Background: an optimization exercise with open tools, aiming at small area and a short achievable clock period. Do not read the settings as production practice. Where RTL was checked, it was by simulation tests only, not by an equivalence proof against the original. The series may have gaps, and a smaller design here may also do less where the tests do not look. Function not checked in runs 1 to 9: the RTL went through the layout flow alone.

==> flow/design.v, too long to show whole: its modules and the start of the top module <==
// module cordic: 3457 lines
module cordic (
    input  wire        clk,
    input  wire        rst,
    input  wire        valid_i,
    input  wire signed [16:0] x_i,
    input  wire signed [16:0] y_i,
    output wire        valid_o,
    output wire signed [16:0] x_o,
    output wire signed [16:0] y_o
    );
  // ...
==> flow/run.sh <==
#!/bin/bash
# synth_recipe.tcl (not shown) runs the flow's synth.tcl, then flattens the netlist and writes it again
# the make line also repeats each setting of config.mk as NAME=value (left out here)
make -C /OpenROAD-flow-scripts/flow DESIGN_CONFIG=/design/flow/config.mk WORK_HOME=/design/flow/orfs CLKGATE_MAP_FILE= SYNTH_SCRIPT=/design/flow/synth_recipe.tcl finish
==> flow/config.mk <==
export PLATFORM = sky130hd
export DESIGN_NAME = cordic
export DESIGN_NICKNAME = cordic
export VERILOG_FILES = /design/flow/design.v
export SDC_FILE = /design/flow/constraint.sdc
export NUM_CORES = 4
export LEC_CHECK = 0
export CAP_MARGIN = 20
export CORE_MARGIN = 2
export CORE_UTILIZATION = 40
export SLEW_MARGIN = 20
==> flow/constraint.sdc <==
create_clock -name core_clock -period 4.6 [get_ports {clk}]
set_input_delay 0.9200 -clock core_clock [delete_from_list [all_inputs] [get_ports {clk}]]
set_output_delay 0.9200 -clock core_clock [all_outputs]
set_load 0.01 [all_outputs]
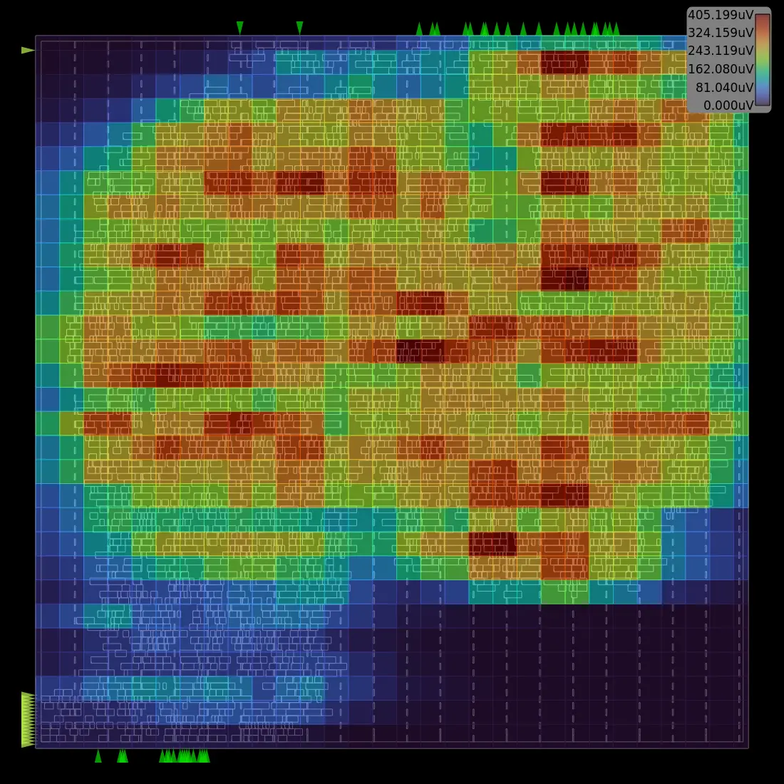
Figure 1: run 1, static IR drop.

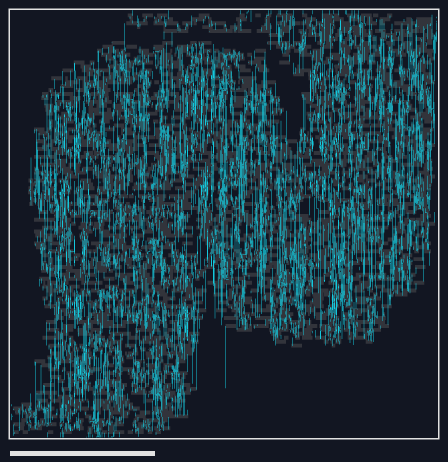
Figure 2: run 1, the metal 2 layer.
Bar = 100 µm.
3523 nets have wire on it. The layer carries 34.6 mm of wire. The layer holds 49% of the routed length.
routing usage on met2: 0.296
Vias: 23100

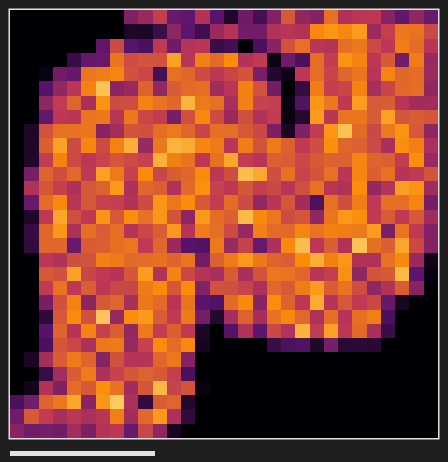
Figure 3: run 1, local utilization.
Bar = 100 µm. The die is cut into 30 by 30 equal tiles; black is low, pale yellow is high, 0 to 100% covered.
20% of the tiles are nearly empty. The mean over all tiles is 43%. The fullest tile reaches 89%. 7.6% of the tiles are over 75% full.

==> summary.md, run 1 <==
| Metric | Value |
|---|---|
| Status | no timing/DRC/antenna violations |
| Final Hold Vio Count | 0 |
| CORE AREA | 84900 µm² |
| Hold/Removal Path Class | reg -> reg |
| R2R setup slack | 0.33 ns |
| Leading register cell type out of synthesis | dfxtp_1 |
| Rel. slew slack | 0.495 |
| Die footprint | slightly below 90000 µm² |
| CTS clk-pin slew, worst paths | 0.06 ns |
| Clock skew | 0.0375 ns |
| Sinks on Clock Net | 574 |
| Largest fanout on the critical path | 10 |
| Die width | slightly below 300 µm |
| Critical Path End Type | register |
| Routing usage on met3 | 0.0229 |
| Setup-failing EPs final | 0 |
| Synthesized area | 34100 µm² |
| Most frequent cells in the layout | dfxtp_1 (574), ha_1 (422), xnor2_1 (404) |
| Placed cell areas | ~37000 µm² |
| GRT Util Overall | 0.163 |
| Layout fillers | between 8000 and 9000 |
| Placer Congestion | 0.839 |
| RSZ-0062 raised after global routing | no |
| Fin area | 38900 µm² |
| Worst path cell trace | nor4_2, buf_4, a41oi_4, buf_12, xor2_1, ha_1, and3_4, a221oi_2, o21ai_0, o21ba_4, o21ai_2, a21oi_2, nor2b_1, nor2_1, fa_1, inv_1, nor3_2, nand4_1, a2111o_1, o41a_1 |
| Root Buffer | clkbuf_16 |
| Post-synthesis sequential area ratio | 0.337 |
| CP required | 5.09 ns |
| Setup Buffers After CTS | 0 |
| Wire length on met2 | between 30000 and 40000 µm |
| Detailed Route Iter0 Violations | 914 |
| H-tree levels | 3 |
| Post-route minimum period | 4.27 ns |
| Routed wl met3 | 2060 µm |
| EDFF count, synth | 0 |
| IO Port Bufs | 71 |
| Slowest-stage cell, CP | fa_1 |
| Post-route ant nets | 0 |
| Syn. warnings | 1 |
| # diodes | 0 |
| Cells after Synth | 3418 |
| Worst Hold Depth | 1 |
| Longest Clk Path Bufs | 3 |
| Startpoint types | register |
| Avg Cell Area, Syn | 9.99 µm² |
| Commonest non-fill, non-tap cell in the layout | dfxtp_1 |
-- run 1: synth_stat cells, drive strengths merged, types with 4 or more instances --
cell type / instances
xor2: 268
xnor2: 404
and2: 18
a221oi: 5
o21ai: 91
o21a: 23
nand2: 123
a41oi: 15
a2111o: 9
a21o: 83
fa: 120
nor4: 11
o21bai: 60
a221o: 14
nand4: 27
nand3: 14
a311oi: 14
a21oi: 199
a31o: 17
clkbuf: 25
nor3: 73
a31oi: 26
nor2b: 40
and4: 16
o41ai: 5
nor2: 117
mux2: 15
buf: 12
mux2i: 13
or4: 17
a211oi: 12
o31ai: 12
dfxtp: 574
o22ai: 9
or3: 17
a21boi: 4
nand2b: 56
o211ai: 34
ha: 422
inv: 322
or2: 32
and3: 22
-- run 1: cells by family (layout without fill, tap and decap cells) --
logic type / after synthesis / count (layout) / synth area share
AO/OA/AOI/OAI: 651 / 651 / 0.126
XOR/XNOR: 672 / 672 / 0.172
adder cells (fa/ha/maj): 542 / 542 / 0.225
buffers and inverters: 359 / 578 / 0.0395
flip-flops: 574 / 574 / 0.337
multiplexers: 28 / 28 / 0.00876
AND/OR/NAND/NOR: 592 / 592 / 0.0911
-- run 1: cell type report --
cell class,count,area (µm²),share of cell area
Clock buffer,94,1930,0.0496
Clock inverter,28,330,0.00849
Inverter,322,1210,0.0311
Multi-Input combinational cell,2485,21300,0.548
Sequential cell,574,11500,0.295
Tap cell,1144,1430,0.0368
Timing Repair Buffer,134,1200,0.0307
-- run 1: worst max-delay path, delay by kind of cell, from the launching register on --
| family | cells | cell delay (ns) |
|---|---|---|
| flops | 1 | 0.34 |
| fa+ha+maj | 2 | 0.79 |
| xor+xnor | 1 | 0.14 |
| compound gates | 8 | 1.50 |
| simple gates | 6 | 0.95 |
| buf+inv | 3 | 0.44 |
-- run 1: stage by stage --
step	util	hold WS (ns)	instances	setup WS [ns]
CTS	0.458	0.412	4778	0.121
global route	0.458	0.434	4781	0.0105
finish	0.458	0.417	4781	0.328
detailed placement	0.431	0.423	4656	0.135
floorplan	-	0.414	3418	0.0265
global placement	0.431	0.417	4656	0.238
## Run 2: what changed since run 1
--- a/flow/design.v
+++ b/flow/design.v
@@ -19,17 +19,18 @@
     assign ax = x_i[16] ? -x_i : x_i;
     assign ay = y_i[16] ? -y_i : y_i;
     reg [16:0] rx_a, ry_a;
-    always @(posedge clk) begin rx_a <= ax; ry_a <= ay; end
+    reg rd_a;
+    always @(posedge clk) begin rx_a <= ax; ry_a <= ay; rd_a <= |y_i[15:0]; end
     wire [16:0] x0, y0, xs0, ys0, nx0, ny0;
     wire d0;
     assign x0 = rx_a; assign y0 = ry_a;
-    assign d0 = ~y0[16] & (|y0[15:0]);
+    assign d0 = rd_a;
     assign xs0 = $signed(x0) >>> 0;
     assign ys0 = $signed(y0) >>> 0;
-    wire [16:0] nx0_b = ys0 ^ {17{~d0}};
+    wire [16:0] nx0_b = ys0 ^ {17{1'b0}};
     wire [16:0] nx0_s;
     wire [17:0] nx0_s_p, nx0_s_g;
-    assign nx0_s_g[0] = ~d0;
+    assign nx0_s_g[0] = 1'b0;
     assign nx0_s_p[0] = 1'b0;
     assign nx0_s_p[1] = x0[0] ^ nx0_b[0];
     assign nx0_s_g[1] = x0[0] & nx0_b[0];
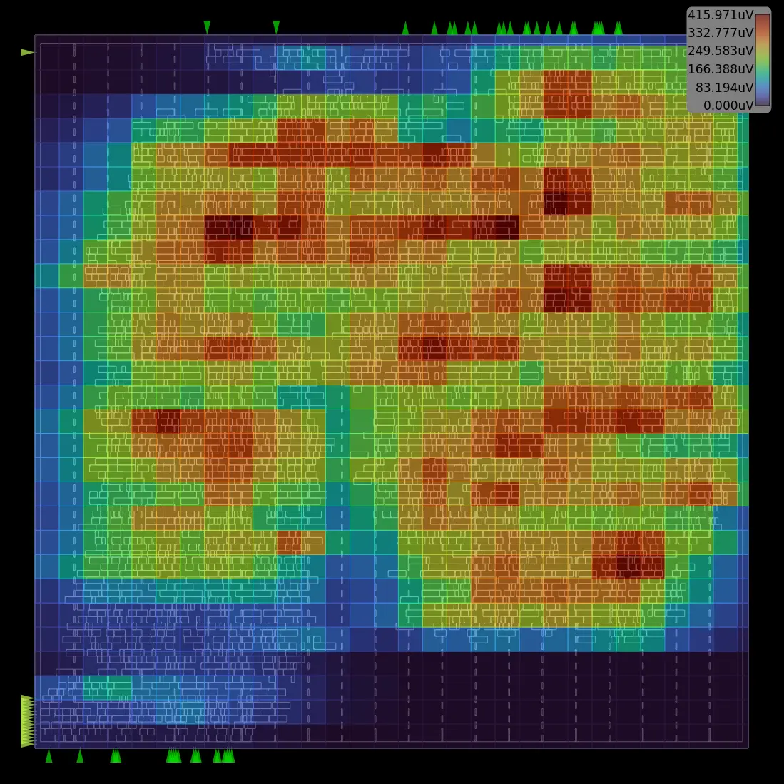
Figure 4: run 2, static IR drop.

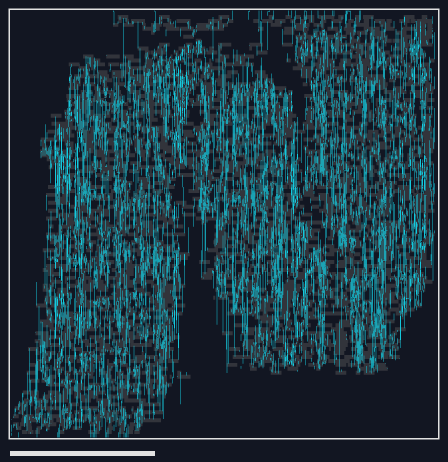
Figure 5: run 2, the metal 2 layer.
Bar = 100 µm.
The longest straight run is 51.5 µm. The layer holds 51% of the routed length.
Vias: 23000
WL final: 70800 µm
routing usage on met2: 0.307

==> summary.md, run 2 <==
| Metric | Value |
|---|---|
| Status | no timing/DRC/antenna violations |
| Longest Clk Path Bufs | 3 (unchanged) |
| Synth cell count leaders | dfxtp_1 (575), ha_1 (423), xnor2_1 (339), inv_1 (302), xor2_1 (293) |
| Mux contribution to synthesized area | 0.00501 (-0.00376) |
| Simple-gate share of the synthesized area | 0.0997 (+0.00866) |
| Final Hold Vio Count | 0 (unchanged) |
| Largest fanout on the critical path | 7 (-3) |
| Syn. warnings | 1 (unchanged) |
| Die footprint | 86700 µm² (-1.1%) |
| CP required | 5.08 ns (about the same) |
| Inst Count DP | 4563 (-2.0%) |
| Commonest non-fill, non-tap cell in the layout | dfxtp_1 |
| RSZ-0062 raised after global routing | yes |
| R2R setup slack | 0.13 ns (-0.19 ns) |
| Critical Path End Type | register |
| Seq. cell area | 11600 µm² (+0.52%) |
| Synthesized area | 33700 µm² (-1.1%) |
| Top-count cell post-synth | dfxtp_1 |
| Hold_ws | 0.429 ns (+0.0124 ns) |
| # diodes | 0 (unchanged) |
| Synth Area in Compound Gates | 0.123 (-0.00347) |
| Startpoint types | register |
| Slowest-stage cell, CP | fa_1 |
| Largest family of logic cells by synthesized area | adder cells |
| H-tree levels | 3 (unchanged) |
| Worst Hold Depth | 1 (unchanged) |
| EDFF count, synth | 0 (unchanged) |
| Post-route ant nets | 0 (unchanged) |
| Leading register cell type out of synthesis | dfxtp_1 |
| Rel. slew slack | 0.374 (-0.122) |
| Sinks on Clock Net | 575 (+0.17%) |
| Setup-failing EPs final | 0 (unchanged) |
| Hold/Removal Path Class | reg -> reg |
| CTS clk-pin slew, worst paths | 0.05 ns (about the same) |
| Post-synthesis sequential area ratio | 0.341 (+0.00439) |
| Worst path cell trace | xor2_1, ha_1, and2_4, nand4_1, and3_4, o31ai_2, a21o_1, a311o_1, a21oi_2, fa_1, inv_1, or4_1, or4_1, or4_4, nor4_4, a31oi_1 |
| GRT Util Overall | 0.166 (+0.00221) |
| Die width | 294 µm (-0.55%) |
| Most frequent cells in the layout | dfxtp_1 (561), ha_1 (421), xnor2_1 (339) |
| Layout fillers | 7806 (-3.6%) |
| Placer Congestion | 0.827 (-1.4%) |
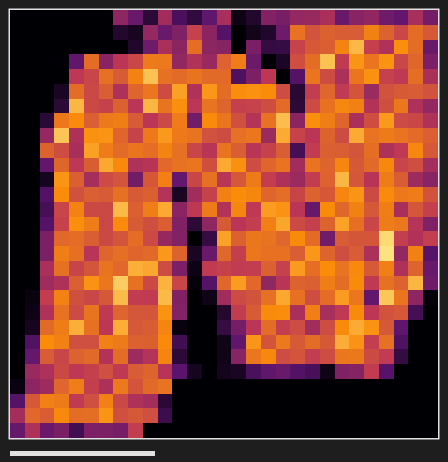
Figure 6: run 2, local utilization.
Bar = 100 µm. The die is cut into 29 by 29 equal tiles; black is low, pale yellow is high, 0 to 100% covered.
20% of the tiles are nearly empty. The mean over all tiles is 44%. The fullest tile reaches 94%. 7.8% of the tiles are over 75% full.
Initial Utilization: 0.404
CORE AREA: 83600 µm²
final core occ: 0.470

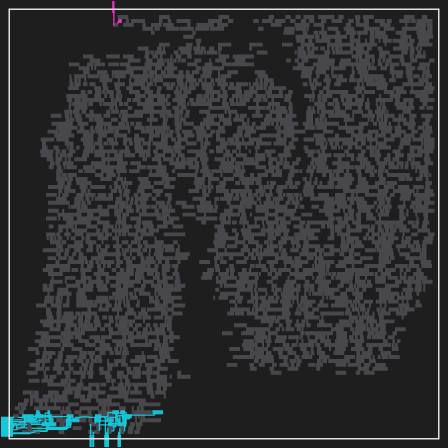
Figure 7: run 2, I/O nets highlighted.
Key: x_i = cyan [bits 17, direction input, edge 10 left, 7 bottom, end cells 42, buffers 17, wire 627 µm]; valid_i = magenta [bits 1, direction input, edge top, end cells 1, buffers 1, wire 12.4 µm]
IO Port Bufs: 71
I/O Pins: 72

-- run 2: cell types whose count changed in the layout (fill, tap and decap cells not counted), sizes merged, moves of 33 or more --
cell,delta
buf,+73
nand2,-52
xnor2,-64
nor2,+74
o21bai,-43
o21a,+39
and2,+33
nand2b,-39
o31ai,+45
-- run 2: cells by family after synthesis --
group | count (synthesis)
AOI/OAI and AO/OA | 607
DFF | 575
adders and majority gates | 543
muxes | 15
and+or+nand+nor | 628
xor gates and xnor gates | 633
buffers and inverters | 338
-- run 2: worst max-delay path: cells and delay by family (launching register included) --
kind	cells	cell delay, ns
flops	1	0.38
fa+ha+maj	2	0.84
xor+xnor	1	0.17
buf+inv	1	0.05
simple gates	7	2.07
compound gates	5	0.84
-- run 2: per-layer routing --
| metal | routed length (µm) | vias up | global-route usage | share of wire |
|---|---|---|---|---|
| li1 | - | 12000 | - | - |
| met1 | 31200 | 10700 | 0.197 | 0.44 |
| met2 | 36000 | 224 | 0.307 | 0.51 |
| met3 | 1930 | 89 | 0.0243 | 0.027 |
| met4 | 1650 | 0 | 0.0469 | 0.023 |
| met5 | 0 | - | 0 | 0 |
-- run 2: timing repair --
item                                    CTS  global route
setup buffers                             0            27
resized for setup                        10            83
endpoints found under the setup margin    6            10
pin swaps                                 0            35
-- run 2: cell type report --
| type | instances | area share |
|---|---|---|
| Tap cell | 1080 | 0.0344 |
| Clock buffer | 88 | 0.0457 |
| Inverter | 302 | 0.0289 |
| Multi-Input combinational cell | 2426 | 0.543 |
| Clock inverter | 33 | 0.00921 |
| Sequential cell | 575 | 0.294 |
| Timing Repair Buffer | 207 | 0.0450 |
-- run 2: stage by stage --
stage,worst slack (ns),setup TNS (ns),area (µm²)
final,0.134,0,39300
after global placement,-0.0723,-0.0739,36500
after detailed placement,-0.169,-0.404,36500
after floorplan,-0.191,-0.191,33800
after global routing,-0.0750,-0.208,39300
after CTS,0.000939,0,38700
## Run 3: what changed since run 2
--- a/flow/design.v
+++ b/flow/design.v
@@ -19,18 +19,17 @@
     assign ax = x_i[16] ? -x_i : x_i;
     assign ay = y_i[16] ? -y_i : y_i;
     reg [16:0] rx_a, ry_a;
-    reg rd_a;
-    always @(posedge clk) begin rx_a <= ax; ry_a <= ay; rd_a <= |y_i[15:0]; end
+    always @(posedge clk) begin rx_a <= ax; ry_a <= ay; end
     wire [16:0] x0, y0, xs0, ys0, nx0, ny0;
     wire d0;
     assign x0 = rx_a; assign y0 = ry_a;
-    assign d0 = rd_a;
+    assign d0 = ~y0[16] & (|y0[15:0]);
     assign xs0 = $signed(x0) >>> 0;
     assign ys0 = $signed(y0) >>> 0;
-    wire [16:0] nx0_b = ys0 ^ {17{1'b0}};
+    wire [16:0] nx0_b = ys0 ^ {17{~d0}};
     wire [16:0] nx0_s;
     wire [17:0] nx0_s_p, nx0_s_g;
-    assign nx0_s_g[0] = 1'b0;
+    assign nx0_s_g[0] = ~d0;
     assign nx0_s_p[0] = 1'b0;
     assign nx0_s_p[1] = x0[0] ^ nx0_b[0];
     assign nx0_s_g[1] = x0[0] & nx0_b[0];
@@ -249,7 +248,10 @@
     assign ny0 = ny0_s;
     reg [16:0] rx0, ry0;
     reg rd0;
-    always @(posedge clk) begin rx0 <= nx0; ry0 <= ny0; rd0 <= ~ny0[16] & (|ny0[15:0]); end
+    wire [16:0] nz0;
+    assign nz0[0] = y0[0] ^ ny0_b[0] ^ d0;
+    assign nz0[16:1] = y0[16:1] ^ ny0_b[16:1] ^ (y0[15:0] | ny0_b[15:0]);
+    always @(posedge clk) begin rx0 <= nx0; ry0 <= ny0; rd0 <= ~ny0[16] & (|nz0); end
     wire [16:0] x1, y1, xs1, ys1, nx1, ny1;
     wire d1;
     assign x1 = rx0; assign y1 = ry0;
@@ -478,7 +480,10 @@
     assign ny1 = ny1_s;
     reg [16:0] rx1, ry1;
     reg rd1;
-    always @(posedge clk) begin rx1 <= nx1; ry1 <= ny1; rd1 <= ~ny1[16] & (|ny1[15:0]); end
+    wire [16:0] nz1;
+    assign nz1[0] = y1[0] ^ ny1_b[0] ^ d1;
+    assign nz1[16:1] = y1[16:1] ^ ny1_b[16:1] ^ (y1[15:0] | ny1_b[15:0]);
+    always @(posedge clk) begin rx1 <= nx1; ry1 <= ny1; rd1 <= ~ny1[16] & (|nz1); end
     wire [16:0] x2, y2, xs2, ys2, nx2, ny2;
     wire d2;
     assign x2 = rx1; assign y2 = ry1;
@@ -707,7 +712,10 @@
     assign ny2 = ny2_s;
     reg [16:0] rx2, ry2;
     reg rd2;
-    always @(posedge clk) begin rx2 <= nx2; ry2 <= ny2; rd2 <= ~ny2[16] & (|ny2[15:0]); end
+    wire [16:0] nz2;
+    assign nz2[0] = y2[0] ^ ny2_b[0] ^ d2;
+    assign nz2[16:1] = y2[16:1] ^ ny2_b[16:1] ^ (y2[15:0] | ny2_b[15:0]);
+    always @(posedge clk) begin rx2 <= nx2; ry2 <= ny2; rd2 <= ~ny2[16] & (|nz2); end
     wire [16:0] x3, y3, xs3, ys3, nx3, ny3;
     wire d3;
     assign x3 = rx2; assign y3 = ry2;
@@ -936,7 +944,10 @@
     assign ny3 = ny3_s;
     reg [16:0] rx3, ry3;
     reg rd3;
-    always @(posedge clk) begin rx3 <= nx3; ry3 <= ny3; rd3 <= ~ny3[16] & (|ny3[15:0]); end
+    wire [16:0] nz3;
+    assign nz3[0] = y3[0] ^ ny3_b[0] ^ d3;
+    assign nz3[16:1] = y3[16:1] ^ ny3_b[16:1] ^ (y3[15:0] | ny3_b[15:0]);
+    always @(posedge clk) begin rx3 <= nx3; ry3 <= ny3; rd3 <= ~ny3[16] & (|nz3); end
     wire [16:0] x4, y4, xs4, ys4, nx4, ny4;
     wire d4;
     assign x4 = rx3; assign y4 = ry3;
@@ -1165,7 +1176,10 @@
     assign ny4 = ny4_s;
     reg [16:0] rx4, ry4;
     reg rd4;
-    always @(posedge clk) begin rx4 <= nx4; ry4 <= ny4; rd4 <= ~ny4[16] & (|ny4[15:0]); end
+    wire [16:0] nz4;
+    assign nz4[0] = y4[0] ^ ny4_b[0] ^ d4;
+    assign nz4[16:1] = y4[16:1] ^ ny4_b[16:1] ^ (y4[15:0] | ny4_b[15:0]);
+    always @(posedge clk) begin rx4 <= nx4; ry4 <= ny4; rd4 <= ~ny4[16] & (|nz4); end
     wire [16:0] x5, y5, xs5, ys5, nx5, ny5;
     wire d5;
     assign x5 = rx4; assign y5 = ry4;
@@ -1394,7 +1408,10 @@
     assign ny5 = ny5_s;
     reg [16:0] rx5, ry5;
     reg rd5;
-    always @(posedge clk) begin rx5 <= nx5; ry5 <= ny5; rd5 <= ~ny5[16] & (|ny5[15:0]); end
+    wire [16:0] nz5;
+    assign nz5[0] = y5[0] ^ ny5_b[0] ^ d5;
+    assign nz5[16:1] = y5[16:1] ^ ny5_b[16:1] ^ (y5[15:0] | ny5_b[15:0]);
+    always @(posedge clk) begin rx5 <= nx5; ry5 <= ny5; rd5 <= ~ny5[16] & (|nz5); end
     wire [16:0] x6, y6, xs6, ys6, nx6, ny6;
     wire d6;
     assign x6 = rx5; assign y6 = ry5;
@@ -1623,7 +1640,10 @@
     assign ny6 = ny6_s;
     reg [16:0] rx6, ry6;
     reg rd6;
-    always @(posedge clk) begin rx6 <= nx6; ry6 <= ny6; rd6 <= ~ny6[16] & (|ny6[15:0]); end
+    wire [16:0] nz6;
+    assign nz6[0] = y6[0] ^ ny6_b[0] ^ d6;
+    assign nz6[16:1] = y6[16:1] ^ ny6_b[16:1] ^ (y6[15:0] | ny6_b[15:0]);
+    always @(posedge clk) begin rx6 <= nx6; ry6 <= ny6; rd6 <= ~ny6[16] & (|nz6); end
     wire [16:0] x7, y7, xs7, ys7, nx7, ny7;
     wire d7;
     assign x7 = rx6; assign y7 = ry6;
@@ -1852,7 +1872,10 @@
     assign ny7 = ny7_s;
     reg [16:0] rx7, ry7;
     reg rd7;
-    always @(posedge clk) begin rx7 <= nx7; ry7 <= ny7; rd7 <= ~ny7[16] & (|ny7[15:0]); end
+    wire [16:0] nz7;
+    assign nz7[0] = y7[0] ^ ny7_b[0] ^ d7;
+    assign nz7[16:1] = y7[16:1] ^ ny7_b[16:1] ^ (y7[15:0] | ny7_b[15:0]);
+    always @(posedge clk) begin rx7 <= nx7; ry7 <= ny7; rd7 <= ~ny7[16] & (|nz7); end
     wire [16:0] x8, y8, xs8, ys8, nx8, ny8;
     wire d8;
     assign x8 = rx7; assign y8 = ry7;
@@ -2081,7 +2104,10 @@
     assign ny8 = ny8_s;
     reg [16:0] rx8, ry8;
     reg rd8;
-    always @(posedge clk) begin rx8 <= nx8; ry8 <= ny8; rd8 <= ~ny8[16] & (|ny8[15:0]); end
+    wire [16:0] nz8;
+    assign nz8[0] = y8[0] ^ ny8_b[0] ^ d8;
+    assign nz8[16:1] = y8[16:1] ^ ny8_b[16:1] ^ (y8[15:0] | ny8_b[15:0]);
+    always @(posedge clk) begin rx8 <= nx8; ry8 <= ny8; rd8 <= ~ny8[16] & (|nz8); end
     wire [16:0] x9, y9, xs9, ys9, nx9, ny9;
     wire d9;
     assign x9 = rx8; assign y9 = ry8;
@@ -2310,7 +2336,10 @@
     assign ny9 = ny9_s;
     reg [16:0] rx9, ry9;
     reg rd9;
-    always @(posedge clk) begin rx9 <= nx9; ry9 <= ny9; rd9 <= ~ny9[16] & (|ny9[15:0]); end
+    wire [16:0] nz9;
+    assign nz9[0] = y9[0] ^ ny9_b[0] ^ d9;
+    assign nz9[16:1] = y9[16:1] ^ ny9_b[16:1] ^ (y9[15:0] | ny9_b[15:0]);
+    always @(posedge clk) begin rx9 <= nx9; ry9 <= ny9; rd9 <= ~ny9[16] & (|nz9); end
     wire [16:0] x10, y10, xs10, ys10, nx10, ny10;
     wire d10;
     assign x10 = rx9; assign y10 = ry9;
@@ -2539,7 +2568,10 @@
     assign ny10 = ny10_s;
     reg [16:0] rx10, ry10;
     reg rd10;
-    always @(posedge clk) begin rx10 <= nx10; ry10 <= ny10; rd10 <= ~ny10[16] & (|ny10[15:0]); end
+    wire [16:0] nz10;
+    assign nz10[0] = y10[0] ^ ny10_b[0] ^ d10;
+    assign nz10[16:1] = y10[16:1] ^ ny10_b[16:1] ^ (y10[15:0] | ny10_b[15:0]);
+    always @(posedge clk) begin rx10 <= nx10; ry10 <= ny10; rd10 <= ~ny10[16] & (|nz10); end
     wire [16:0] x11, y11, xs11, ys11, nx11, ny11;
     wire d11;
     assign x11 = rx10; assign y11 = ry10;
@@ -2768,7 +2800,10 @@
     assign ny11 = ny11_s;
     reg [16:0] rx11, ry11;
     reg rd11;
-    always @(posedge clk) begin rx11 <= nx11; ry11 <= ny11; rd11 <= ~ny11[16] & (|ny11[15:0]); end
+    wire [16:0] nz11;
+    assign nz11[0] = y11[0] ^ ny11_b[0] ^ d11;
+    assign nz11[16:1] = y11[16:1] ^ ny11_b[16:1] ^ (y11[15:0] | ny11_b[15:0]);
+    always @(posedge clk) begin rx11 <= nx11; ry11 <= ny11; rd11 <= ~ny11[16] & (|nz11); end
     wire [16:0] x12, y12, xs12, ys12, nx12, ny12;
     wire d12;
     assign x12 = rx11; assign y12 = ry11;
@@ -2997,7 +3032,10 @@
     assign ny12 = ny12_s;
     reg [16:0] rx12, ry12;
     reg rd12;
-    always @(posedge clk) begin rx12 <= nx12; ry12 <= ny12; rd12 <= ~ny12[16] & (|ny12[15:0]); end
+    wire [16:0] nz12;
+    assign nz12[0] = y12[0] ^ ny12_b[0] ^ d12;
+    assign nz12[16:1] = y12[16:1] ^ ny12_b[16:1] ^ (y12[15:0] | ny12_b[15:0]);
+    always @(posedge clk) begin rx12 <= nx12; ry12 <= ny12; rd12 <= ~ny12[16] & (|nz12); end
     wire [16:0] x13, y13, xs13, ys13, nx13, ny13;
     wire d13;
     assign x13 = rx12; assign y13 = ry12;
@@ -3226,7 +3264,10 @@
     assign ny13 = ny13_s;
     reg [16:0] rx13, ry13;
     reg rd13;
-    always @(posedge clk) begin rx13 <= nx13; ry13 <= ny13; rd13 <= ~ny13[16] & (|ny13[15:0]); end
+    wire [16:0] nz13;
+    assign nz13[0] = y13[0] ^ ny13_b[0] ^ d13;
+    assign nz13[16:1] = y13[16:1] ^ ny13_b[16:1] ^ (y13[15:0] | ny13_b[15:0]);
+    always @(posedge clk) begin rx13 <= nx13; ry13 <= ny13; rd13 <= ~ny13[16] & (|nz13); end
     wire [16:0] x14, y14, xs14, ys14, nx14, ny14;
     wire d14;
     assign x14 = rx13; assign y14 = ry13;
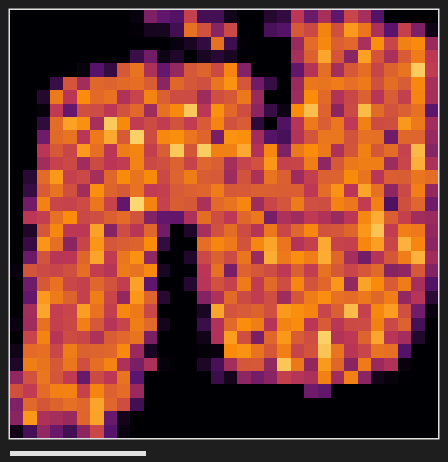
Figure 8: run 3, local utilization.
Bar = 100 µm. The die is cut into 32 by 32 equal tiles; black is low, pale yellow is high, 0 to 100% covered.
22% of the tiles are nearly empty. The emptiest ninth of the die: bottom center. The mean over all tiles is 42%. 7.3% of the tiles are over 75% full. The fullest tile reaches 91%.

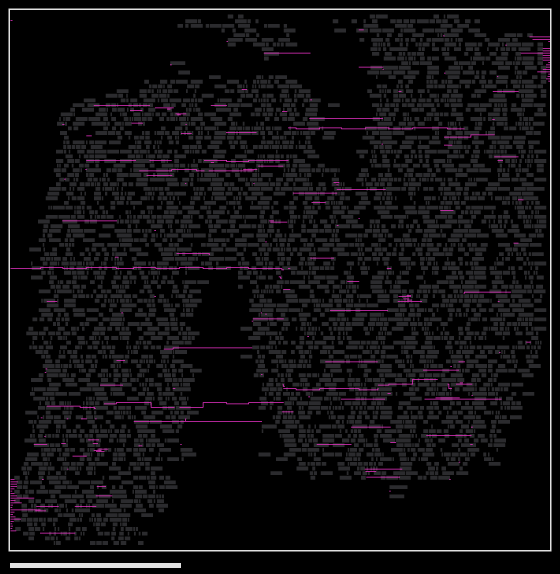
Figure 9: run 3, signal wires on met3.
Bar = 100 µm.
116 nets have wire on it. The layer carries 1980 µm of wire. The wires run mostly horizontal.

==> summary.md, run 3 <==
| Metric | Value |
|---|---|
| Longest Clk Path Bufs | 3 (unchanged) |
| Largest family of logic cells by synthesized area | adder cells |
| H-tree levels | 3 (unchanged) |
| Post-Route Setup TNS | 0 ns (unchanged) |
| Sinks on Clock Net | 574 (-0.17%) |
| Post-route ant nets | 0 (unchanged) |
| Die footprint | 99400 µm² (+15%) |
| EDFF count, synth | 0 (unchanged) |
| Critical Path End Type | register |
| Layout fillers | 9189 (+18%) |
| Leading register cell type out of synthesis | dfxtp_1 |
| Rel. slew slack | 0.453 (+0.0791) |
| Final Hold Vio Count | 0 (unchanged) |
| Synthesized area | 38800 µm² (+15%) |
| Placer Congestion | 0.846 (+2.3%) |
| Syn. warnings | 1 (unchanged) |
| Setup-failing EPs final | 0 (unchanged) |
| Status | no timing/DRC/antenna violations |
| Initial Utilization | 0.402 (-0.00200) |
| Simple-gate share of the synthesized area | 0.0704 (-0.0294) |
| Synth Area in Compound Gates | 0.0875 (-0.0354) |
| Largest fanout on the critical path | 5 (-2) |
| CTS clk-pin slew, worst paths | 0.06 ns (about the same) |
| Die width | 315 µm (+7.1%) |
| GRT Util Overall | 0.163 (-0.00285) |
| Seq. cell area | 11500 µm² (-0.51%) |
| I/O Pins | 72 (unchanged) |
| Post-synthesis sequential area ratio | 0.297 (-0.0446) |
| Commonest non-fill, non-tap cell in the layout | ha_1 |
| Setup Buffers After CTS | 0 (unchanged) |
| Startpoint types | register |
| Synth cell count leaders | ha_1 (645), inv_1 (602), dfxtp_1 (574), xnor2_1 (476), xor2_1 (448) |
| IO Port Bufs | 71 (unchanged) |
| Hold/Removal Path Class | reg -> reg |
| CORE AREA | 96400 µm² (+15%) |
| Post-cts sizing count | 0 (-10) |
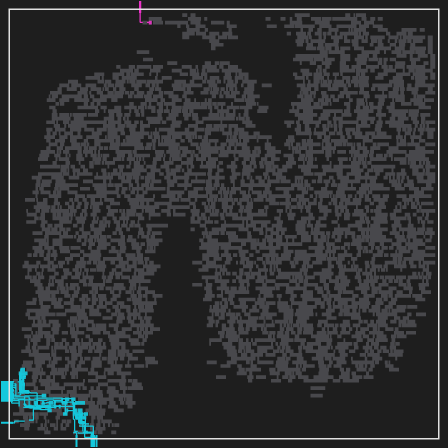
Figure 10: run 3, I/O nets highlighted.
Key: valid_i = magenta [bits 1, direction input, edge top, end cells 1, buffers 1, wire 12.1 µm]; x_i = cyan [bits 17, direction input, edge 12 left, 5 bottom, end cells 41, buffers 17, wire 677 µm]

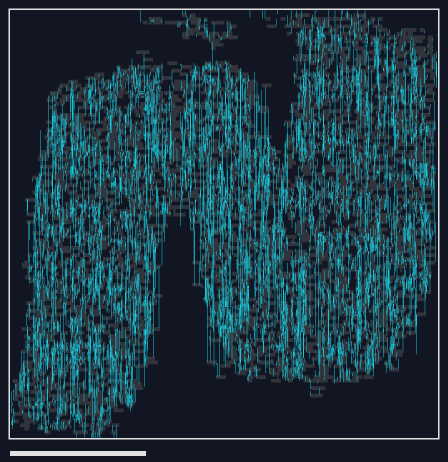
Figure 11: run 3, the metal 2 layer.
Bar = 100 µm.
The longest straight run is 69.0 µm. The layer holds 51% of the routed length. 4062 nets have wire on it.
WL final: 79300 µm
routing usage on met2: 0.306
Vias: 25500

-- run 3: cell types whose count changed after synthesis, sizes merged, moves of 56 or more --
| cell | delta |
|---|---|
| inv | +301 |
| ha | +222 |
| xor2 | +155 |
| xnor2 | +136 |
| nor2 | -92 |
| a21o | -56 |
-- run 3: metal layers --
metal,vias up,global-route usage,share of wire
li1,13200,-,-
met3,109,0.0241,0.025
met5,-,0,0
met2,264,0.306,0.51
met4,0,0.0455,0.024
met1,11900,0.190,0.44
-- run 3: cell type report --
class | count | area share
Clock buffer | 95 | 0.0455
Clock inverter | 31 | 0.00941
Sequential cell | 574 | 0.264
Timing Repair Buffer | 105 | 0.0227
Inverter | 603 | 0.0519
Multi-Input combinational cell | 2757 | 0.570
Tap cell | 1276 | 0.0366
-- run 3: critical path, stage by stage, from the launching register on --
cell and delay (ns):
dfxtp_1 0.34, nor4_2 0.29, buf_4 0.17, a41oi_4 0.17
xnor2_1 0.28, ha_1 0.28, nor3_1 0.19, a311o_1 0.15
a21oi_1 0.07, a221o_1 0.39, a41o_1 0.29, a41o_1 0.29
o41a_1 0.35, a21o_1 0.21, a21oi_1 0.19, fa_1 0.45
inv_1 0.06
-- run 3: logic make-up after synthesis --
logic type,Yosys count
xor gates and xnor gates,924
adders and majority gates,765
buffers and inverters,643
DFF,574
and+or+nand+nor,532
AOI/OAI and AO/OA,520
muxes,16
-- run 3: through the flow --
step                      setup WS (ns)  area (µm²)  utilization  cells  hold slack, ns
final                             0.371       43600        0.452   5441           0.429
after detailed placement          0.326       41200        0.427   5315           0.423
after global placement            0.339       41200        0.427   5315           0.416
after floorplan                   0.376       38800            -   3974           0.414
after global routing             0.0246       43600        0.452   5441           0.442
after CTS                         0.288       43600        0.452   5441           0.422
==> run 4: too many edits to list; what changed since run 3 <==
flow/design.v: 3501 -> 3532 lines; modules unchanged: 0
  cordic: edited, 3499 -> 3530 lines
--- a/flow/config.mk
+++ b/flow/config.mk
@@ -6,6 +6,8 @@
 export NUM_CORES = 4
 export LEC_CHECK = 0
+export ABC_AREA = 1
 export CAP_MARGIN = 20
 export CORE_MARGIN = 2
 export CORE_UTILIZATION = 40
+export SETUP_SLACK_MARGIN = 1.5
 export SLEW_MARGIN = 20
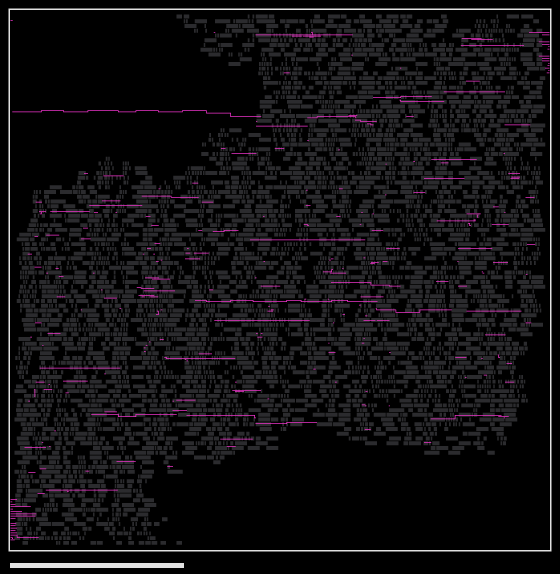
Figure 12: run 4, signal wires on met3.
Bar = 100 µm.
The longest straight run is 65.8 µm. 148 nets have wire on it.

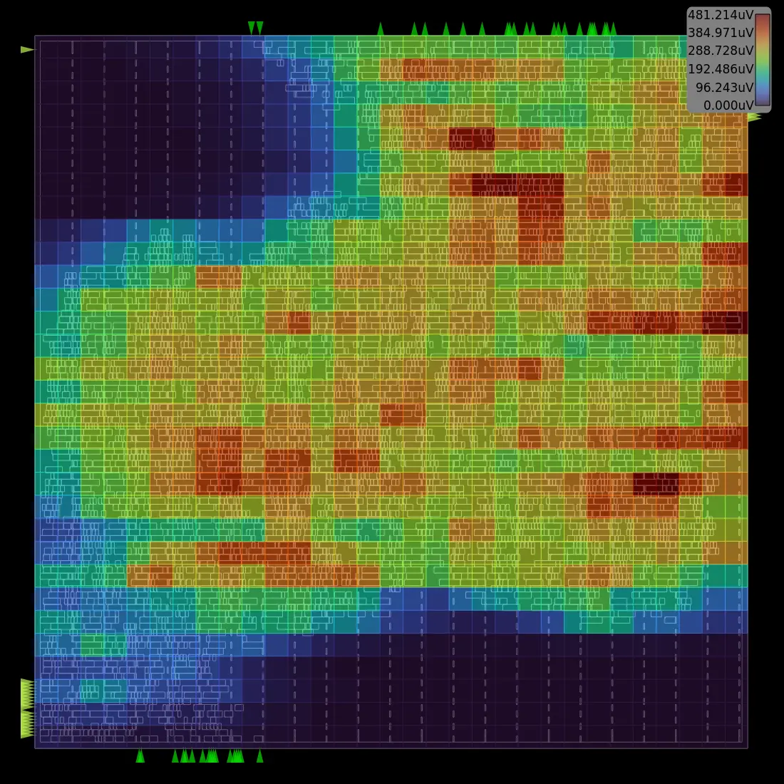
Figure 13: run 4, static IR drop.

==> summary.md, run 4 <==
| Metric | Value |
|---|---|
| IO Port Bufs | 71 (unchanged) |
| EDFF count, synth | 0 (unchanged) |
| Wire per inst | 13.7 µm |
| Synthesized area | 37400 µm² (-3.5%) |
| Critical Path End Type | register |
| Inserted Clock Buffers | 70 |
| Via/cell ratio | roughly 4.6 |
| Rel. slew slack | 0.604 (+0.151) |
| Synth cell count leaders | nand2_1 (1045), inv_1 (823), dfxtp_1 (575), ha_1 (423), a21oi_1 (293) |
| WL final | 87000 µm (+9.8%) |
| Syn. warnings | 1 (unchanged) |
| H-tree levels | 3 (unchanged) |
| Layout fillers | 8717 (-5.1%) |
| Detailed Route Iter0 Violations | 1052 |
| Setup-failing EPs final | 0 (unchanged) |
| Setup Buffers After CTS | 70 (+70) |
| Remaining Overflow, GRT | 0 |
| Post-Route Setup TNS | 0 ns (unchanged) |
| Worst slack at placement | 0.969 ns (+0.643 ns) |
| Die width | 310 µm (-1.8%) |
| Area delta synth->final | 21.8% |
| I/O Pins | 72 (unchanged) |
| Longest Clk Path Bufs | 3 (unchanged) |
| Most frequent cells in the layout | nand2_1 (973), inv_1 (787), dfxtp_1 (552) |
| R2R setup slack | 1.37 ns |
| Clock latency (worst-skew pair) | 0.64 ns |
| Vias | 29400 (+16%) |
| Setup ws final | 1.37 ns (+1.00 ns) |
| Hold_ws | 0.400 ns (-0.0292 ns) |
| Global-route wire length before repair | 139000 µm |
| Sinks on Clock Net | 575 (+0.17%) |
| Syn_nets | ~5300 |
| CTS clk-pin slew, worst paths | 0.06 ns (about the same) |
| Die footprint | 95900 µm² (-3.5%) |
| Hold/Removal Path Class | reg -> reg |
| Post-cts sizing count | 123 (+123) |
| Avg Cell Area, Syn | 7.92 µm² |
| Final Hold Vio Count | 0 (unchanged) |
| Status | no timing/DRC/antenna violations |
| GRT Util Overall | 0.179 (+0.0159) |
| Post-synthesis sequential area ratio | 0.308 (+0.0114) |
| Main area contributors after synthesis | dfxtp_1 (31%), ha_1 (14%), nand2_1 (10%), inv_1 (8.3%), fa_1 (6.4%) |
| Commonest non-fill, non-tap cell in the layout | nand2_1 |
| Placer Congestion | 0.849 (+0.40%) |
| Post-route ant nets | 0 (unchanged) |
| Largest fanout on the critical path | 8 (+3) |
| Fmax achieved | 0.310 GHz |
| Startpoint types | register |
| Leading register cell type out of synthesis | dfxtp_1 |
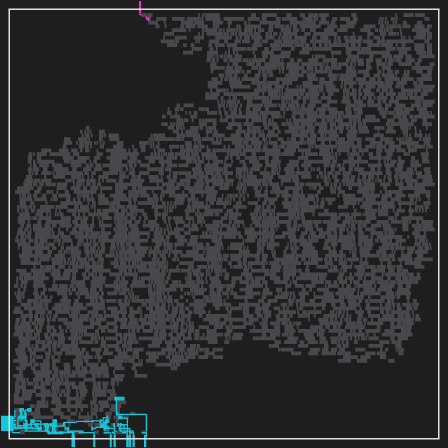
Figure 14: run 4, I/O nets highlighted.
Key: valid_i = magenta [bits 1, direction input, edge top, end cells 1, buffers 1, wire 7.80 µm]; x_i = cyan [bits 17, direction input, edge 9 bottom, 8 left, end cells 39, buffers 17, wire 533 µm]

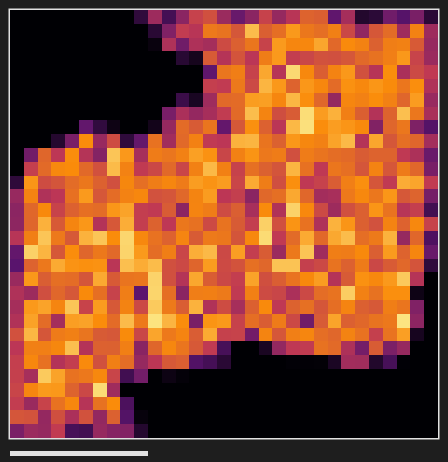
Figure 15: run 4, local utilization.
Bar = 100 µm. The die is cut into 31 by 31 equal tiles; black is low, pale yellow is high, 0 to 100% covered.
15% of the tiles are over 75% full. The fullest tile reaches 94%. The mean over all tiles is 46%. 24% of the tiles are nearly empty. The emptiest ninth of the die: upper left.
CORE AREA: 92900 µm²
Initial Utilization: 0.402
final core occ: 0.490

==> run 4: cell count changes after synthesis, sizes merged, moves of 27 or more <==
cell,delta
or3,-42
nor4,-33
nand3,+192
nand2,+1006
inv,+234
nor2b,-27
nand2b,-51
xor2,-199
a21oi,+131
nor2,+146
ha,-222
xnor2,-237
nand3b,+51
o21ai,-75
==> run 4: layout make-up <==
cell class                      count  area [µm²]  share of cell area
Multi-Input combinational cell   3274       24200               0.532
Sequential cell                   575       11600               0.254
Inverter                          837        3190              0.0701
Timing Repair Buffer              282        2580              0.0566
Clock buffer                       91        1920              0.0422
Tap cell                         1254        1570              0.0345
Clock inverter                     30         462              0.0101
Timing Repair inverter              2        12.5            0.000275
==> run 4: cell families (layout without fill, tap and decap cells) <==
logic type	after synthesis	after routing	share of synthesized area
simple gates	1750	1750	0.202
buf+inv	872	1242	0.0902
flops	575	575	0.308
xor+xnor	488	488	0.115
compound gates	493	493	0.0794
fa+ha+maj	543	543	0.206
==> run 4: per-layer routing <==
layer | wire [µm] | track usage
met5 | 0 | 0
met1 | 35300 | 0.191
met2 | 46000 | 0.348
met4 | 3610 | 0.0752
met3 | 2090 | 0.0240
==> run 4: critical path: stages, from the launching register on <==
cell	delay, ns
dfxtp_4	0.39
buf_4	0.18
xor2_1	0.16
ha_1	0.35
nand2_1	0.09
nor2_1	0.10
nand2_1	0.10
nand2_4	0.12
nand2_1	0.08
nand2_1	0.08
a21oi_1	0.08
fa_1	0.50
inv_1	0.05
nor3_1	0.16
nand3_1	0.10
nor2_1	0.10
nand3_1	0.08
nor2_1	0.14
nand2_1	0.07
nor2_1	0.11
a21oi_1	0.07
==> run 4: metrics by stage <==
stage | instances | utilization | area, µm²
after floorplan | 4721 | - | 37400
after global placement | 6027 | 0.426 | 39600
after detailed placement | 6027 | 0.426 | 39600
after CTS | 6220 | 0.464 | 43100
after global routing | 6345 | 0.490 | 45500
final | 6345 | 0.490 | 45500
## Run 5: large edit since run 4, in outline
flow/design.v: 3532 -> 3100 lines; modules unchanged: 0
  cordic: edited, 3530 -> 3098 lines
--- a/flow/config.mk
+++ b/flow/config.mk
@@ -6,8 +6,6 @@
 export NUM_CORES = 4
 export LEC_CHECK = 0
-export ABC_AREA = 1
 export CAP_MARGIN = 20
 export CORE_MARGIN = 2
 export CORE_UTILIZATION = 40
-export SETUP_SLACK_MARGIN = 1.5
 export SLEW_MARGIN = 20
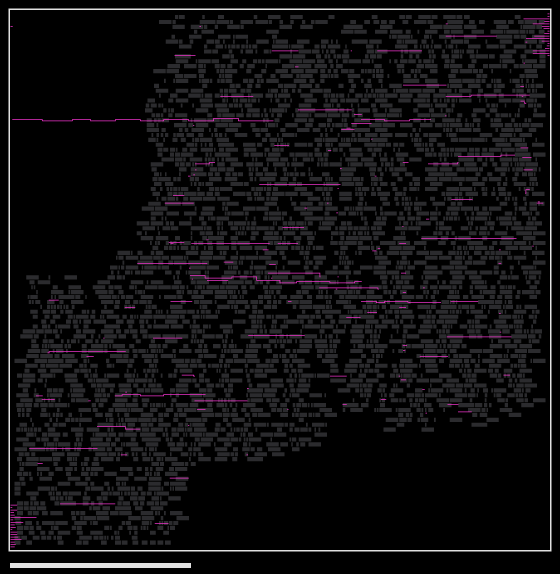
Figure 16: run 5, signal wires on met3.
Bar = 100 µm.
91 nets have wire on it. The wires run mostly horizontal. The layer holds 2.2% of the routed length. The longest straight run is 52.4 µm.
routing usage on met3: 0.0212
Vias: 22600
WL final: 73200 µm

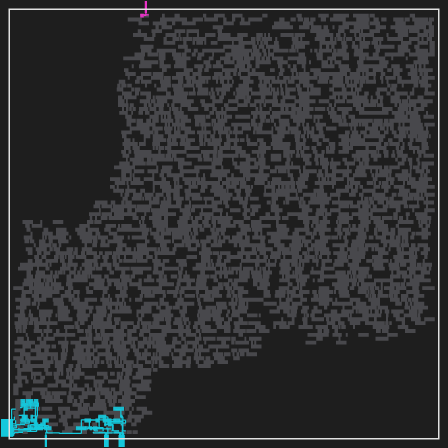
Figure 17: run 5, I/O nets highlighted.
Key: x_i = cyan [bits 17, direction input, edge 9 left, 8 bottom, end cells 41, buffers 17, wire 584 µm]; valid_i = magenta [bits 1, direction input, edge top, end cells 1, buffers 1, wire 10.5 µm]

==> summary.md, run 5 <==
| Metric | Value |
|---|---|
| Status | no timing/DRC/antenna violations |
| Setup Buffers After CTS | 0 (-100%) |
| Slowest-stage cell, CP | dfxtp_1 |
| Longest Clk Path Bufs | 3 (unchanged) |
| Inserted Clock Buffers | 67 (-4.3%) |
| Post-cts sizing count | 0 (-100%) |
| H-tree levels | 3 (unchanged) |
| IO Port Bufs | 71 (unchanged) |
| I/O Pins | 72 (unchanged) |
| Commonest non-fill, non-tap cell in the layout | dfxtp_1 |
| Fmax achieved | 0.261 GHz (-16%) |
| Sinks on Clock Net | 575 (unchanged) |
| Layout fillers | 8188 (-6.1%) |
| R2R setup slack | 0.77 ns (-0.60 ns) |
| Avg Cell Area, Syn | 10.2 µm² (+29%) |
| EDFF count, synth | 0 (unchanged) |
| CORE AREA | 86500 µm² (-6.9%) |
| Startpoint types | register |
| Inst Count DP | 4610 (-24%) |
| Leading register cell type out of synthesis | dfxtp_1 |
| Largest fanout on the critical path | 16 (+8) |
| Die width | 299 µm (-3.5%) |
| Setup-failing EPs final | 0 (unchanged) |
| Area of the multi-input gates | 21500 µm² (-11%) |
| Clock latency (worst-skew pair) | 0.61 ns (-0.03 ns) |
| Detailed Route Iter0 Violations | 664 (-37%) |
| Critical path's largest stage delay | 0.87 ns (+0.37 ns) |
| Initial Utilization | 0.403 (about the same) |
| Final Hold Vio Count | 0 (unchanged) |
| Post-synthesis sequential area ratio | 0.331 (+0.0227) |
| Post-Route Setup TNS | 0 ns (unchanged) |
| Synthesized area | 34800 µm² (-6.9%) |
| Most frequent CP cell | nor4_1 |
| Synth cell count leaders | dfxtp_1 (575), inv_1 (439), ha_1 (423), xnor2_1 (310), xor2_1 (256) |
| Area delta synth->final | 13.0% |
| Main area contributors after synthesis | dfxtp_1 (33%), ha_1 (15%), fa_1 (14%), xnor2_1 (7.8%), xor2_1 (6.4%) |
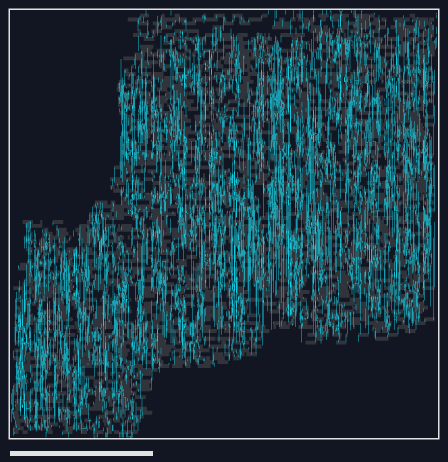
Figure 18: run 5, the metal 2 layer.
Bar = 100 µm.
3609 nets have wire on it. The layer holds 52% of the routed length.

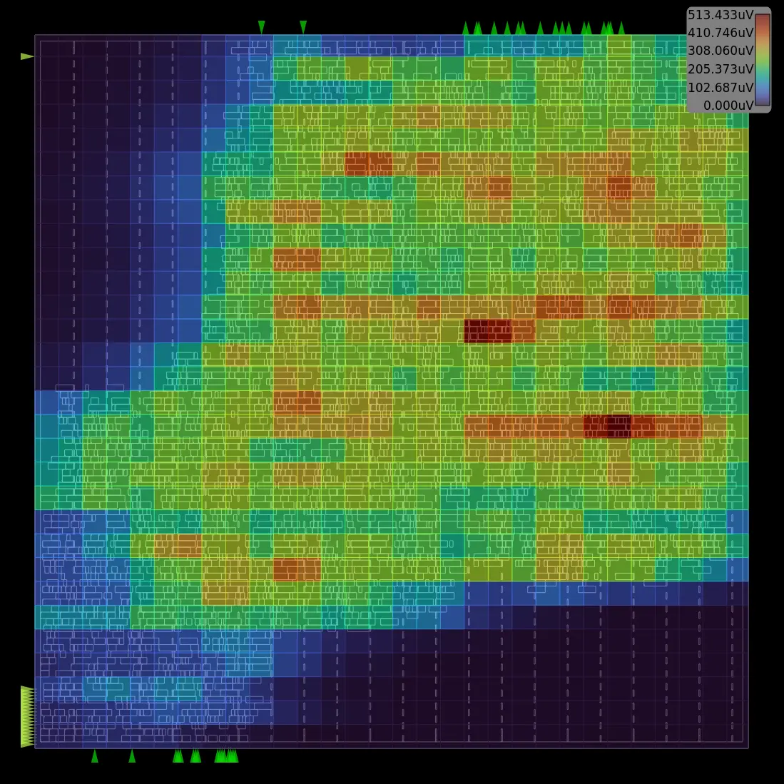
Figure 19: run 5, static IR drop.

## run 5: cell types whose count changed after synthesis, moves of 70 or more
cell,before,now
nand3_1,203,38
o21ai_0,8,82
nand2_2,70,0
nor2_1,244,103
inv_1,823,439
a21oi_1,293,193
nand2_1,1045,141
fa_1,120,240
xnor2_1,239,310
## run 5: stage by stage
stage	hold slack [ns]	util	instance area, µm²	worst slack [ns]
floorplan	0.414	-	34800	0.740
global placement	0.417	0.428	37000	0.797
detailed placement	0.422	0.428	37000	0.768
CTS	0.433	0.455	39300	0.729
global route	0.446	0.455	39300	0.401
finish	0.431	0.455	39300	0.770
## run 5: critical path: cells and delay by family (launching register included)
kind	cells	cell delay, ns
DFF	1	0.87
buffers and inverters	1	0.05
adders and majority gates	2	0.89
xor gates and xnor gates	1	0.17
and+or+nand+nor	5	1.12
AOI/OAI and AO/OA	3	0.60
## run 5: final cells by class
cell class,count,area share
multi-input combinational,2349,0.547
timing repair buffer,92,0.0221
inverter,439,0.0419
clock buffer,90,0.0487
clock inverter,29,0.0108
tap,1155,0.0367
sequential,575,0.293
## run 5: cell families after synthesis
family | count (synthesis) | synth area share
adder cells (fa/ha/maj) | 663 | 0.290
flip-flops | 575 | 0.331
XOR/XNOR | 566 | 0.142
AND/OR/NAND/NOR | 559 | 0.0832
AO/OA/AOI/OAI | 546 | 0.0974
buffers and inverters | 474 | 0.0516
multiplexers | 15 | 0.00485
## run 5: routing by layer
| metal | vias to the layer above | global-route usage | wire (µm) |
|---|---|---|---|
| met2 | 215 | 0.317 | 38100 |
| li1 | 11600 | - | - |
| met5 | - | 0 | 0 |
| met3 | 117 | 0.0212 | 1630 |
| met4 | 0 | 0.0523 | 2010 |
| met1 | 10700 | 0.195 | 31500 |
## Run 6: what changed since run 5
--- a/flow/config.mk
+++ b/flow/config.mk
@@ -8,4 +8,5 @@
 export CAP_MARGIN = 20
 export CORE_MARGIN = 2
 export CORE_UTILIZATION = 40
+export SETUP_SLACK_MARGIN = 1.0
 export SLEW_MARGIN = 20
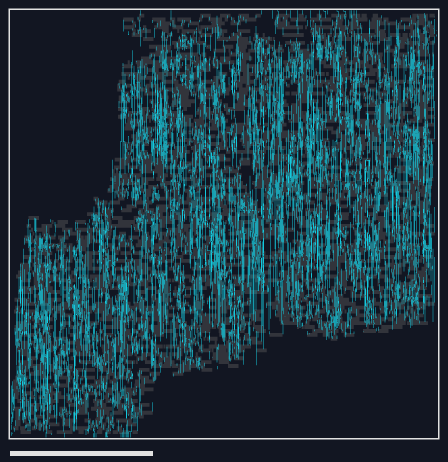
Figure 20: run 6, the metal 2 layer.
Bar = 100 µm.
3638 nets have wire on it. The layer carries 38.3 mm of wire. The layer holds 52% of the routed length.
WL final: 73600 µm
Vias: 22600

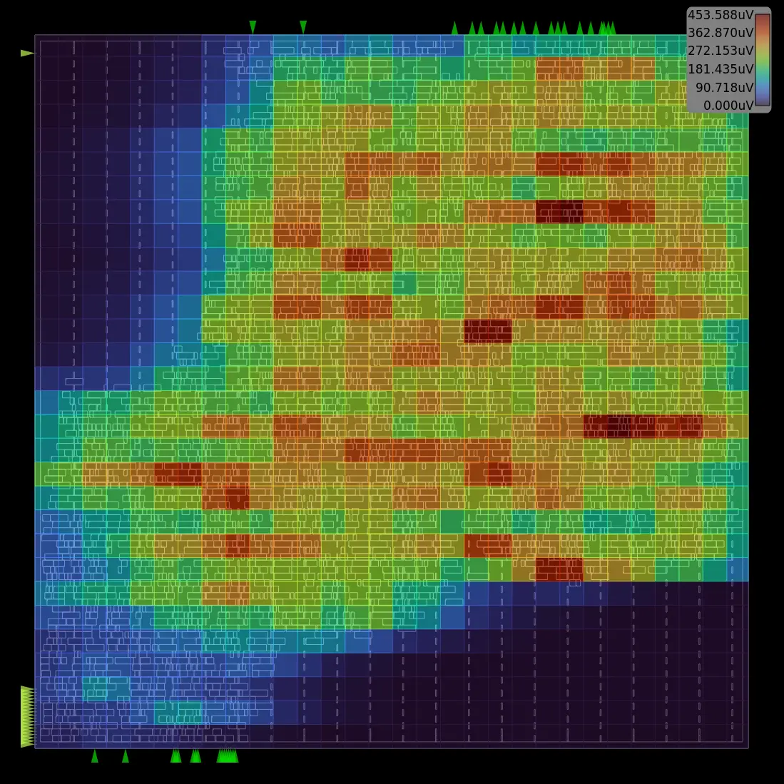
Figure 21: run 6, static IR drop.

==> summary.md, run 6 <==
| Metric | Value |
|---|---|
| Largest fanout on the critical path | 6 (-10) |
| Layout fillers | 8193 (+0.061%) |
| Status | no timing/DRC/antenna violations |
| Setup ws final | 1.08 ns (+0.308 ns) |
| Placed cell areas | 37000 µm² (about the same) |
| Main area contributors after synthesis | dfxtp_1 (33%), ha_1 (15%), fa_1 (14%), xnor2_1 (7.8%), xor2_1 (6.4%) |
| Final Hold Vio Count | 0 (unchanged) |
| Inserted Clock Buffers | 67 (unchanged) |
| Flops & latches, synth | 575 |
| Startpoint types | register |
| Synth cell count leaders | dfxtp_1 (575), inv_1 (439), ha_1 (423), xnor2_1 (310), xor2_1 (256) |
| Detailed Route Iter0 Violations | 682 (+2.7%) |
| Avg Cell Area, Syn | 10.2 µm² (unchanged) |
| Post-synthesis sequential area ratio | 0.331 (unchanged) |
| Post-Route Setup TNS | 0 ns (unchanged) |
| Fmax achieved | 0.284 GHz (+8.7%) |
| Fraction of registers with async set/reset | 0 |
| Setup-failing EPs final | 0 (unchanged) |
| Synthesized area | 34800 µm² (unchanged) |
| Clock latency (worst-skew pair) | 0.62 ns (about the same) |
| CORE AREA | 86500 µm² (unchanged) |
| Wire per inst | 15.5 µm |
| Placer Congestion | slightly above 0.8 |
| Most frequent cells in the layout | dfxtp_1 (561), inv_1 (438), ha_1 (422) |
| Hold_ws | 0.419 ns (-0.0115 ns) |
| Hold/Removal Path Class | reg -> reg |
| Worst slack at placement | 0.704 ns (-0.0634 ns) |
| Leading register cell type out of synthesis | dfxtp_1 |
| I/O Pins | 72 (unchanged) |
| Die width | 299 µm (unchanged) |
| Sinks on Clock Net | 575 (unchanged) |
| Top-count cell post-synth | dfxtp_1 |
| Inst Count DP | 4610 (unchanged) |
| Residual DRC count | 0 |
| IO Port Bufs | 71 (unchanged) |
| Area delta synth->final | 13.7% |
| R2R setup slack | 1.08 ns (+0.31 ns) |
| Final std cells w/o fill | 4732 |
| Fin area | 39600 µm² (+0.68%) |
| Longest Clk Path Bufs | 3 (unchanged) |
| H-tree levels | 3 (unchanged) |
| EDFF count, synth | 0 (unchanged) |
| Initial antenna violation count | 0 |
| Commonest non-fill, non-tap cell in the layout | dfxtp_1 |
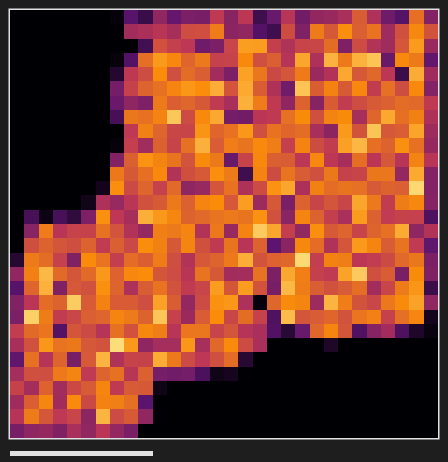
Figure 22: run 6, local utilization.
Bar = 100 µm. The die is cut into 30 by 30 equal tiles; black is low, pale yellow is high, 0 to 100% covered.
The emptiest ninth of the die: upper left. The fullest tile reaches 93%. 25% of the tiles are nearly empty. 9.0% of the tiles are over 75% full. The mean over all tiles is 43%.
Initial Utilization: 0.403
final core occ: 0.458

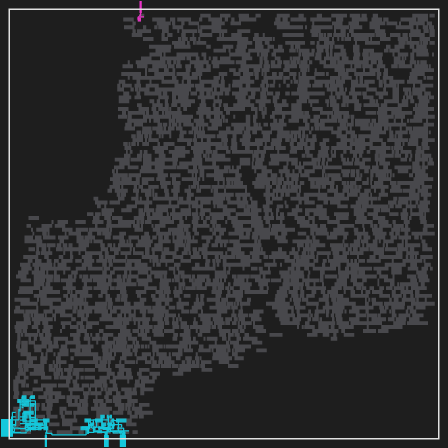
Figure 23: run 6, I/O nets highlighted.
Key: x_i = cyan [bits 17, direction input, edge 9 left, 8 bottom, end cells 41, buffers 17, wire 579 µm]; valid_i = magenta [bits 1, direction input, edge top, end cells 1, buffers 1, wire 10.7 µm]

-- run 6: cell count changes in the layout (fill, tap and decap cells not counted), sizes merged --
cell      delta
clkbuf       -5
inv          -1
bufinv       +2
buf          +7
clkinv       +2
clkinvlp     -2
-- run 6: layer usage --
| layer | track usage | wire, µm | vias up |
|---|---|---|---|
| met5 | 0 | 0 | - |
| met4 | 0.0494 | 1870 | 0 |
| met3 | 0.0257 | 2270 | 107 |
| met2 | 0.318 | 38300 | 268 |
| met1 | 0.193 | 31200 | 10700 |
| li1 | - | - | 11600 |
-- run 6: kinds of logic (layout without fill, tap and decap cells) --
| group | count (synthesis) | in the layout | share of synthesized area |
|---|---|---|---|
| buf+inv | 474 | 653 | 0.0516 |
| fa+ha+maj | 663 | 663 | 0.290 |
| flops | 575 | 575 | 0.331 |
| simple gates | 559 | 559 | 0.0832 |
| mux | 15 | 15 | 0.00485 |
| compound gates | 546 | 546 | 0.0974 |
| xor+xnor | 566 | 566 | 0.142 |
-- run 6: cell type report --
class                   instances  share of cell area
clock buffers                  85              0.0471
flip-flops and latches        575               0.292
inverters                     439              0.0417
repair buffers                 99              0.0235
clock inverters                30              0.0127
well taps                    1155              0.0365
multi-input cells            2349               0.546
-- run 6: timing repair --
item,in CTS,in global routing
endpoints found under the setup margin,14,19
buffers inserted,0,7
pin swaps,1,13
resized for setup,14,35
-- run 6: worst max-delay path, stage by stage, from the launching register on --
cell and delay, ns:
dfxtp_2 0.37, xor2_1 0.17, ha_1 0.34, nand2_1 0.08
nor3b_2 0.21, nor4_1 0.11, o31ai_2 0.36, o21ai_2 0.13
o21a_1 0.22, fa_1 0.50, inv_1 0.04, or4_1 0.57
nor4_2 0.18, a31oi_1 0.11
## Run 7: what changed since run 6
--- a/flow/config.mk
+++ b/flow/config.mk
@@ -8,5 +8,5 @@
 export CAP_MARGIN = 20
 export CORE_MARGIN = 2
 export CORE_UTILIZATION = 40
-export SETUP_SLACK_MARGIN = 1.0
+export SETUP_SLACK_MARGIN = 1.5
 export SLEW_MARGIN = 20
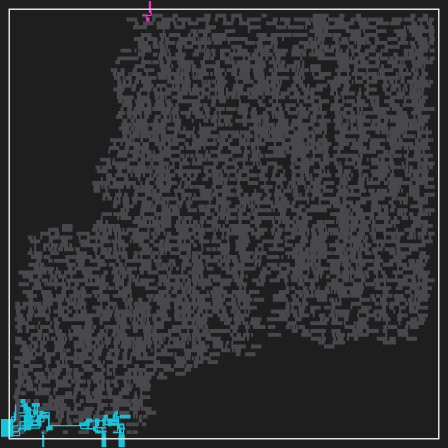
Figure 24: run 7, I/O nets highlighted.
Key: valid_i = magenta [bits 1, direction input, edge top, end cells 1, buffers 1, wire 13.3 µm]; x_i = cyan [bits 17, direction input, edge 9 left, 8 bottom, end cells 41, buffers 17, wire 586 µm]

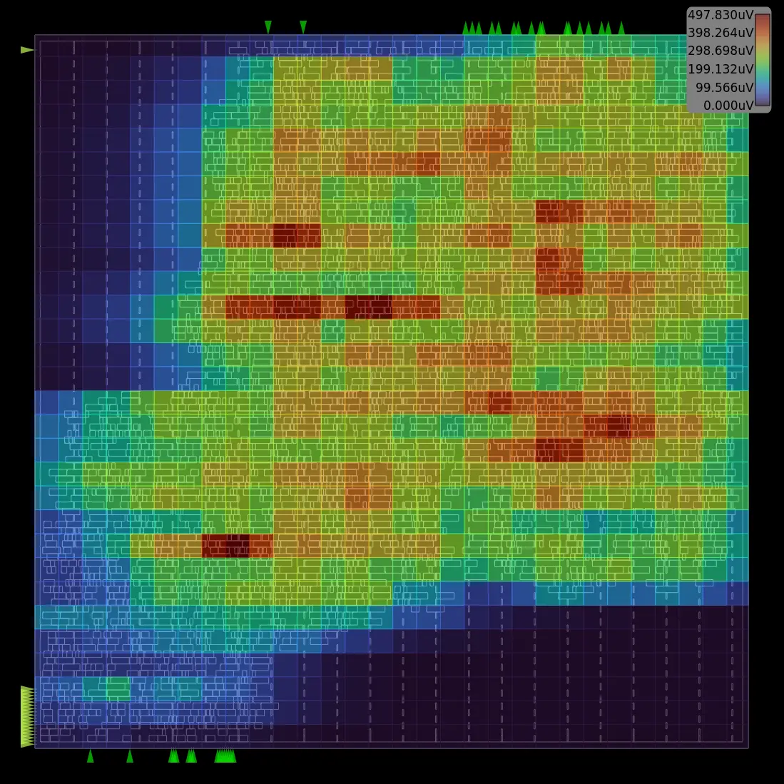
Figure 25: run 7, static IR drop.

==> summary.md, run 7 <==
| Metric | Value |
|---|---|
| Hold_ws | 0.436 ns (+0.0162 ns) |
| Maxcap violations | 0 |
| Setup-failing EPs final | 0 (unchanged) |
| Post-Route Setup TNS | 0 ns (unchanged) |
| FP Rows | ~110 |
| Initial Utilization | 0.403 (unchanged) |
| Avg Cell Area, Syn | 10.2 µm² (unchanged) |
| Main area contributors after synthesis | dfxtp_1 (33%), ha_1 (15%), fa_1 (14%), xnor2_1 (7.8%), xor2_1 (6.4%) |
| Final std cells w/o fill | 4820 (+1.9%) |
| R2R setup slack | 1.32 ns (+0.24 ns) |
| Global-route wire length before repair | 125000 µm |
| Sinks on Clock Net | 575 (unchanged) |
| Fmax achieved | 0.305 GHz (+7.5%) |
| CORE AREA | 86500 µm² (unchanged) |
| H-tree levels | 3 (unchanged) |
| Unique masters post-synth | 54 |
| Commonest non-fill, non-tap cell in the layout | dfxtp_1 |
| Clock latency (worst-skew pair) | 0.62 ns (about the same) |
| Initial antenna violation count | 0 (unchanged) |
| Critical Path End Type | register |
| Syn_nets | around 4000 |
| Hold/Removal Path Class | reg -> reg |
| I/O Pins | 72 (unchanged) |
| EDFF count, synth | 0 (unchanged) |
| Longest Clk Path Bufs | 3 (unchanged) |
| Startpoint types | register |
| Wire per inst | 15.9 µm (+2.1%) |
| Leading register cell type out of synthesis | dfxtp_1 |
| Pin count of the biggest net entering global routing | 22 |
| Area delta synth->final | 18.6% |
| Final core occ | 0.478 (+0.0198) |
| Most frequent cells in the layout | dfxtp_1 (555), inv_1 (437), ha_1 (414) |
| Die width | 299 µm (unchanged) |
| Top-count cell post-synth | dfxtp_1 |
| Layout fillers | 8042 (-1.8%) |
| Flops & latches, synth | 575 (unchanged) |
| Hold_buf cts | 0 |
| Detailed Route Iter0 Violations | 785 (+15%) |
| Worst Hold Depth | 1 |
| Residual DRC count | 0 (unchanged) |
| Largest fanout on the critical path | 8 (+2) |
| Final Hold Vio Count | 0 (unchanged) |
| Synth cell count leaders | dfxtp_1 (575), inv_1 (439), ha_1 (423), xnor2_1 (310), xor2_1 (256) |
| IO Port Bufs | 71 (unchanged) |
| RSZ-0062 raised after global routing | yes |
| Worst-margin pin slew | 0.756 ns |
| Inst Count DP | 4605 (-0.11%) |
| Final worst path period share | 0.712 |
| Placer Congestion | 0.819 (-0.85%) |
| Synthesized area | 34800 µm² (unchanged) |
| Inserted Clock Buffers | 68 (+1.5%) |
| Status | no timing/DRC/antenna violations |
| Fraction of registers with async set/reset | 0 (unchanged) |
| Post-synthesis sequential area ratio | 0.331 (unchanged) |
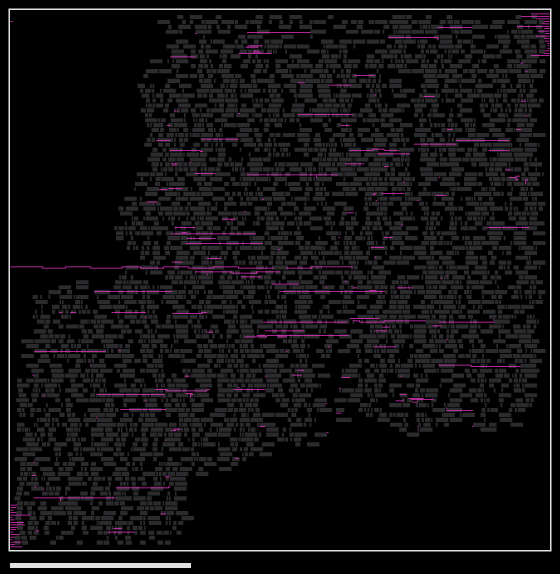
Figure 26: run 7, signal wires on met3.
Bar = 100 µm.
The layer holds 2.5% of the routed length. The layer carries 1920 µm of wire. 113 nets have wire on it. The wires run mostly horizontal. The longest straight run is 58.0 µm.
routing usage on met3: 0.0230
Vias: 23200
WL final: 76500 µm

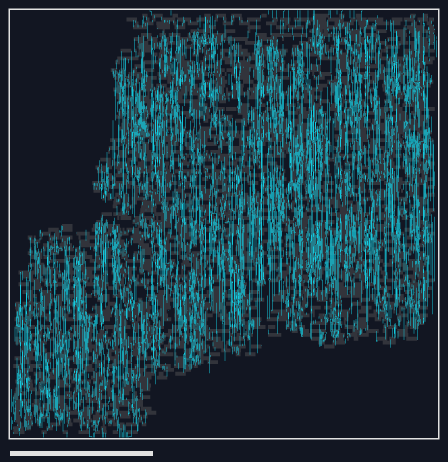
Figure 27: run 7, the metal 2 layer.
Bar = 100 µm.
3738 nets have wire on it. The longest straight run is 77.5 µm. The wires run mostly vertical.

==> run 7: cell counts after synthesis <==
No cell type changed its count.
==> run 7: cells by family (layout without fill, tap and decap cells) <==
family,after synthesis,after routing,synth area share
adders and majority gates,663,663,0.290
DFF,575,575,0.331
xor gates and xnor gates,566,566,0.142
and+or+nand+nor,559,559,0.0832
AOI/OAI and AO/OA,546,546,0.0974
buffers and inverters,474,741,0.0516
muxes,15,15,0.00485
==> run 7: cell type report <==
class	count	area [µm²]	area share
clock inverter	31	473	0.0115
timing repair buffer	181	1660	0.0403
clock buffer	90	1920	0.0464
sequential	575	11600	0.280
multi-input combinational	2349	22600	0.547
tap	1155	1450	0.0350
inverter	439	1650	0.0400
==> run 7: per-stage QoR <==
step	cell area, µm²	worst slack [ns]
2_1_floorplan	35300	1.30
3_3_place_gp	37200	0.925
3_5_place_dp	37200	0.856
4_1_cts	40400	1.20
5_1_grt	41300	1.11
6_report	41300	1.32
==> run 7: what timing repair did <==
action,CTS,global route
setup buffers,63,31
gates resized for setup,79,126
gates cloned,0,0
pin swaps,56,79
hold endpoints to repair,0,0
setup endpoints to repair,124,59
==> run 7: worst max-delay path: stages, from the launching register on <==
cell and delay, ns:
dfxtp_4 0.38, xor2_1 0.17, ha_1 0.32, nand2_1 0.08, nor3b_2 0.22, nor4_2 0.09
o31ai_2 0.26, o21ai_2 0.10, o21a_1 0.19, fa_1 0.53, inv_1 0.05, or4_4 0.50
nor4_4 0.14, a31oi_1 0.11
==> run 7: metal layers <==
metal | GRT usage | wire length [µm] | share of wire
met5 | 0 | 0 | 0
met4 | 0.0606 | 2430 | 0.032
met3 | 0.0230 | 1920 | 0.025
met2 | 0.327 | 40300 | 0.53
met1 | 0.200 | 31800 | 0.42
## Run 8: what changed since run 7
--- a/flow/config.mk
+++ b/flow/config.mk
@@ -8,5 +8,5 @@
 export CAP_MARGIN = 20
 export CORE_MARGIN = 2
 export CORE_UTILIZATION = 40
-export SETUP_SLACK_MARGIN = 1.5
+export SETUP_SLACK_MARGIN = 2.0
 export SLEW_MARGIN = 20
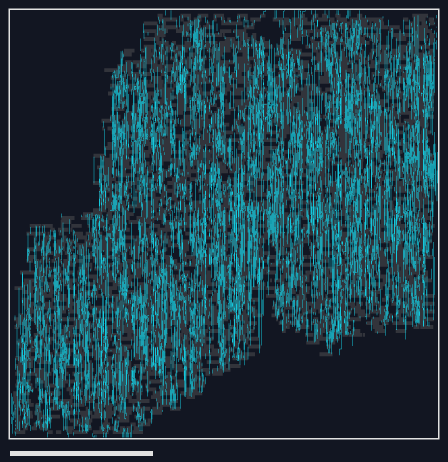
Figure 28: run 8, the metal 2 layer.
Bar = 100 µm.
The layer carries 45.3 mm of wire. 4018 nets have wire on it.

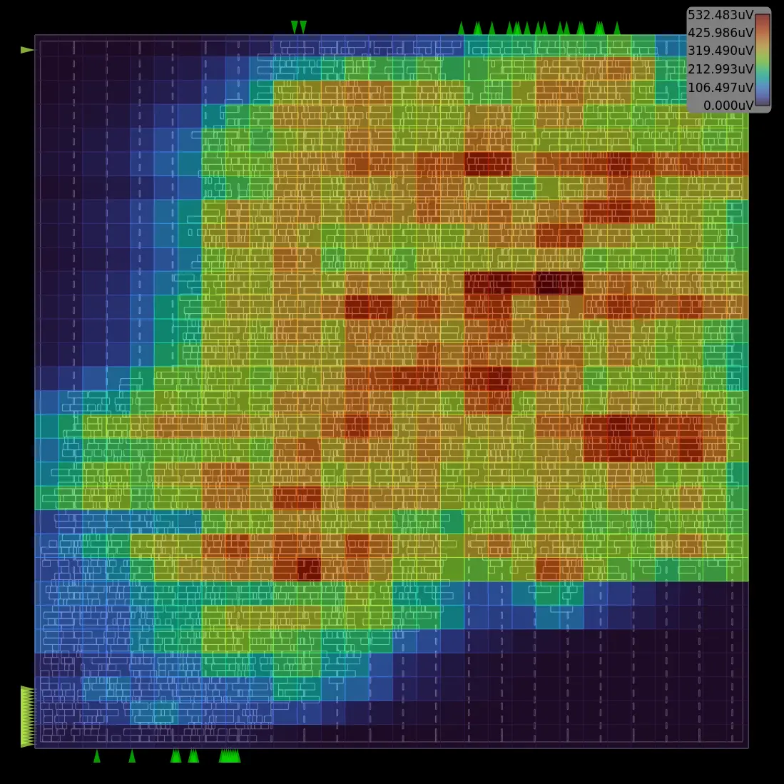
Figure 29: run 8, static IR drop.

==> summary.md, run 8 <==
| Metric | Value |
|---|---|
| Critical path's largest stage delay | 0.53 ns (about the same) |
| WL final | 83800 µm (+9.5%) |
| Leading register cell type out of synthesis | dfxtp_1 |
| Worst Hold Depth | 1 (unchanged) |
| Avg Cell Area, Syn | 10.2 µm² (unchanged) |
| Routing usage on met3 | 0.0241 (+0.00109) |
| Status | no timing/DRC/antenna violations |
| Die width | 299 µm (unchanged) |
| Startpoint types | register |
| Vias | 24500 (+5.6%) |
| Syn_nets | 4098 (unchanged) |
| Main area contributors after synthesis | dfxtp_1 (33%), ha_1 (15%), fa_1 (14%), xnor2_1 (7.8%), xor2_1 (6.4%) |
| Largest fanout on the critical path | 7 (-1) |
| IO Port Bufs | 71 (unchanged) |
| R2R setup slack | 1.14 ns (-0.18 ns) |
| Worst path cell trace | xor2_1, ha_1, nand2_2, nor3b_4, nor4_4, o31ai_4, o21ai_2, o21a_1, fa_1, inv_1, or4_4, nor4_4, a31oi_1 |
| WP depth | 13 (unchanged) |
| Flops & latches, synth | 575 (unchanged) |
| Worst slack at placement | 0.781 ns (-0.0745 ns) |
| Unique masters post-synth | 54 (unchanged) |
| GR Layer Usage met1 | 0.204 (+0.00422) |
| Setup-failing EPs final | 0 (unchanged) |
| Final worst path period share | 0.752 (+0.0391) |
| Initial antenna violation count | 0 (unchanged) |
| Worst-margin pin slew | 0.602 ns (-0.154 ns) |
| Hold_buf cts | 0 (unchanged) |
| Sinks on Clock Net | 575 (unchanged) |
| Critical Path End Type | register |
| Residual DRC count | 0 (unchanged) |
| Post-synthesis sequential area ratio | 0.331 (unchanged) |
| Fmax achieved | 0.289 GHz (-5.2%) |
| Setup ws final | 1.14 ns (-0.180 ns) |
| Pin count of the biggest net entering global routing | 18 (-18%) |
| Longest Clk Path Bufs | 3 (unchanged) |
| Area delta synth->final | 35.1% |
| I/O Pins | 72 (unchanged) |
| Wire per inst | 16.7 µm (+5.1%) |
| Synthesized area | 34800 µm² (unchanged) |
| RSZ-0062 raised after global routing | yes |
| Synth cell count leaders | dfxtp_1 (575), inv_1 (439), ha_1 (423), xnor2_1 (310), xor2_1 (256) |
| Fraction of registers with async set/reset | 0 (unchanged) |
| Maxcap violations | 0 (unchanged) |
| Hold/Removal Path Class | reg -> reg |
| Inserted Clock Buffers | 67 (-1.5%) |
| Top Usage Layer GRT | met2 |
| Worst path bufs/invs | 1 (unchanged) |
| Most frequent cells in the layout | dfxtp_1 (535), inv_1 (423), ha_1 (346) |
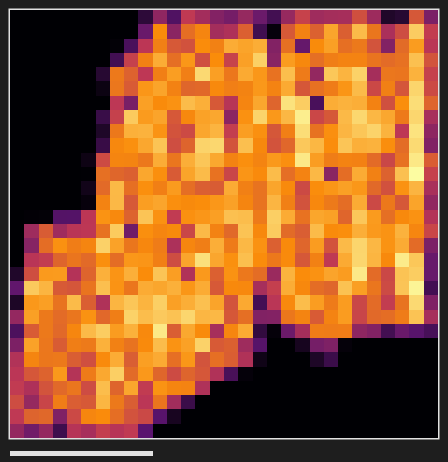
Figure 30: run 8, local utilization.
Bar = 100 µm. The die is cut into 30 by 30 equal tiles; black is low, pale yellow is high, 0 to 100% covered.
The mean over all tiles is 51%. The fullest tile reaches 99%. The emptiest ninth of the die: upper left.

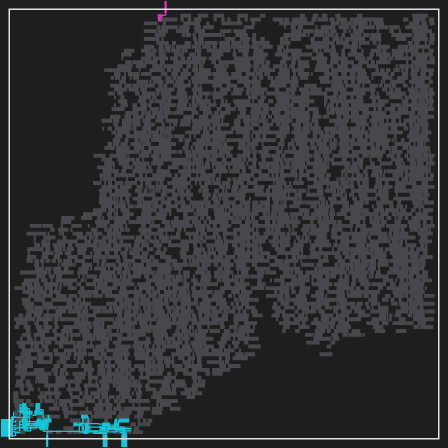
Figure 31: run 8, I/O nets highlighted.
Key: x_i = cyan [bits 17, direction input, edge 9 left, 8 bottom, end cells 41, buffers 17, wire 577 µm]; valid_i = magenta [bits 1, direction input, edge top, end cells 1, buffers 1, wire 13.9 µm]

-- run 8: layout make-up --
class                   count  area, µm²  area share
multi-input cells        2349      26400       0.561
flip-flops and latches    575      11600       0.247
repair buffers            382       3590      0.0763
clock buffers              90       1950      0.0414
inverters                 439       1650      0.0351
well taps                1155       1450      0.0307
clock inverters            32        415     0.00883
-- run 8: worst reg2reg max path, delay by kind of cell (launching register included) --
family,cells,cell delay [ns]
adders and majority gates,2,0.87
and+or+nand+nor,5,1.13
xor gates and xnor gates,1,0.18
buffers and inverters,1,0.05
AOI/OAI and AO/OA,4,0.73
DFF,1,0.38
-- run 8: metrics by stage --
| step | instances | utilization |
|---|---|---|
| floorplan | 3398 | - |
| global placement | 4601 | 0.433 |
| detailed placement | 4601 | 0.433 |
| CTS | 4896 | 0.502 |
| global route | 5022 | 0.544 |
| finish | 5022 | 0.544 |
-- run 8: per-layer routing --
metal | share of wire | up-vias
met3 | 0.023 | 174
met5 | 0 | -
met1 | 0.40 | 11900
li1 | - | 12100
met2 | 0.54 | 274
met4 | 0.035 | 0
-- run 8: cell families after synthesis --
family                     count (synthesis)  share of synthesized area
DFF                                      575                      0.331
muxes                                     15                    0.00485
adders and majority gates                663                      0.290
AOI/OAI and AO/OA                        546                     0.0974
and+or+nand+nor                          559                     0.0832
buffers and inverters                    474                     0.0516
xor gates and xnor gates                 566                      0.142
-- run 8: what timing repair did --
| action | CTS | global route |
|---|---|---|
| endpoints found under the setup margin | 329 | 227 |
| resized for setup | 450 | 496 |
| setup buffers | 173 | 126 |
| pin swaps | 244 | 325 |
## Run 9: what changed since run 8
--- a/flow/config.mk
+++ b/flow/config.mk
@@ -8,5 +8,5 @@
 export CAP_MARGIN = 20
 export CORE_MARGIN = 2
 export CORE_UTILIZATION = 40
-export SETUP_SLACK_MARGIN = 2.0
+export SETUP_SLACK_MARGIN = 2.5
 export SLEW_MARGIN = 20
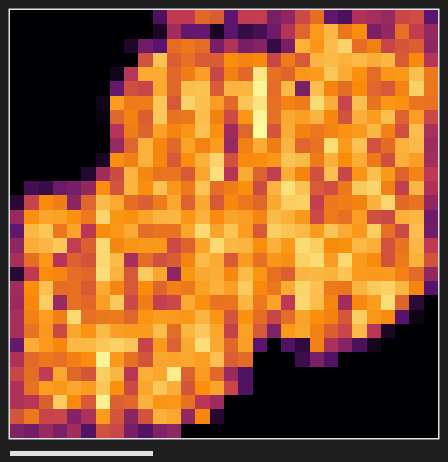
Figure 32: run 9, local utilization.
Bar = 100 µm. The die is cut into 30 by 30 equal tiles; black is low, pale yellow is high, 0 to 100% covered.
The fullest tile reaches 99%. 35% of the tiles are over 75% full. The emptiest ninth of the die: upper left. 20% of the tiles are nearly empty.
final core occ: 0.568
CORE AREA: 86500 µm²

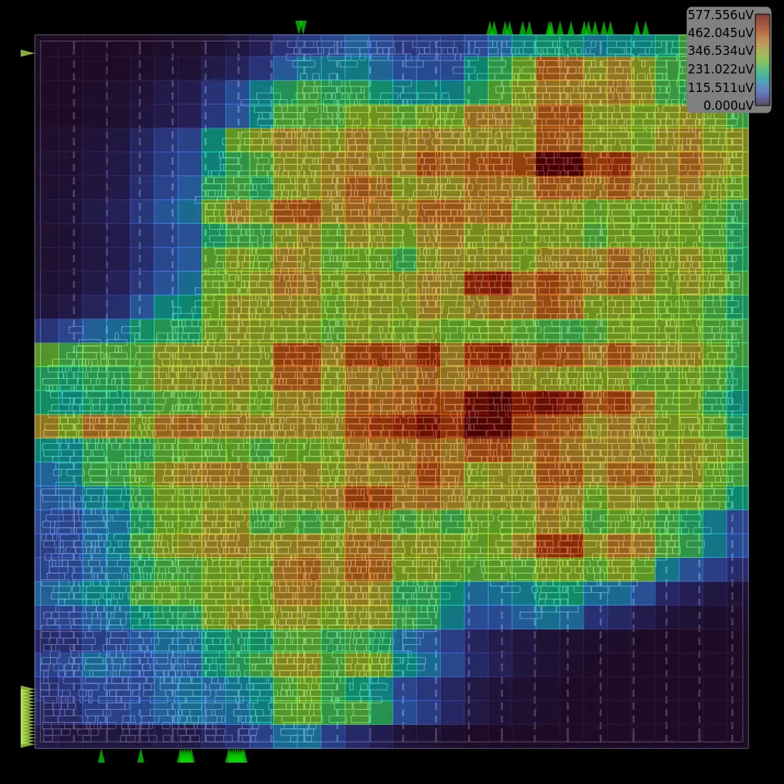
Figure 33: run 9, static IR drop.

==> summary.md, run 9 <==
| Metric | Value |
|---|---|
| Status | no timing/DRC/antenna violations |
| Wire length on met2 | 49400 µm (+9.0%) |
| Largest fanout on the critical path | 10 (+3) |
| Area leader, netlist | dfxtp_1 |
| Critical Path End Type | register |
| Worst-margin pin slew | 0.750 ns (+0.148 ns) |
| Fraction of registers with async set/reset | 0 (unchanged) |
| Initial antenna violation count | 0 (unchanged) |
| Inst Count DP | 4603 (+0.043%) |
| Flops & latches, synth | 575 (unchanged) |
| Routed length on met1 | 33200 µm (-1.1%) |
| Fmax achieved | 0.303 GHz (+4.8%) |
| Wire per inst | 17.4 µm (+4.5%) |
| Avg Cell Area, Syn | 10.2 µm² (unchanged) |
| IO Port Bufs | 71 (unchanged) |
| Unique masters post-synth | 54 (unchanged) |
| WL final | 88200 µm (+5.3%) |
| Most frequent cells in the layout | dfxtp_1 (535), inv_1 (392), ha_1 (339) |
| Final worst path period share | 0.717 (-0.0344) |
| Die width | 299 µm (unchanged) |
| Longest Clk Path Bufs | 3 (unchanged) |
| Residual DRC count | 0 (unchanged) |
| Highest routed metal layer | met4 |
| Routed wl met3 | 1970 µm (+0.10%) |
| Inserted Clock Buffers | 67 (unchanged) |
| Syn_nets | 4098 (unchanged) |
| Pin count of the biggest net entering global routing | 18 (unchanged) |
| Vias | 24800 (+1.6%) |
| R2R setup slack | 1.30 ns (+0.16 ns) |
| Sinks on Clock Net | 575 (unchanged) |
| Worst slack at placement | 0.741 ns (-0.0397 ns) |
| RSZ-0062 raised after global routing | yes |
| Setup ws final | 1.30 ns (+0.158 ns) |
| Post-synthesis sequential area ratio | 0.331 (unchanged) |
| Area delta synth->final | 41.1% |
| Main area contributors after synthesis | dfxtp_1 (33%), ha_1 (15%), fa_1 (14%), xnor2_1 (7.8%), xor2_1 (6.4%) |
| Setup-failing EPs final | 0 (unchanged) |
| Final std cells w/o fill | 5063 (+0.82%) |
| Hold/Removal Path Class | reg -> reg |
| H-tree levels | 3 |
| Startpoint types | register |
| I/O Pins | 72 (unchanged) |
| Leading register cell type out of synthesis | dfxtp_1 |
| Synth cell count leaders | dfxtp_1 (575), inv_1 (439), ha_1 (423), xnor2_1 (310), xor2_1 (256) |
| Worst Hold Depth | 1 (unchanged) |
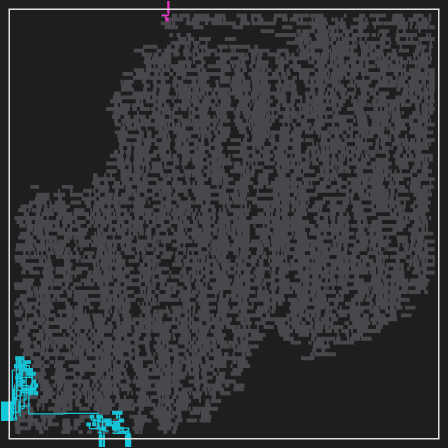
Figure 34: run 9, I/O nets highlighted.
Key: x_i = cyan [bits 17, direction input, edge 10 left, 7 bottom, end cells 41, buffers 18, wire 682 µm]; valid_i = magenta [bits 1, direction input, edge top, end cells 1, buffers 1, wire 10.7 µm]

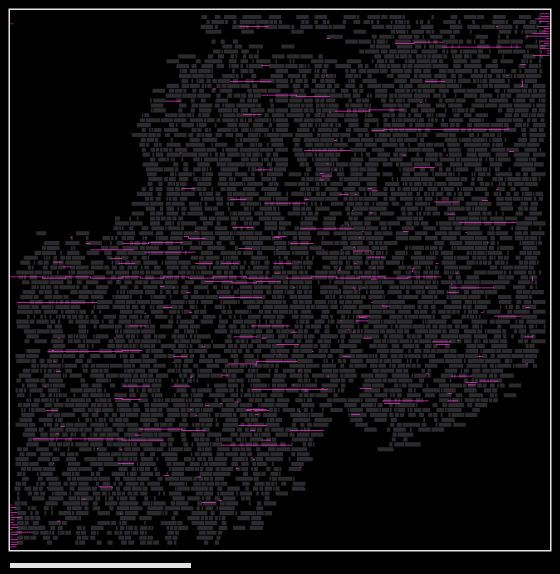
Figure 35: run 9, signal wires on met3.
Bar = 100 µm.
The longest straight run is 69.5 µm. 138 nets have wire on it. The layer carries 1970 µm of wire. The wires run mostly horizontal. The layer holds 2.2% of the routed length.

## run 9: cell counts after synthesis
No cell type changed its count.
## run 9: logic make-up (layout without fill, tap and decap cells)
kind of cell             count (synthesis)  in the layout  synth area share
multiplexers                            15             15           0.00485
buffers and inverters                  474            984            0.0516
adder cells (fa/ha/maj)                663            663             0.290
AO/OA/AOI/OAI                          546            546            0.0974
AND/OR/NAND/NOR                        559            559            0.0832
flip-flops                             575            575             0.331
XOR/XNOR                               566            566             0.142
## run 9: worst max-delay path: stages, from the launching register on
cell and delay [ns]:
dfxtp_4 0.39, buf_8 0.16, xor2_1 0.16, ha_1 0.38, nand3_2 0.12, o31ai_4 0.30
o21ai_2 0.13, o21a_1 0.22, fa_1 0.53, inv_1 0.04, or4_4 0.50, nor4_4 0.14
a31oi_1 0.10
## run 9: repair_timing
item / 4_1_cts / 5_1_grt
resized for setup: 704 / 471
setup buffers: 217 / 123
setup endpoints to repair: 460 / 429
pin swaps: 267 / 276
cloned: 2 / 1
hold buffers: 0 / 0
## run 9: metrics by stage
step | utilization
4_1_cts | 0.527
5_1_grt | 0.568
3_5_place_dp | 0.446
6_report | 0.568
3_3_place_gp | 0.446
2_1_floorplan | -
## run 9: area by class of cell
type,count,area (µm²),share of cell area
Sequential cell,575,11600,0.236
Timing Repair Buffer,428,4090,0.0832
Multi-Input combinational cell,2349,27900,0.568
Clock inverter,36,564,0.0115
Clock buffer,81,1840,0.0375
Tap cell,1155,1450,0.0294
Inverter,439,1670,0.0340
## run 9: layer usage
layer / global-route usage / vias to the layer above
li1: - / 12200
met1: 0.201 / 12200
met2: 0.380 / 315
met3: 0.0247 / 205
met4: 0.0757 / 0
met5: 0 / -
## Run 10: what changed since run 9
--- a/flow/design.v
+++ b/flow/design.v
@@ -25,8 +25,8 @@
     wire d0;
     assign x0 = rx_a; assign y0 = ry_a;
     assign d0 = rd_a;
-    assign xs0 = $signed(x0) >>> 0;
-    assign ys0 = $signed(y0) >>> 0;
+    assign xs0 = x0;
+    assign ys0 = y0;
     wire [16:0] nx0_b = ys0 ^ {17{1'b0}};
     wire [16:0] nx0_s;
     wire [17:0] nx0_s_p, nx0_s_g;
@@ -230,8 +230,8 @@
     wire d1;
     assign x1 = rx0; assign y1 = ry0;
     assign d1 = rd0;
-    assign xs1 = $signed(x1) >>> 1;
-    assign ys1 = $signed(y1) >>> 1;
+    assign xs1 = {{1{x1[16]}}, x1[16:1]};
+    assign ys1 = {{1{y1[16]}}, y1[16:1]};
     wire [16:0] nx1_b = ys1 ^ {17{~d1}};
     wire [16:0] nx1_s;
     wire [17:0] nx1_s_p, nx1_s_g;
@@ -435,8 +435,8 @@
     wire d2;
     assign x2 = rx1; assign y2 = ry1;
     assign d2 = rd1;
-    assign xs2 = $signed(x2) >>> 2;
-    assign ys2 = $signed(y2) >>> 2;
+    assign xs2 = {{2{x2[16]}}, x2[16:2]};
+    assign ys2 = {{2{y2[16]}}, y2[16:2]};
     wire [16:0] nx2_b = ys2 ^ {17{~d2}};
     wire [16:0] nx2_s;
     wire [17:0] nx2_s_p, nx2_s_g;
@@ -640,8 +640,8 @@
     wire d3;
     assign x3 = rx2; assign y3 = ry2;
     assign d3 = rd2;
-    assign xs3 = $signed(x3) >>> 3;
-    assign ys3 = $signed(y3) >>> 3;
+    assign xs3 = {{3{x3[16]}}, x3[16:3]};
+    assign ys3 = {{3{y3[16]}}, y3[16:3]};
     wire [16:0] nx3_b = ys3 ^ {17{~d3}};
     wire [16:0] nx3_s;
     wire [17:0] nx3_s_p, nx3_s_g;
@@ -845,8 +845,8 @@
     wire d4;
     assign x4 = rx3; assign y4 = ry3;
     assign d4 = rd3;
-    assign xs4 = $signed(x4) >>> 4;
-    assign ys4 = $signed(y4) >>> 4;
+    assign xs4 = {{4{x4[16]}}, x4[16:4]};
+    assign ys4 = {{4{y4[16]}}, y4[16:4]};
     wire [16:0] nx4_b = ys4 ^ {17{~d4}};
     wire [16:0] nx4_s;
     wire [17:0] nx4_s_p, nx4_s_g;
@@ -1050,8 +1050,8 @@
     wire d5;
     assign x5 = rx4; assign y5 = ry4;
     assign d5 = rd4;
-    assign xs5 = $signed(x5) >>> 5;
-    assign ys5 = $signed(y5) >>> 5;
+    assign xs5 = {{5{x5[16]}}, x5[16:5]};
+    assign ys5 = {{5{y5[16]}}, y5[16:5]};
     wire [16:0] nx5_b = ys5 ^ {17{~d5}};
     wire [16:0] nx5_s;
     wire [17:0] nx5_s_p, nx5_s_g;
@@ -1255,8 +1255,8 @@
     wire d6;
     assign x6 = rx5; assign y6 = ry5;
     assign d6 = rd5;
-    assign xs6 = $signed(x6) >>> 6;
-    assign ys6 = $signed(y6) >>> 6;
+    assign xs6 = {{6{x6[16]}}, x6[16:6]};
+    assign ys6 = {{6{y6[16]}}, y6[16:6]};
     wire [16:0] nx6_b = ys6 ^ {17{~d6}};
     wire [16:0] nx6_s;
     wire [17:0] nx6_s_p, nx6_s_g;
@@ -1460,8 +1460,8 @@
     wire d7;
     assign x7 = rx6; assign y7 = ry6;
     assign d7 = rd6;
-    assign xs7 = $signed(x7) >>> 7;
-    assign ys7 = $signed(y7) >>> 7;
+    assign xs7 = {{7{x7[16]}}, x7[16:7]};
+    assign ys7 = {{7{y7[16]}}, y7[16:7]};
     wire [16:0] nx7_b = ys7 ^ {17{~d7}};
     wire [16:0] nx7_s;
     wire [17:0] nx7_s_p, nx7_s_g;
@@ -1665,8 +1665,8 @@
     wire d8;
     assign x8 = rx7; assign y8 = ry7;
     assign d8 = rd7;
-    assign xs8 = $signed(x8) >>> 8;
-    assign ys8 = $signed(y8) >>> 8;
+    assign xs8 = {{8{x8[16]}}, x8[16:8]};
+    assign ys8 = {{8{y8[16]}}, y8[16:8]};
     wire [16:0] nx8_b = ys8 ^ {17{~d8}};
     wire [16:0] nx8_s;
     wire [17:0] nx8_s_p, nx8_s_g;
@@ -1870,8 +1870,8 @@
     wire d9;
     assign x9 = rx8; assign y9 = ry8;
     assign d9 = rd8;
-    assign xs9 = $signed(x9) >>> 9;
-    assign ys9 = $signed(y9) >>> 9;
+    assign xs9 = {{9{x9[16]}}, x9[16:9]};
+    assign ys9 = {{9{y9[16]}}, y9[16:9]};
     wire [16:0] nx9_b = ys9 ^ {17{~d9}};
     wire [16:0] nx9_s;
     wire [17:0] nx9_s_p, nx9_s_g;
@@ -2075,8 +2075,8 @@
     wire d10;
     assign x10 = rx9; assign y10 = ry9;
     assign d10 = rd9;
-    assign xs10 = $signed(x10) >>> 10;
-    assign ys10 = $signed(y10) >>> 10;
+    assign xs10 = {{10{x10[16]}}, x10[16:10]};
+    assign ys10 = {{10{y10[16]}}, y10[16:10]};
     wire [16:0] nx10_b = ys10 ^ {17{~d10}};
     wire [16:0] nx10_s;
     wire [17:0] nx10_s_p, nx10_s_g;
@@ -2280,8 +2280,8 @@
     wire d11;
     assign x11 = rx10; assign y11 = ry10;
     assign d11 = rd10;
-    assign xs11 = $signed(x11) >>> 11;
-    assign ys11 = $signed(y11) >>> 11;
+    assign xs11 = {{11{x11[16]}}, x11[16:11]};
+    assign ys11 = {{11{y11[16]}}, y11[16:11]};
     wire [16:0] nx11_b = ys11 ^ {17{~d11}};
     wire [16:0] nx11_s;
     wire [17:0] nx11_s_p, nx11_s_g;
@@ -2485,8 +2485,8 @@
     wire d12;
     assign x12 = rx11; assign y12 = ry11;
     assign d12 = rd11;
-    assign xs12 = $signed(x12) >>> 12;
-    assign ys12 = $signed(y12) >>> 12;
+    assign xs12 = {{12{x12[16]}}, x12[16:12]};
+    assign ys12 = {{12{y12[16]}}, y12[16:12]};
     wire [16:0] nx12_b = ys12 ^ {17{~d12}};
     wire [16:0] nx12_s;
     wire [17:0] nx12_s_p, nx12_s_g;
@@ -2690,8 +2690,8 @@
     wire d13;
     assign x13 = rx12; assign y13 = ry12;
     assign d13 = rd12;
-    assign xs13 = $signed(x13) >>> 13;
-    assign ys13 = $signed(y13) >>> 13;
+    assign xs13 = {{13{x13[16]}}, x13[16:13]};
+    assign ys13 = {{13{y13[16]}}, y13[16:13]};
     wire [16:0] nx13_b = ys13 ^ {17{~d13}};
     wire [16:0] nx13_s;
     wire [17:0] nx13_s_p, nx13_s_g;
@@ -2895,8 +2895,8 @@
     wire d14;
     assign x14 = rx13; assign y14 = ry13;
     assign d14 = rd13;
-    assign xs14 = $signed(x14) >>> 14;
-    assign ys14 = $signed(y14) >>> 14;
+    assign xs14 = {{14{x14[16]}}, x14[16:14]};
+    assign ys14 = {{14{y14[16]}}, y14[16:14]};
     wire [16:0] nx14_b = ys14 ^ {17{~d14}};
     wire [16:0] nx14_s;
     wire [17:0] nx14_s_p, nx14_s_g;
--- a/flow/config.mk
+++ b/flow/config.mk
@@ -8,5 +8,6 @@
 export CAP_MARGIN = 20
 export CORE_MARGIN = 2
 export CORE_UTILIZATION = 40
-export SETUP_SLACK_MARGIN = 2.5
+export CTS_BUF_LIST = sky130_fd_sc_hd__clkbuf_4 sky130_fd_sc_hd__clkbuf_8
+export SETUP_SLACK_MARGIN = 1.5
 export SLEW_MARGIN = 20
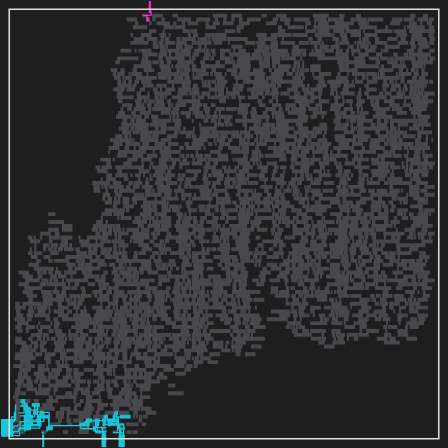
Figure 36: run 10, I/O nets highlighted.
Key: x_i = cyan [bits 17, direction input, edge 9 left, 8 bottom, end cells 41, buffers 17, wire 584 µm]; valid_i = magenta [bits 1, direction input, edge top, end cells 1, buffers 1, wire 13.3 µm]

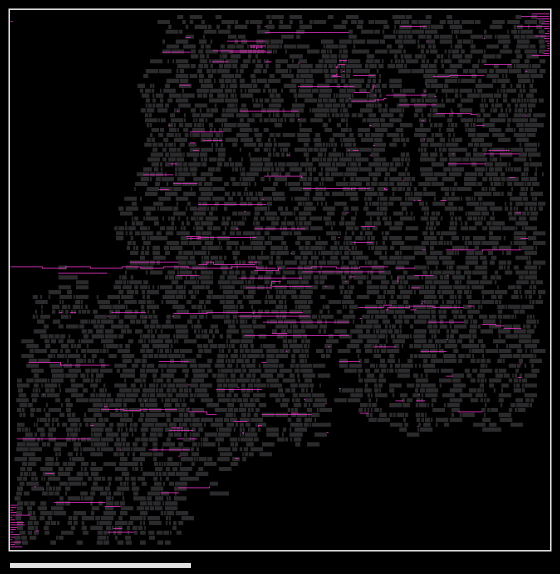
Figure 37: run 10, signal wires on met3.
Bar = 100 µm.
The layer holds 2.9% of the routed length. The layer carries 2280 µm of wire. The wires run mostly horizontal. The longest straight run is 57.3 µm.

==> summary.md, run 10 <==
| Metric | Value |
|---|---|
| Residual DRC count | 0 (unchanged) |
| Inserted Clock Buffers | 99 (+48%) |
| Leading register cell type out of synthesis | dfxtp_1 |
| Crit-path leading delay family | simple AND/OR/NAND/NOR gates |
| FP Rows | 108 |
| Fraction of registers with async set/reset | 0 (unchanged) |
| Worst path cell trace | xor2_1, ha_1, nand2_1, nor3b_2, nor4_2, o31ai_2, o21ai_2, o21a_1, fa_1, inv_1, or4_4, nor4_4, a31oi_1 |
| Worst-margin pin slew | 0.721 ns (-0.0292 ns) |
| Simple-gate share of the synthesized area | 0.0832 (unchanged) |
| H-tree levels | 3 (unchanged) |
| Initial antenna violation count | 1 (+1) |
| Largest family of logic cells by synthesized area | adder cells |
| Largest fanout on the critical path | 8 (-2) |
| IO Port Bufs | 71 (unchanged) |
| CORE AREA | 86500 µm² (unchanged) |
| Unique masters post-synth | 54 (unchanged) |
| Longest Clk Path Bufs | 3 (unchanged) |
| Critical Path End Type | register |
| Critical path's largest stage delay | 0.53 ns (about the same) |
| Hold/Removal Path Class | reg -> reg |
| Xor-xnor portion of the synthesized cell area | 0.142 (unchanged) |
| CP Class | reg -> reg |
| Syn. warnings | 1 |
| Setup-failing EPs final | 0 (unchanged) |
| CTS tree | done |
| Status | no timing/DRC/antenna violations |
| CP required | 5.21 ns |
| R2R setup slack | 1.32 ns (+0.02 ns) |
| Synth cell count leaders | dfxtp_1 (575), inv_1 (439), ha_1 (423), xnor2_1 (310), xor2_1 (256) |
| Slowest-stage cell, CP | fa_1 |
| Wire per inst | 15.7 µm (-9.7%) |
| Area leader, netlist | dfxtp_1 |
| Worst path bufs/invs | 1 (-1) |
| Startpoint types | register |
| WP depth | 13 (+1) |
| Final core occ | 0.483 (-0.0844) |
| Mux contribution to synthesized area | 0.00485 (unchanged) |
| Syn_nets | 4098 (unchanged) |
| Adder-cell share of the synthesized area | 0.290 (unchanged) |
| Area delta synth->final | 20.1% |
| Avg Cell Area, Syn | 10.2 µm² (unchanged) |
| RSZ-0062 raised after global routing | yes |
| I/O Pins | 72 (unchanged) |
| Vias | 23400 (-5.8%) |
| Area of the multi-input gates | 22800 µm² (-18%) |
| Synthesized area | 34800 µm² |
| Most frequent cells in the layout | dfxtp_1 (557), inv_1 (435), ha_1 (408) |
| Final worst path period share | 0.712 (-0.00482) |
| Post-synthesis sequential area ratio | 0.331 (unchanged) |
| Fmax achieved | 0.305 GHz (+0.68%) |
| Die width | 299 µm (unchanged) |
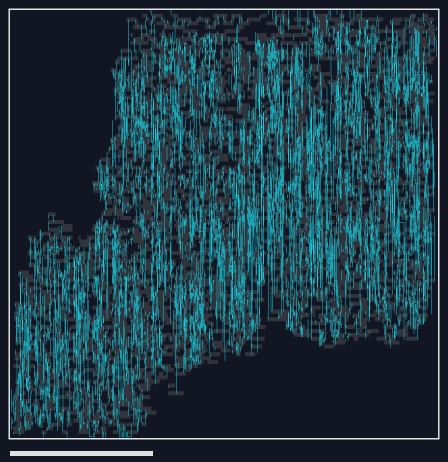
Figure 38: run 10, the metal 2 layer.
Bar = 100 µm.
3797 nets have wire on it. The layer carries 40.4 mm of wire.
WL final: 77200 µm
routing usage on met2: 0.326

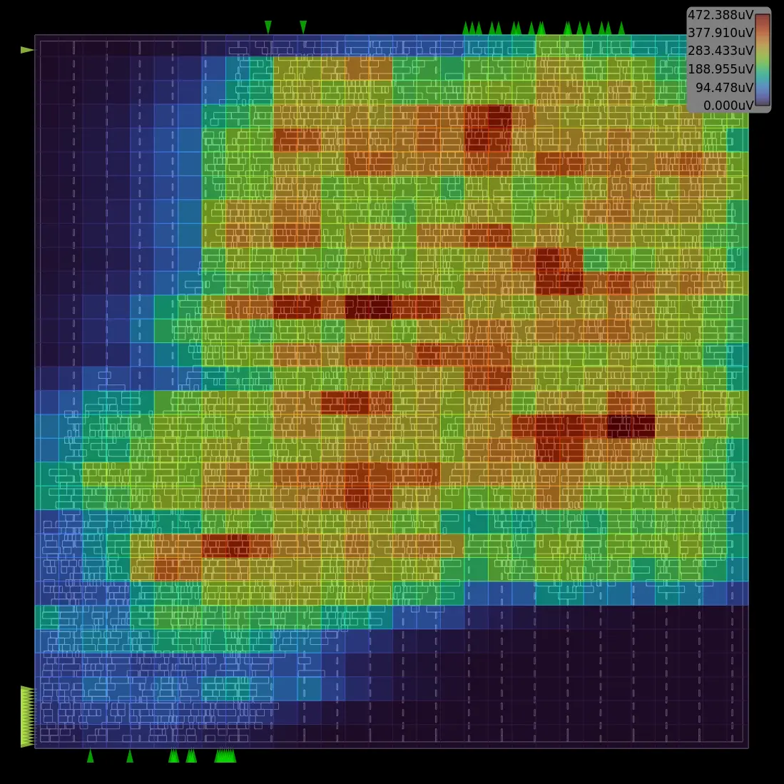
Figure 39: run 10, static IR drop.

-- run 10: cell counts after synthesis --
Identical to the previous run, type by type.
-- run 10: worst reg2reg max path, stage by stage, from the launching register on --
cell and delay, ns:
dfxtp_4 0.39, xor2_1 0.17, ha_1 0.32, nand2_1 0.08, nor3b_2 0.22, nor4_2 0.09
o31ai_2 0.26, o21ai_2 0.10, o21a_1 0.19, fa_1 0.53, inv_1 0.05, or4_4 0.50
nor4_4 0.15, a31oi_1 0.10
-- run 10: layout make-up --
| cell class | instances | share of cell area |
|---|---|---|
| Timing Repair Buffer | 206 | 0.0449 |
| Antenna cell | 1 | 0.0000599 |
| Clock buffer | 143 | 0.0439 |
| Clock inverter | 40 | 0.0140 |
| Inverter | 439 | 0.0395 |
| Sequential cell | 575 | 0.277 |
| Multi-Input combinational cell | 2349 | 0.546 |
| Tap cell | 1155 | 0.0346 |
-- run 10: metrics by stage --
step / worst slack, ns / std cells / hold WS [ns]
floorplan: 1.30 / 3398 / 0.414
global placement: 0.925 / 4605 / 0.417
detailed placement: 0.856 / 4605 / 0.422
CTS: 1.20 / 4854 / 0.377
global route: 1.09 / 4908 / 0.395
finish: 1.32 / 4908 / 0.386
-- run 10: layer usage --
metal / vias up / share of wire / global-route usage
li1: 11800 / - / -
met5: - / 0 / 0
met2: 300 / 0.52 / 0.326
met4: 0 / 0.033 / 0.0662
met1: 11100 / 0.41 / 0.199
met3: 151 / 0.030 / 0.0273
-- run 10: kinds of logic (layout without fill, tap and decap cells) --
| family | Yosys count | after routing |
|---|---|---|
| buffers and inverters | 474 | 828 |
| xor gates and xnor gates | 566 | 566 |
| adders and majority gates | 663 | 663 |
| muxes | 15 | 15 |
| DFF | 575 | 575 |
| other | 0 | 1 |
| AOI/OAI and AO/OA | 546 | 546 |
| and+or+nand+nor | 559 | 559 |
-- run 10: timing repair --
item,4_1_cts,5_1_grt
pin swaps,54,106
setup buffers,66,53
setup endpoints to repair,122,61
gates resized for setup,78,179
## Run 11: what changed since run 10
--- a/flow/config.mk
+++ b/flow/config.mk
@@ -7,7 +7,7 @@
 export LEC_CHECK = 0
 export CAP_MARGIN = 20
 export CORE_MARGIN = 2
-export CORE_UTILIZATION = 40
+export CORE_UTILIZATION = 55
 export CTS_BUF_LIST = sky130_fd_sc_hd__clkbuf_4 sky130_fd_sc_hd__clkbuf_8
 export SETUP_SLACK_MARGIN = 1.5
 export SLEW_MARGIN = 20
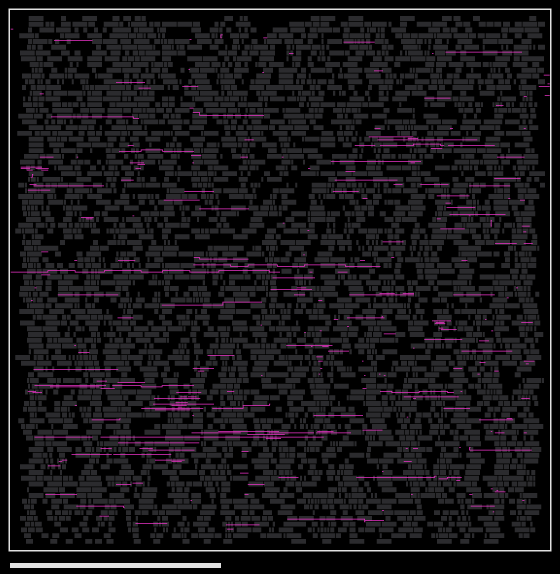
Figure 40: run 11, signal wires on met3.
Bar = 100 µm.
The layer holds 3.3% of the routed length. 144 nets have wire on it. The longest straight run is 105 µm.

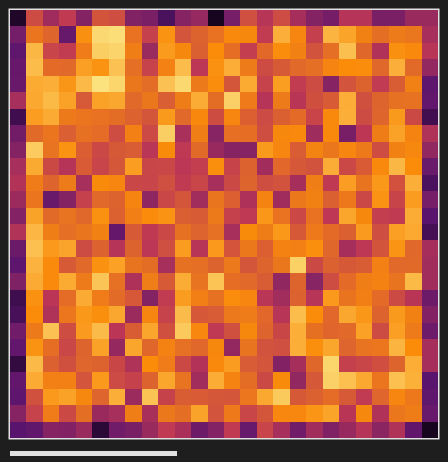
Figure 41: run 11, local utilization.
Bar = 100 µm. The die is cut into 26 by 26 equal tiles; black is low, pale yellow is high, 0 to 100% covered.
21% of the tiles are over 75% full. The mean over all tiles is 61%. The fullest tile reaches 94%.
final core occ: 0.655
Initial Utilization: 0.554

==> summary.md, run 11 <==
| Metric | Value |
|---|---|
| Post-Route Setup TNS | 0 ns |
| Leading register cell type out of synthesis | dfxtp_1 |
| Syn_nets | 4098 (unchanged) |
| RSZ-0062 raised after global routing | yes |
| Residual DRC count | 0 (unchanged) |
| I/O Pins | 72 (unchanged) |
| CORE AREA | 62900 µm² (-27%) |
| WP depth | 13 (unchanged) |
| CP Class | reg -> reg |
| H-tree levels | 3 (unchanged) |
| Critical Path End Type | register |
| Worst-margin pin slew | 0.630 ns (-0.0906 ns) |
| Worst path bufs/invs | 1 (unchanged) |
| Startpoint types | register |
| Fmax achieved | 0.300 GHz (-1.7%) |
| IO Port Bufs | 71 (unchanged) |
| Hold_ws | 0.434 ns (+0.0487 ns) |
| Hold/Removal Path Class | reg -> reg |
| CP required | 5.16 ns (-0.05 ns) |
| Longest Clk Path Bufs | 3 (unchanged) |
| Commonest non-fill, non-tap cell in the layout | dfxtp_1 |
| Synth cell count leaders | dfxtp_1 (575), inv_1 (439), ha_1 (423), xnor2_1 (310), xor2_1 (256) |
| CTS tree | done |
| Wire per inst | 17.5 µm (+11%) |
| Fraction of registers with async set/reset | 0 (unchanged) |
| Most frequent cells in the layout | dfxtp_1 (546), inv_1 (435), ha_1 (411) |
| Largest fanout on the critical path | 6 (-2) |
| Setup-failing EPs final | 0 (unchanged) |
| Initial antenna violation count | 1 (unchanged) |
| FP Rows | 92 (-15%) |
| Post-synthesis sequential area ratio | 0.331 (unchanged) |
| Inserted Clock Buffers | 97 (-2.0%) |
| Synthesized area | 34800 µm² (unchanged) |
| Setup ws final | 1.27 ns (-0.0566 ns) |
| Die width | 256 µm (-15%) |
| Status | no timing/DRC/antenna violations |
| Worst slack at placement | 0.839 ns (-0.0169 ns) |
| WL final | 80300 µm (+4.0%) |
| Avg Cell Area, Syn | 10.2 µm² (unchanged) |
| Critical path's largest stage delay | 0.55 ns (+0.02 ns) |
| R2R setup slack | 1.27 ns (-0.06 ns) |
| Area leader, netlist | dfxtp_1 |
| Worst path cell trace | xor2_1, ha_1, nand2_2, nor3b_4, nor4_4, o31ai_4, o21ai_2, o21a_1, fa_1, inv_1, or4_4, nor4_2, a31oi_1 |
| Unique masters post-synth | 54 (unchanged) |
| Vias | 24000 (+2.5%) |
| Slowest-stage cell, CP | fa_1 |
| Crit-path leading delay family | simple AND/OR/NAND/NOR gates |
| Final worst path period share | 0.725 (+0.0123) |
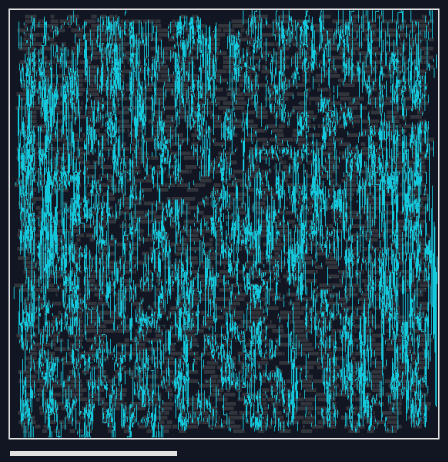
Figure 42: run 11, the metal 2 layer.
Bar = 100 µm.
3855 nets have wire on it. The layer holds 47% of the routed length. The wires run mostly vertical. The layer carries 37.4 mm of wire. The longest straight run is 82.3 µm.

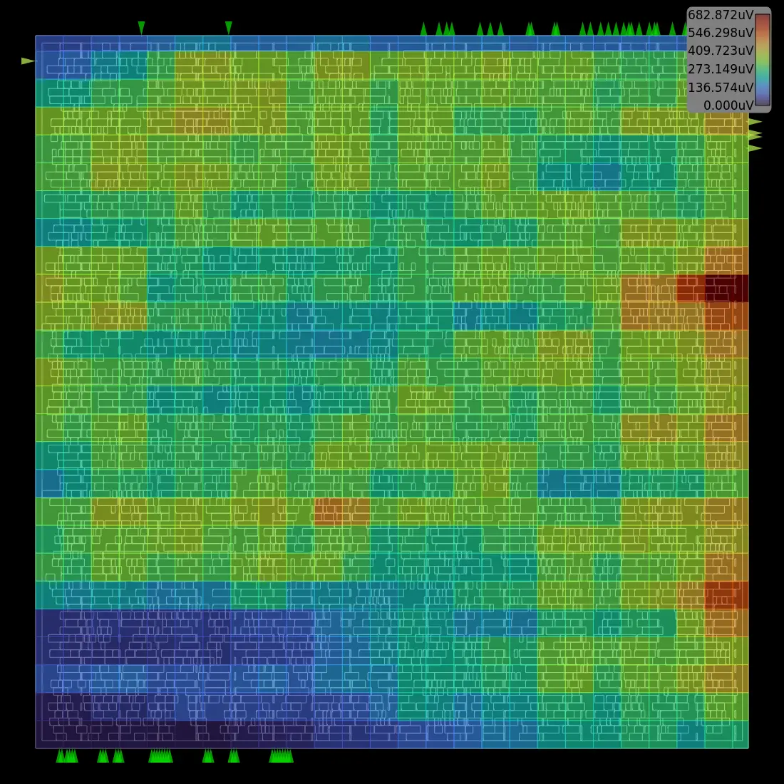
Figure 43: run 11, static IR drop.

[run 11: cell counts after synthesis]
Identical to the previous run, type by type.
[run 11: cell type report]
class	instances	area (µm²)	share of cell area
clock inverter	24	337	0.00818
timing repair buffer	196	1780	0.0432
sequential	575	11600	0.281
multi-input combinational	2349	22900	0.555
antenna	3	7.51	0.000182
tap	846	1060	0.0257
clock buffer	151	1900	0.0461
inverter	439	1650	0.0401
[run 11: metrics by stage]
step / cell area (µm²) / std cells / utilization
2_1_floorplan: 35300 / 3398 / -
3_3_place_gp: 36800 / 4296 / 0.586
3_5_place_dp: 36800 / 4296 / 0.586
4_1_cts: 39900 / 4540 / 0.635
5_1_grt: 41200 / 4583 / 0.655
6_report: 41200 / 4583 / 0.655
[run 11: logic make-up (layout without fill, tap and decap cells)]
kind of cell,Yosys count,count (layout),synth area share
buffers and inverters,474,810,0.0516
flip-flops,575,575,0.331
multiplexers,15,15,0.00485
adder cells (fa/ha/maj),663,663,0.290
XOR/XNOR,566,566,0.142
AND/OR/NAND/NOR,559,559,0.0832
AO/OA/AOI/OAI,546,546,0.0974
other,0,3,0
[run 11: what timing repair did]
item | 4_1_cts | 5_1_grt
resized for setup | 83 | 178
hold endpoints to repair | 0 | 0
buffers inserted | 69 | 40
pin swaps | 76 | 110
setup endpoints to repair | 115 | 58
[run 11: routing by layer]
layer / up-vias / global-route usage / part of all wire
met5: - / 0 / 0
li1: 11800 / - / -
met4: 0 / 0.0809 / 0.029
met3: 154 / 0.0318 / 0.033
met1: 11600 / 0.336 / 0.47
met2: 392 / 0.407 / 0.47

==> gallery <==
Signal wires on met3.
Bar = 100 µm.
Plate I
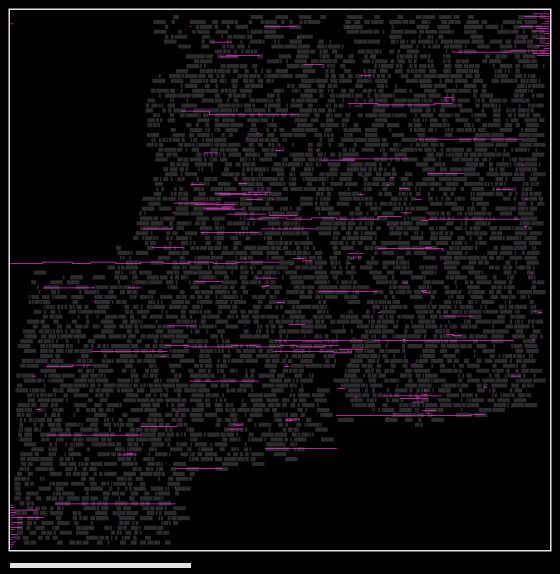
Plate II
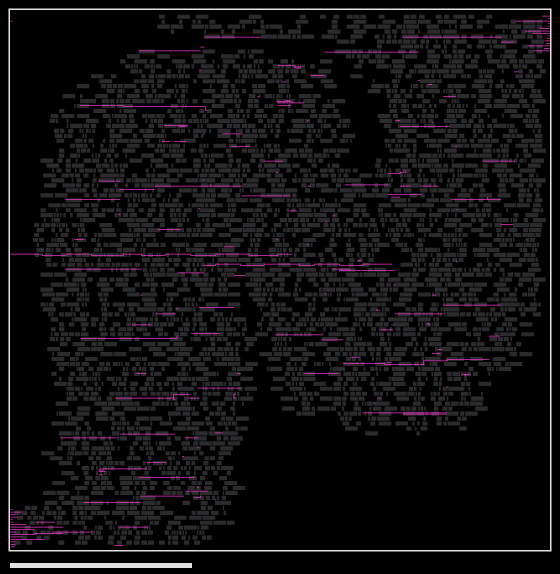
Plate I comes from run 6.
Plate II comes from run 1.

Key to Plate I:
The longest straight run is 77.7 µm. The layer carries 2270 µm of wire. 117 nets have wire on it. The wires run mostly horizontal. The layer holds 3.1% of the routed length.

==> separate check: timing with driven ports <==
How much do the figures lean on ideal ports? The routed layouts below were timed once more, with nothing changed but the port constraints.
Step 1 assumes that a clkbuf_16 drives the clock port and a buf_2 every other input.
Step 2, shift: input delay + t, output delay - t, t = (earliest + latest rising clock arrival at the registers) / 2. This alone moves slack from input paths to output paths.
Slacks: no drivers / after step 1 / after step 2; pairs: no drivers / after step 1.
| run | shift t [ns] | slack for setup (ns) | pins driven straight from the clock port |
|---|---|---|---|
| run 1 | 0.650 | 0.328 / 0.328 / 0.328 | 1 |
| run 2 | 0.661 | 0.134 / 0.134 / 0.134 | 1 |
| run 3 | 0.693 | 0.371 / 0.371 / 0.371 | 1 |
| run 4 | 0.685 | 1.374 / 1.374 / 1.374 | 1 |
| run 5 | 0.657 | 0.770 / 0.770 / 0.770 | 1 |
| run 6 | 0.657 | 1.078 / 1.078 / 1.078 | 1 |
| run 7 | 0.663 | 1.323 / 1.323 / 1.323 | 1 |
| run 8 | 0.673 | 1.143 / 1.143 / 1.143 | 1 |
| run 9 | 0.669 | 1.301 / 1.301 / 1.301 | 1 |
| run 10 | 0.772 | 1.323 / 1.323 / 1.323 | 1 |
| run 11 | 0.730 | 1.267 / 1.267 / 1.267 | 1 |
After both steps setup and hold are still met in every run listed.
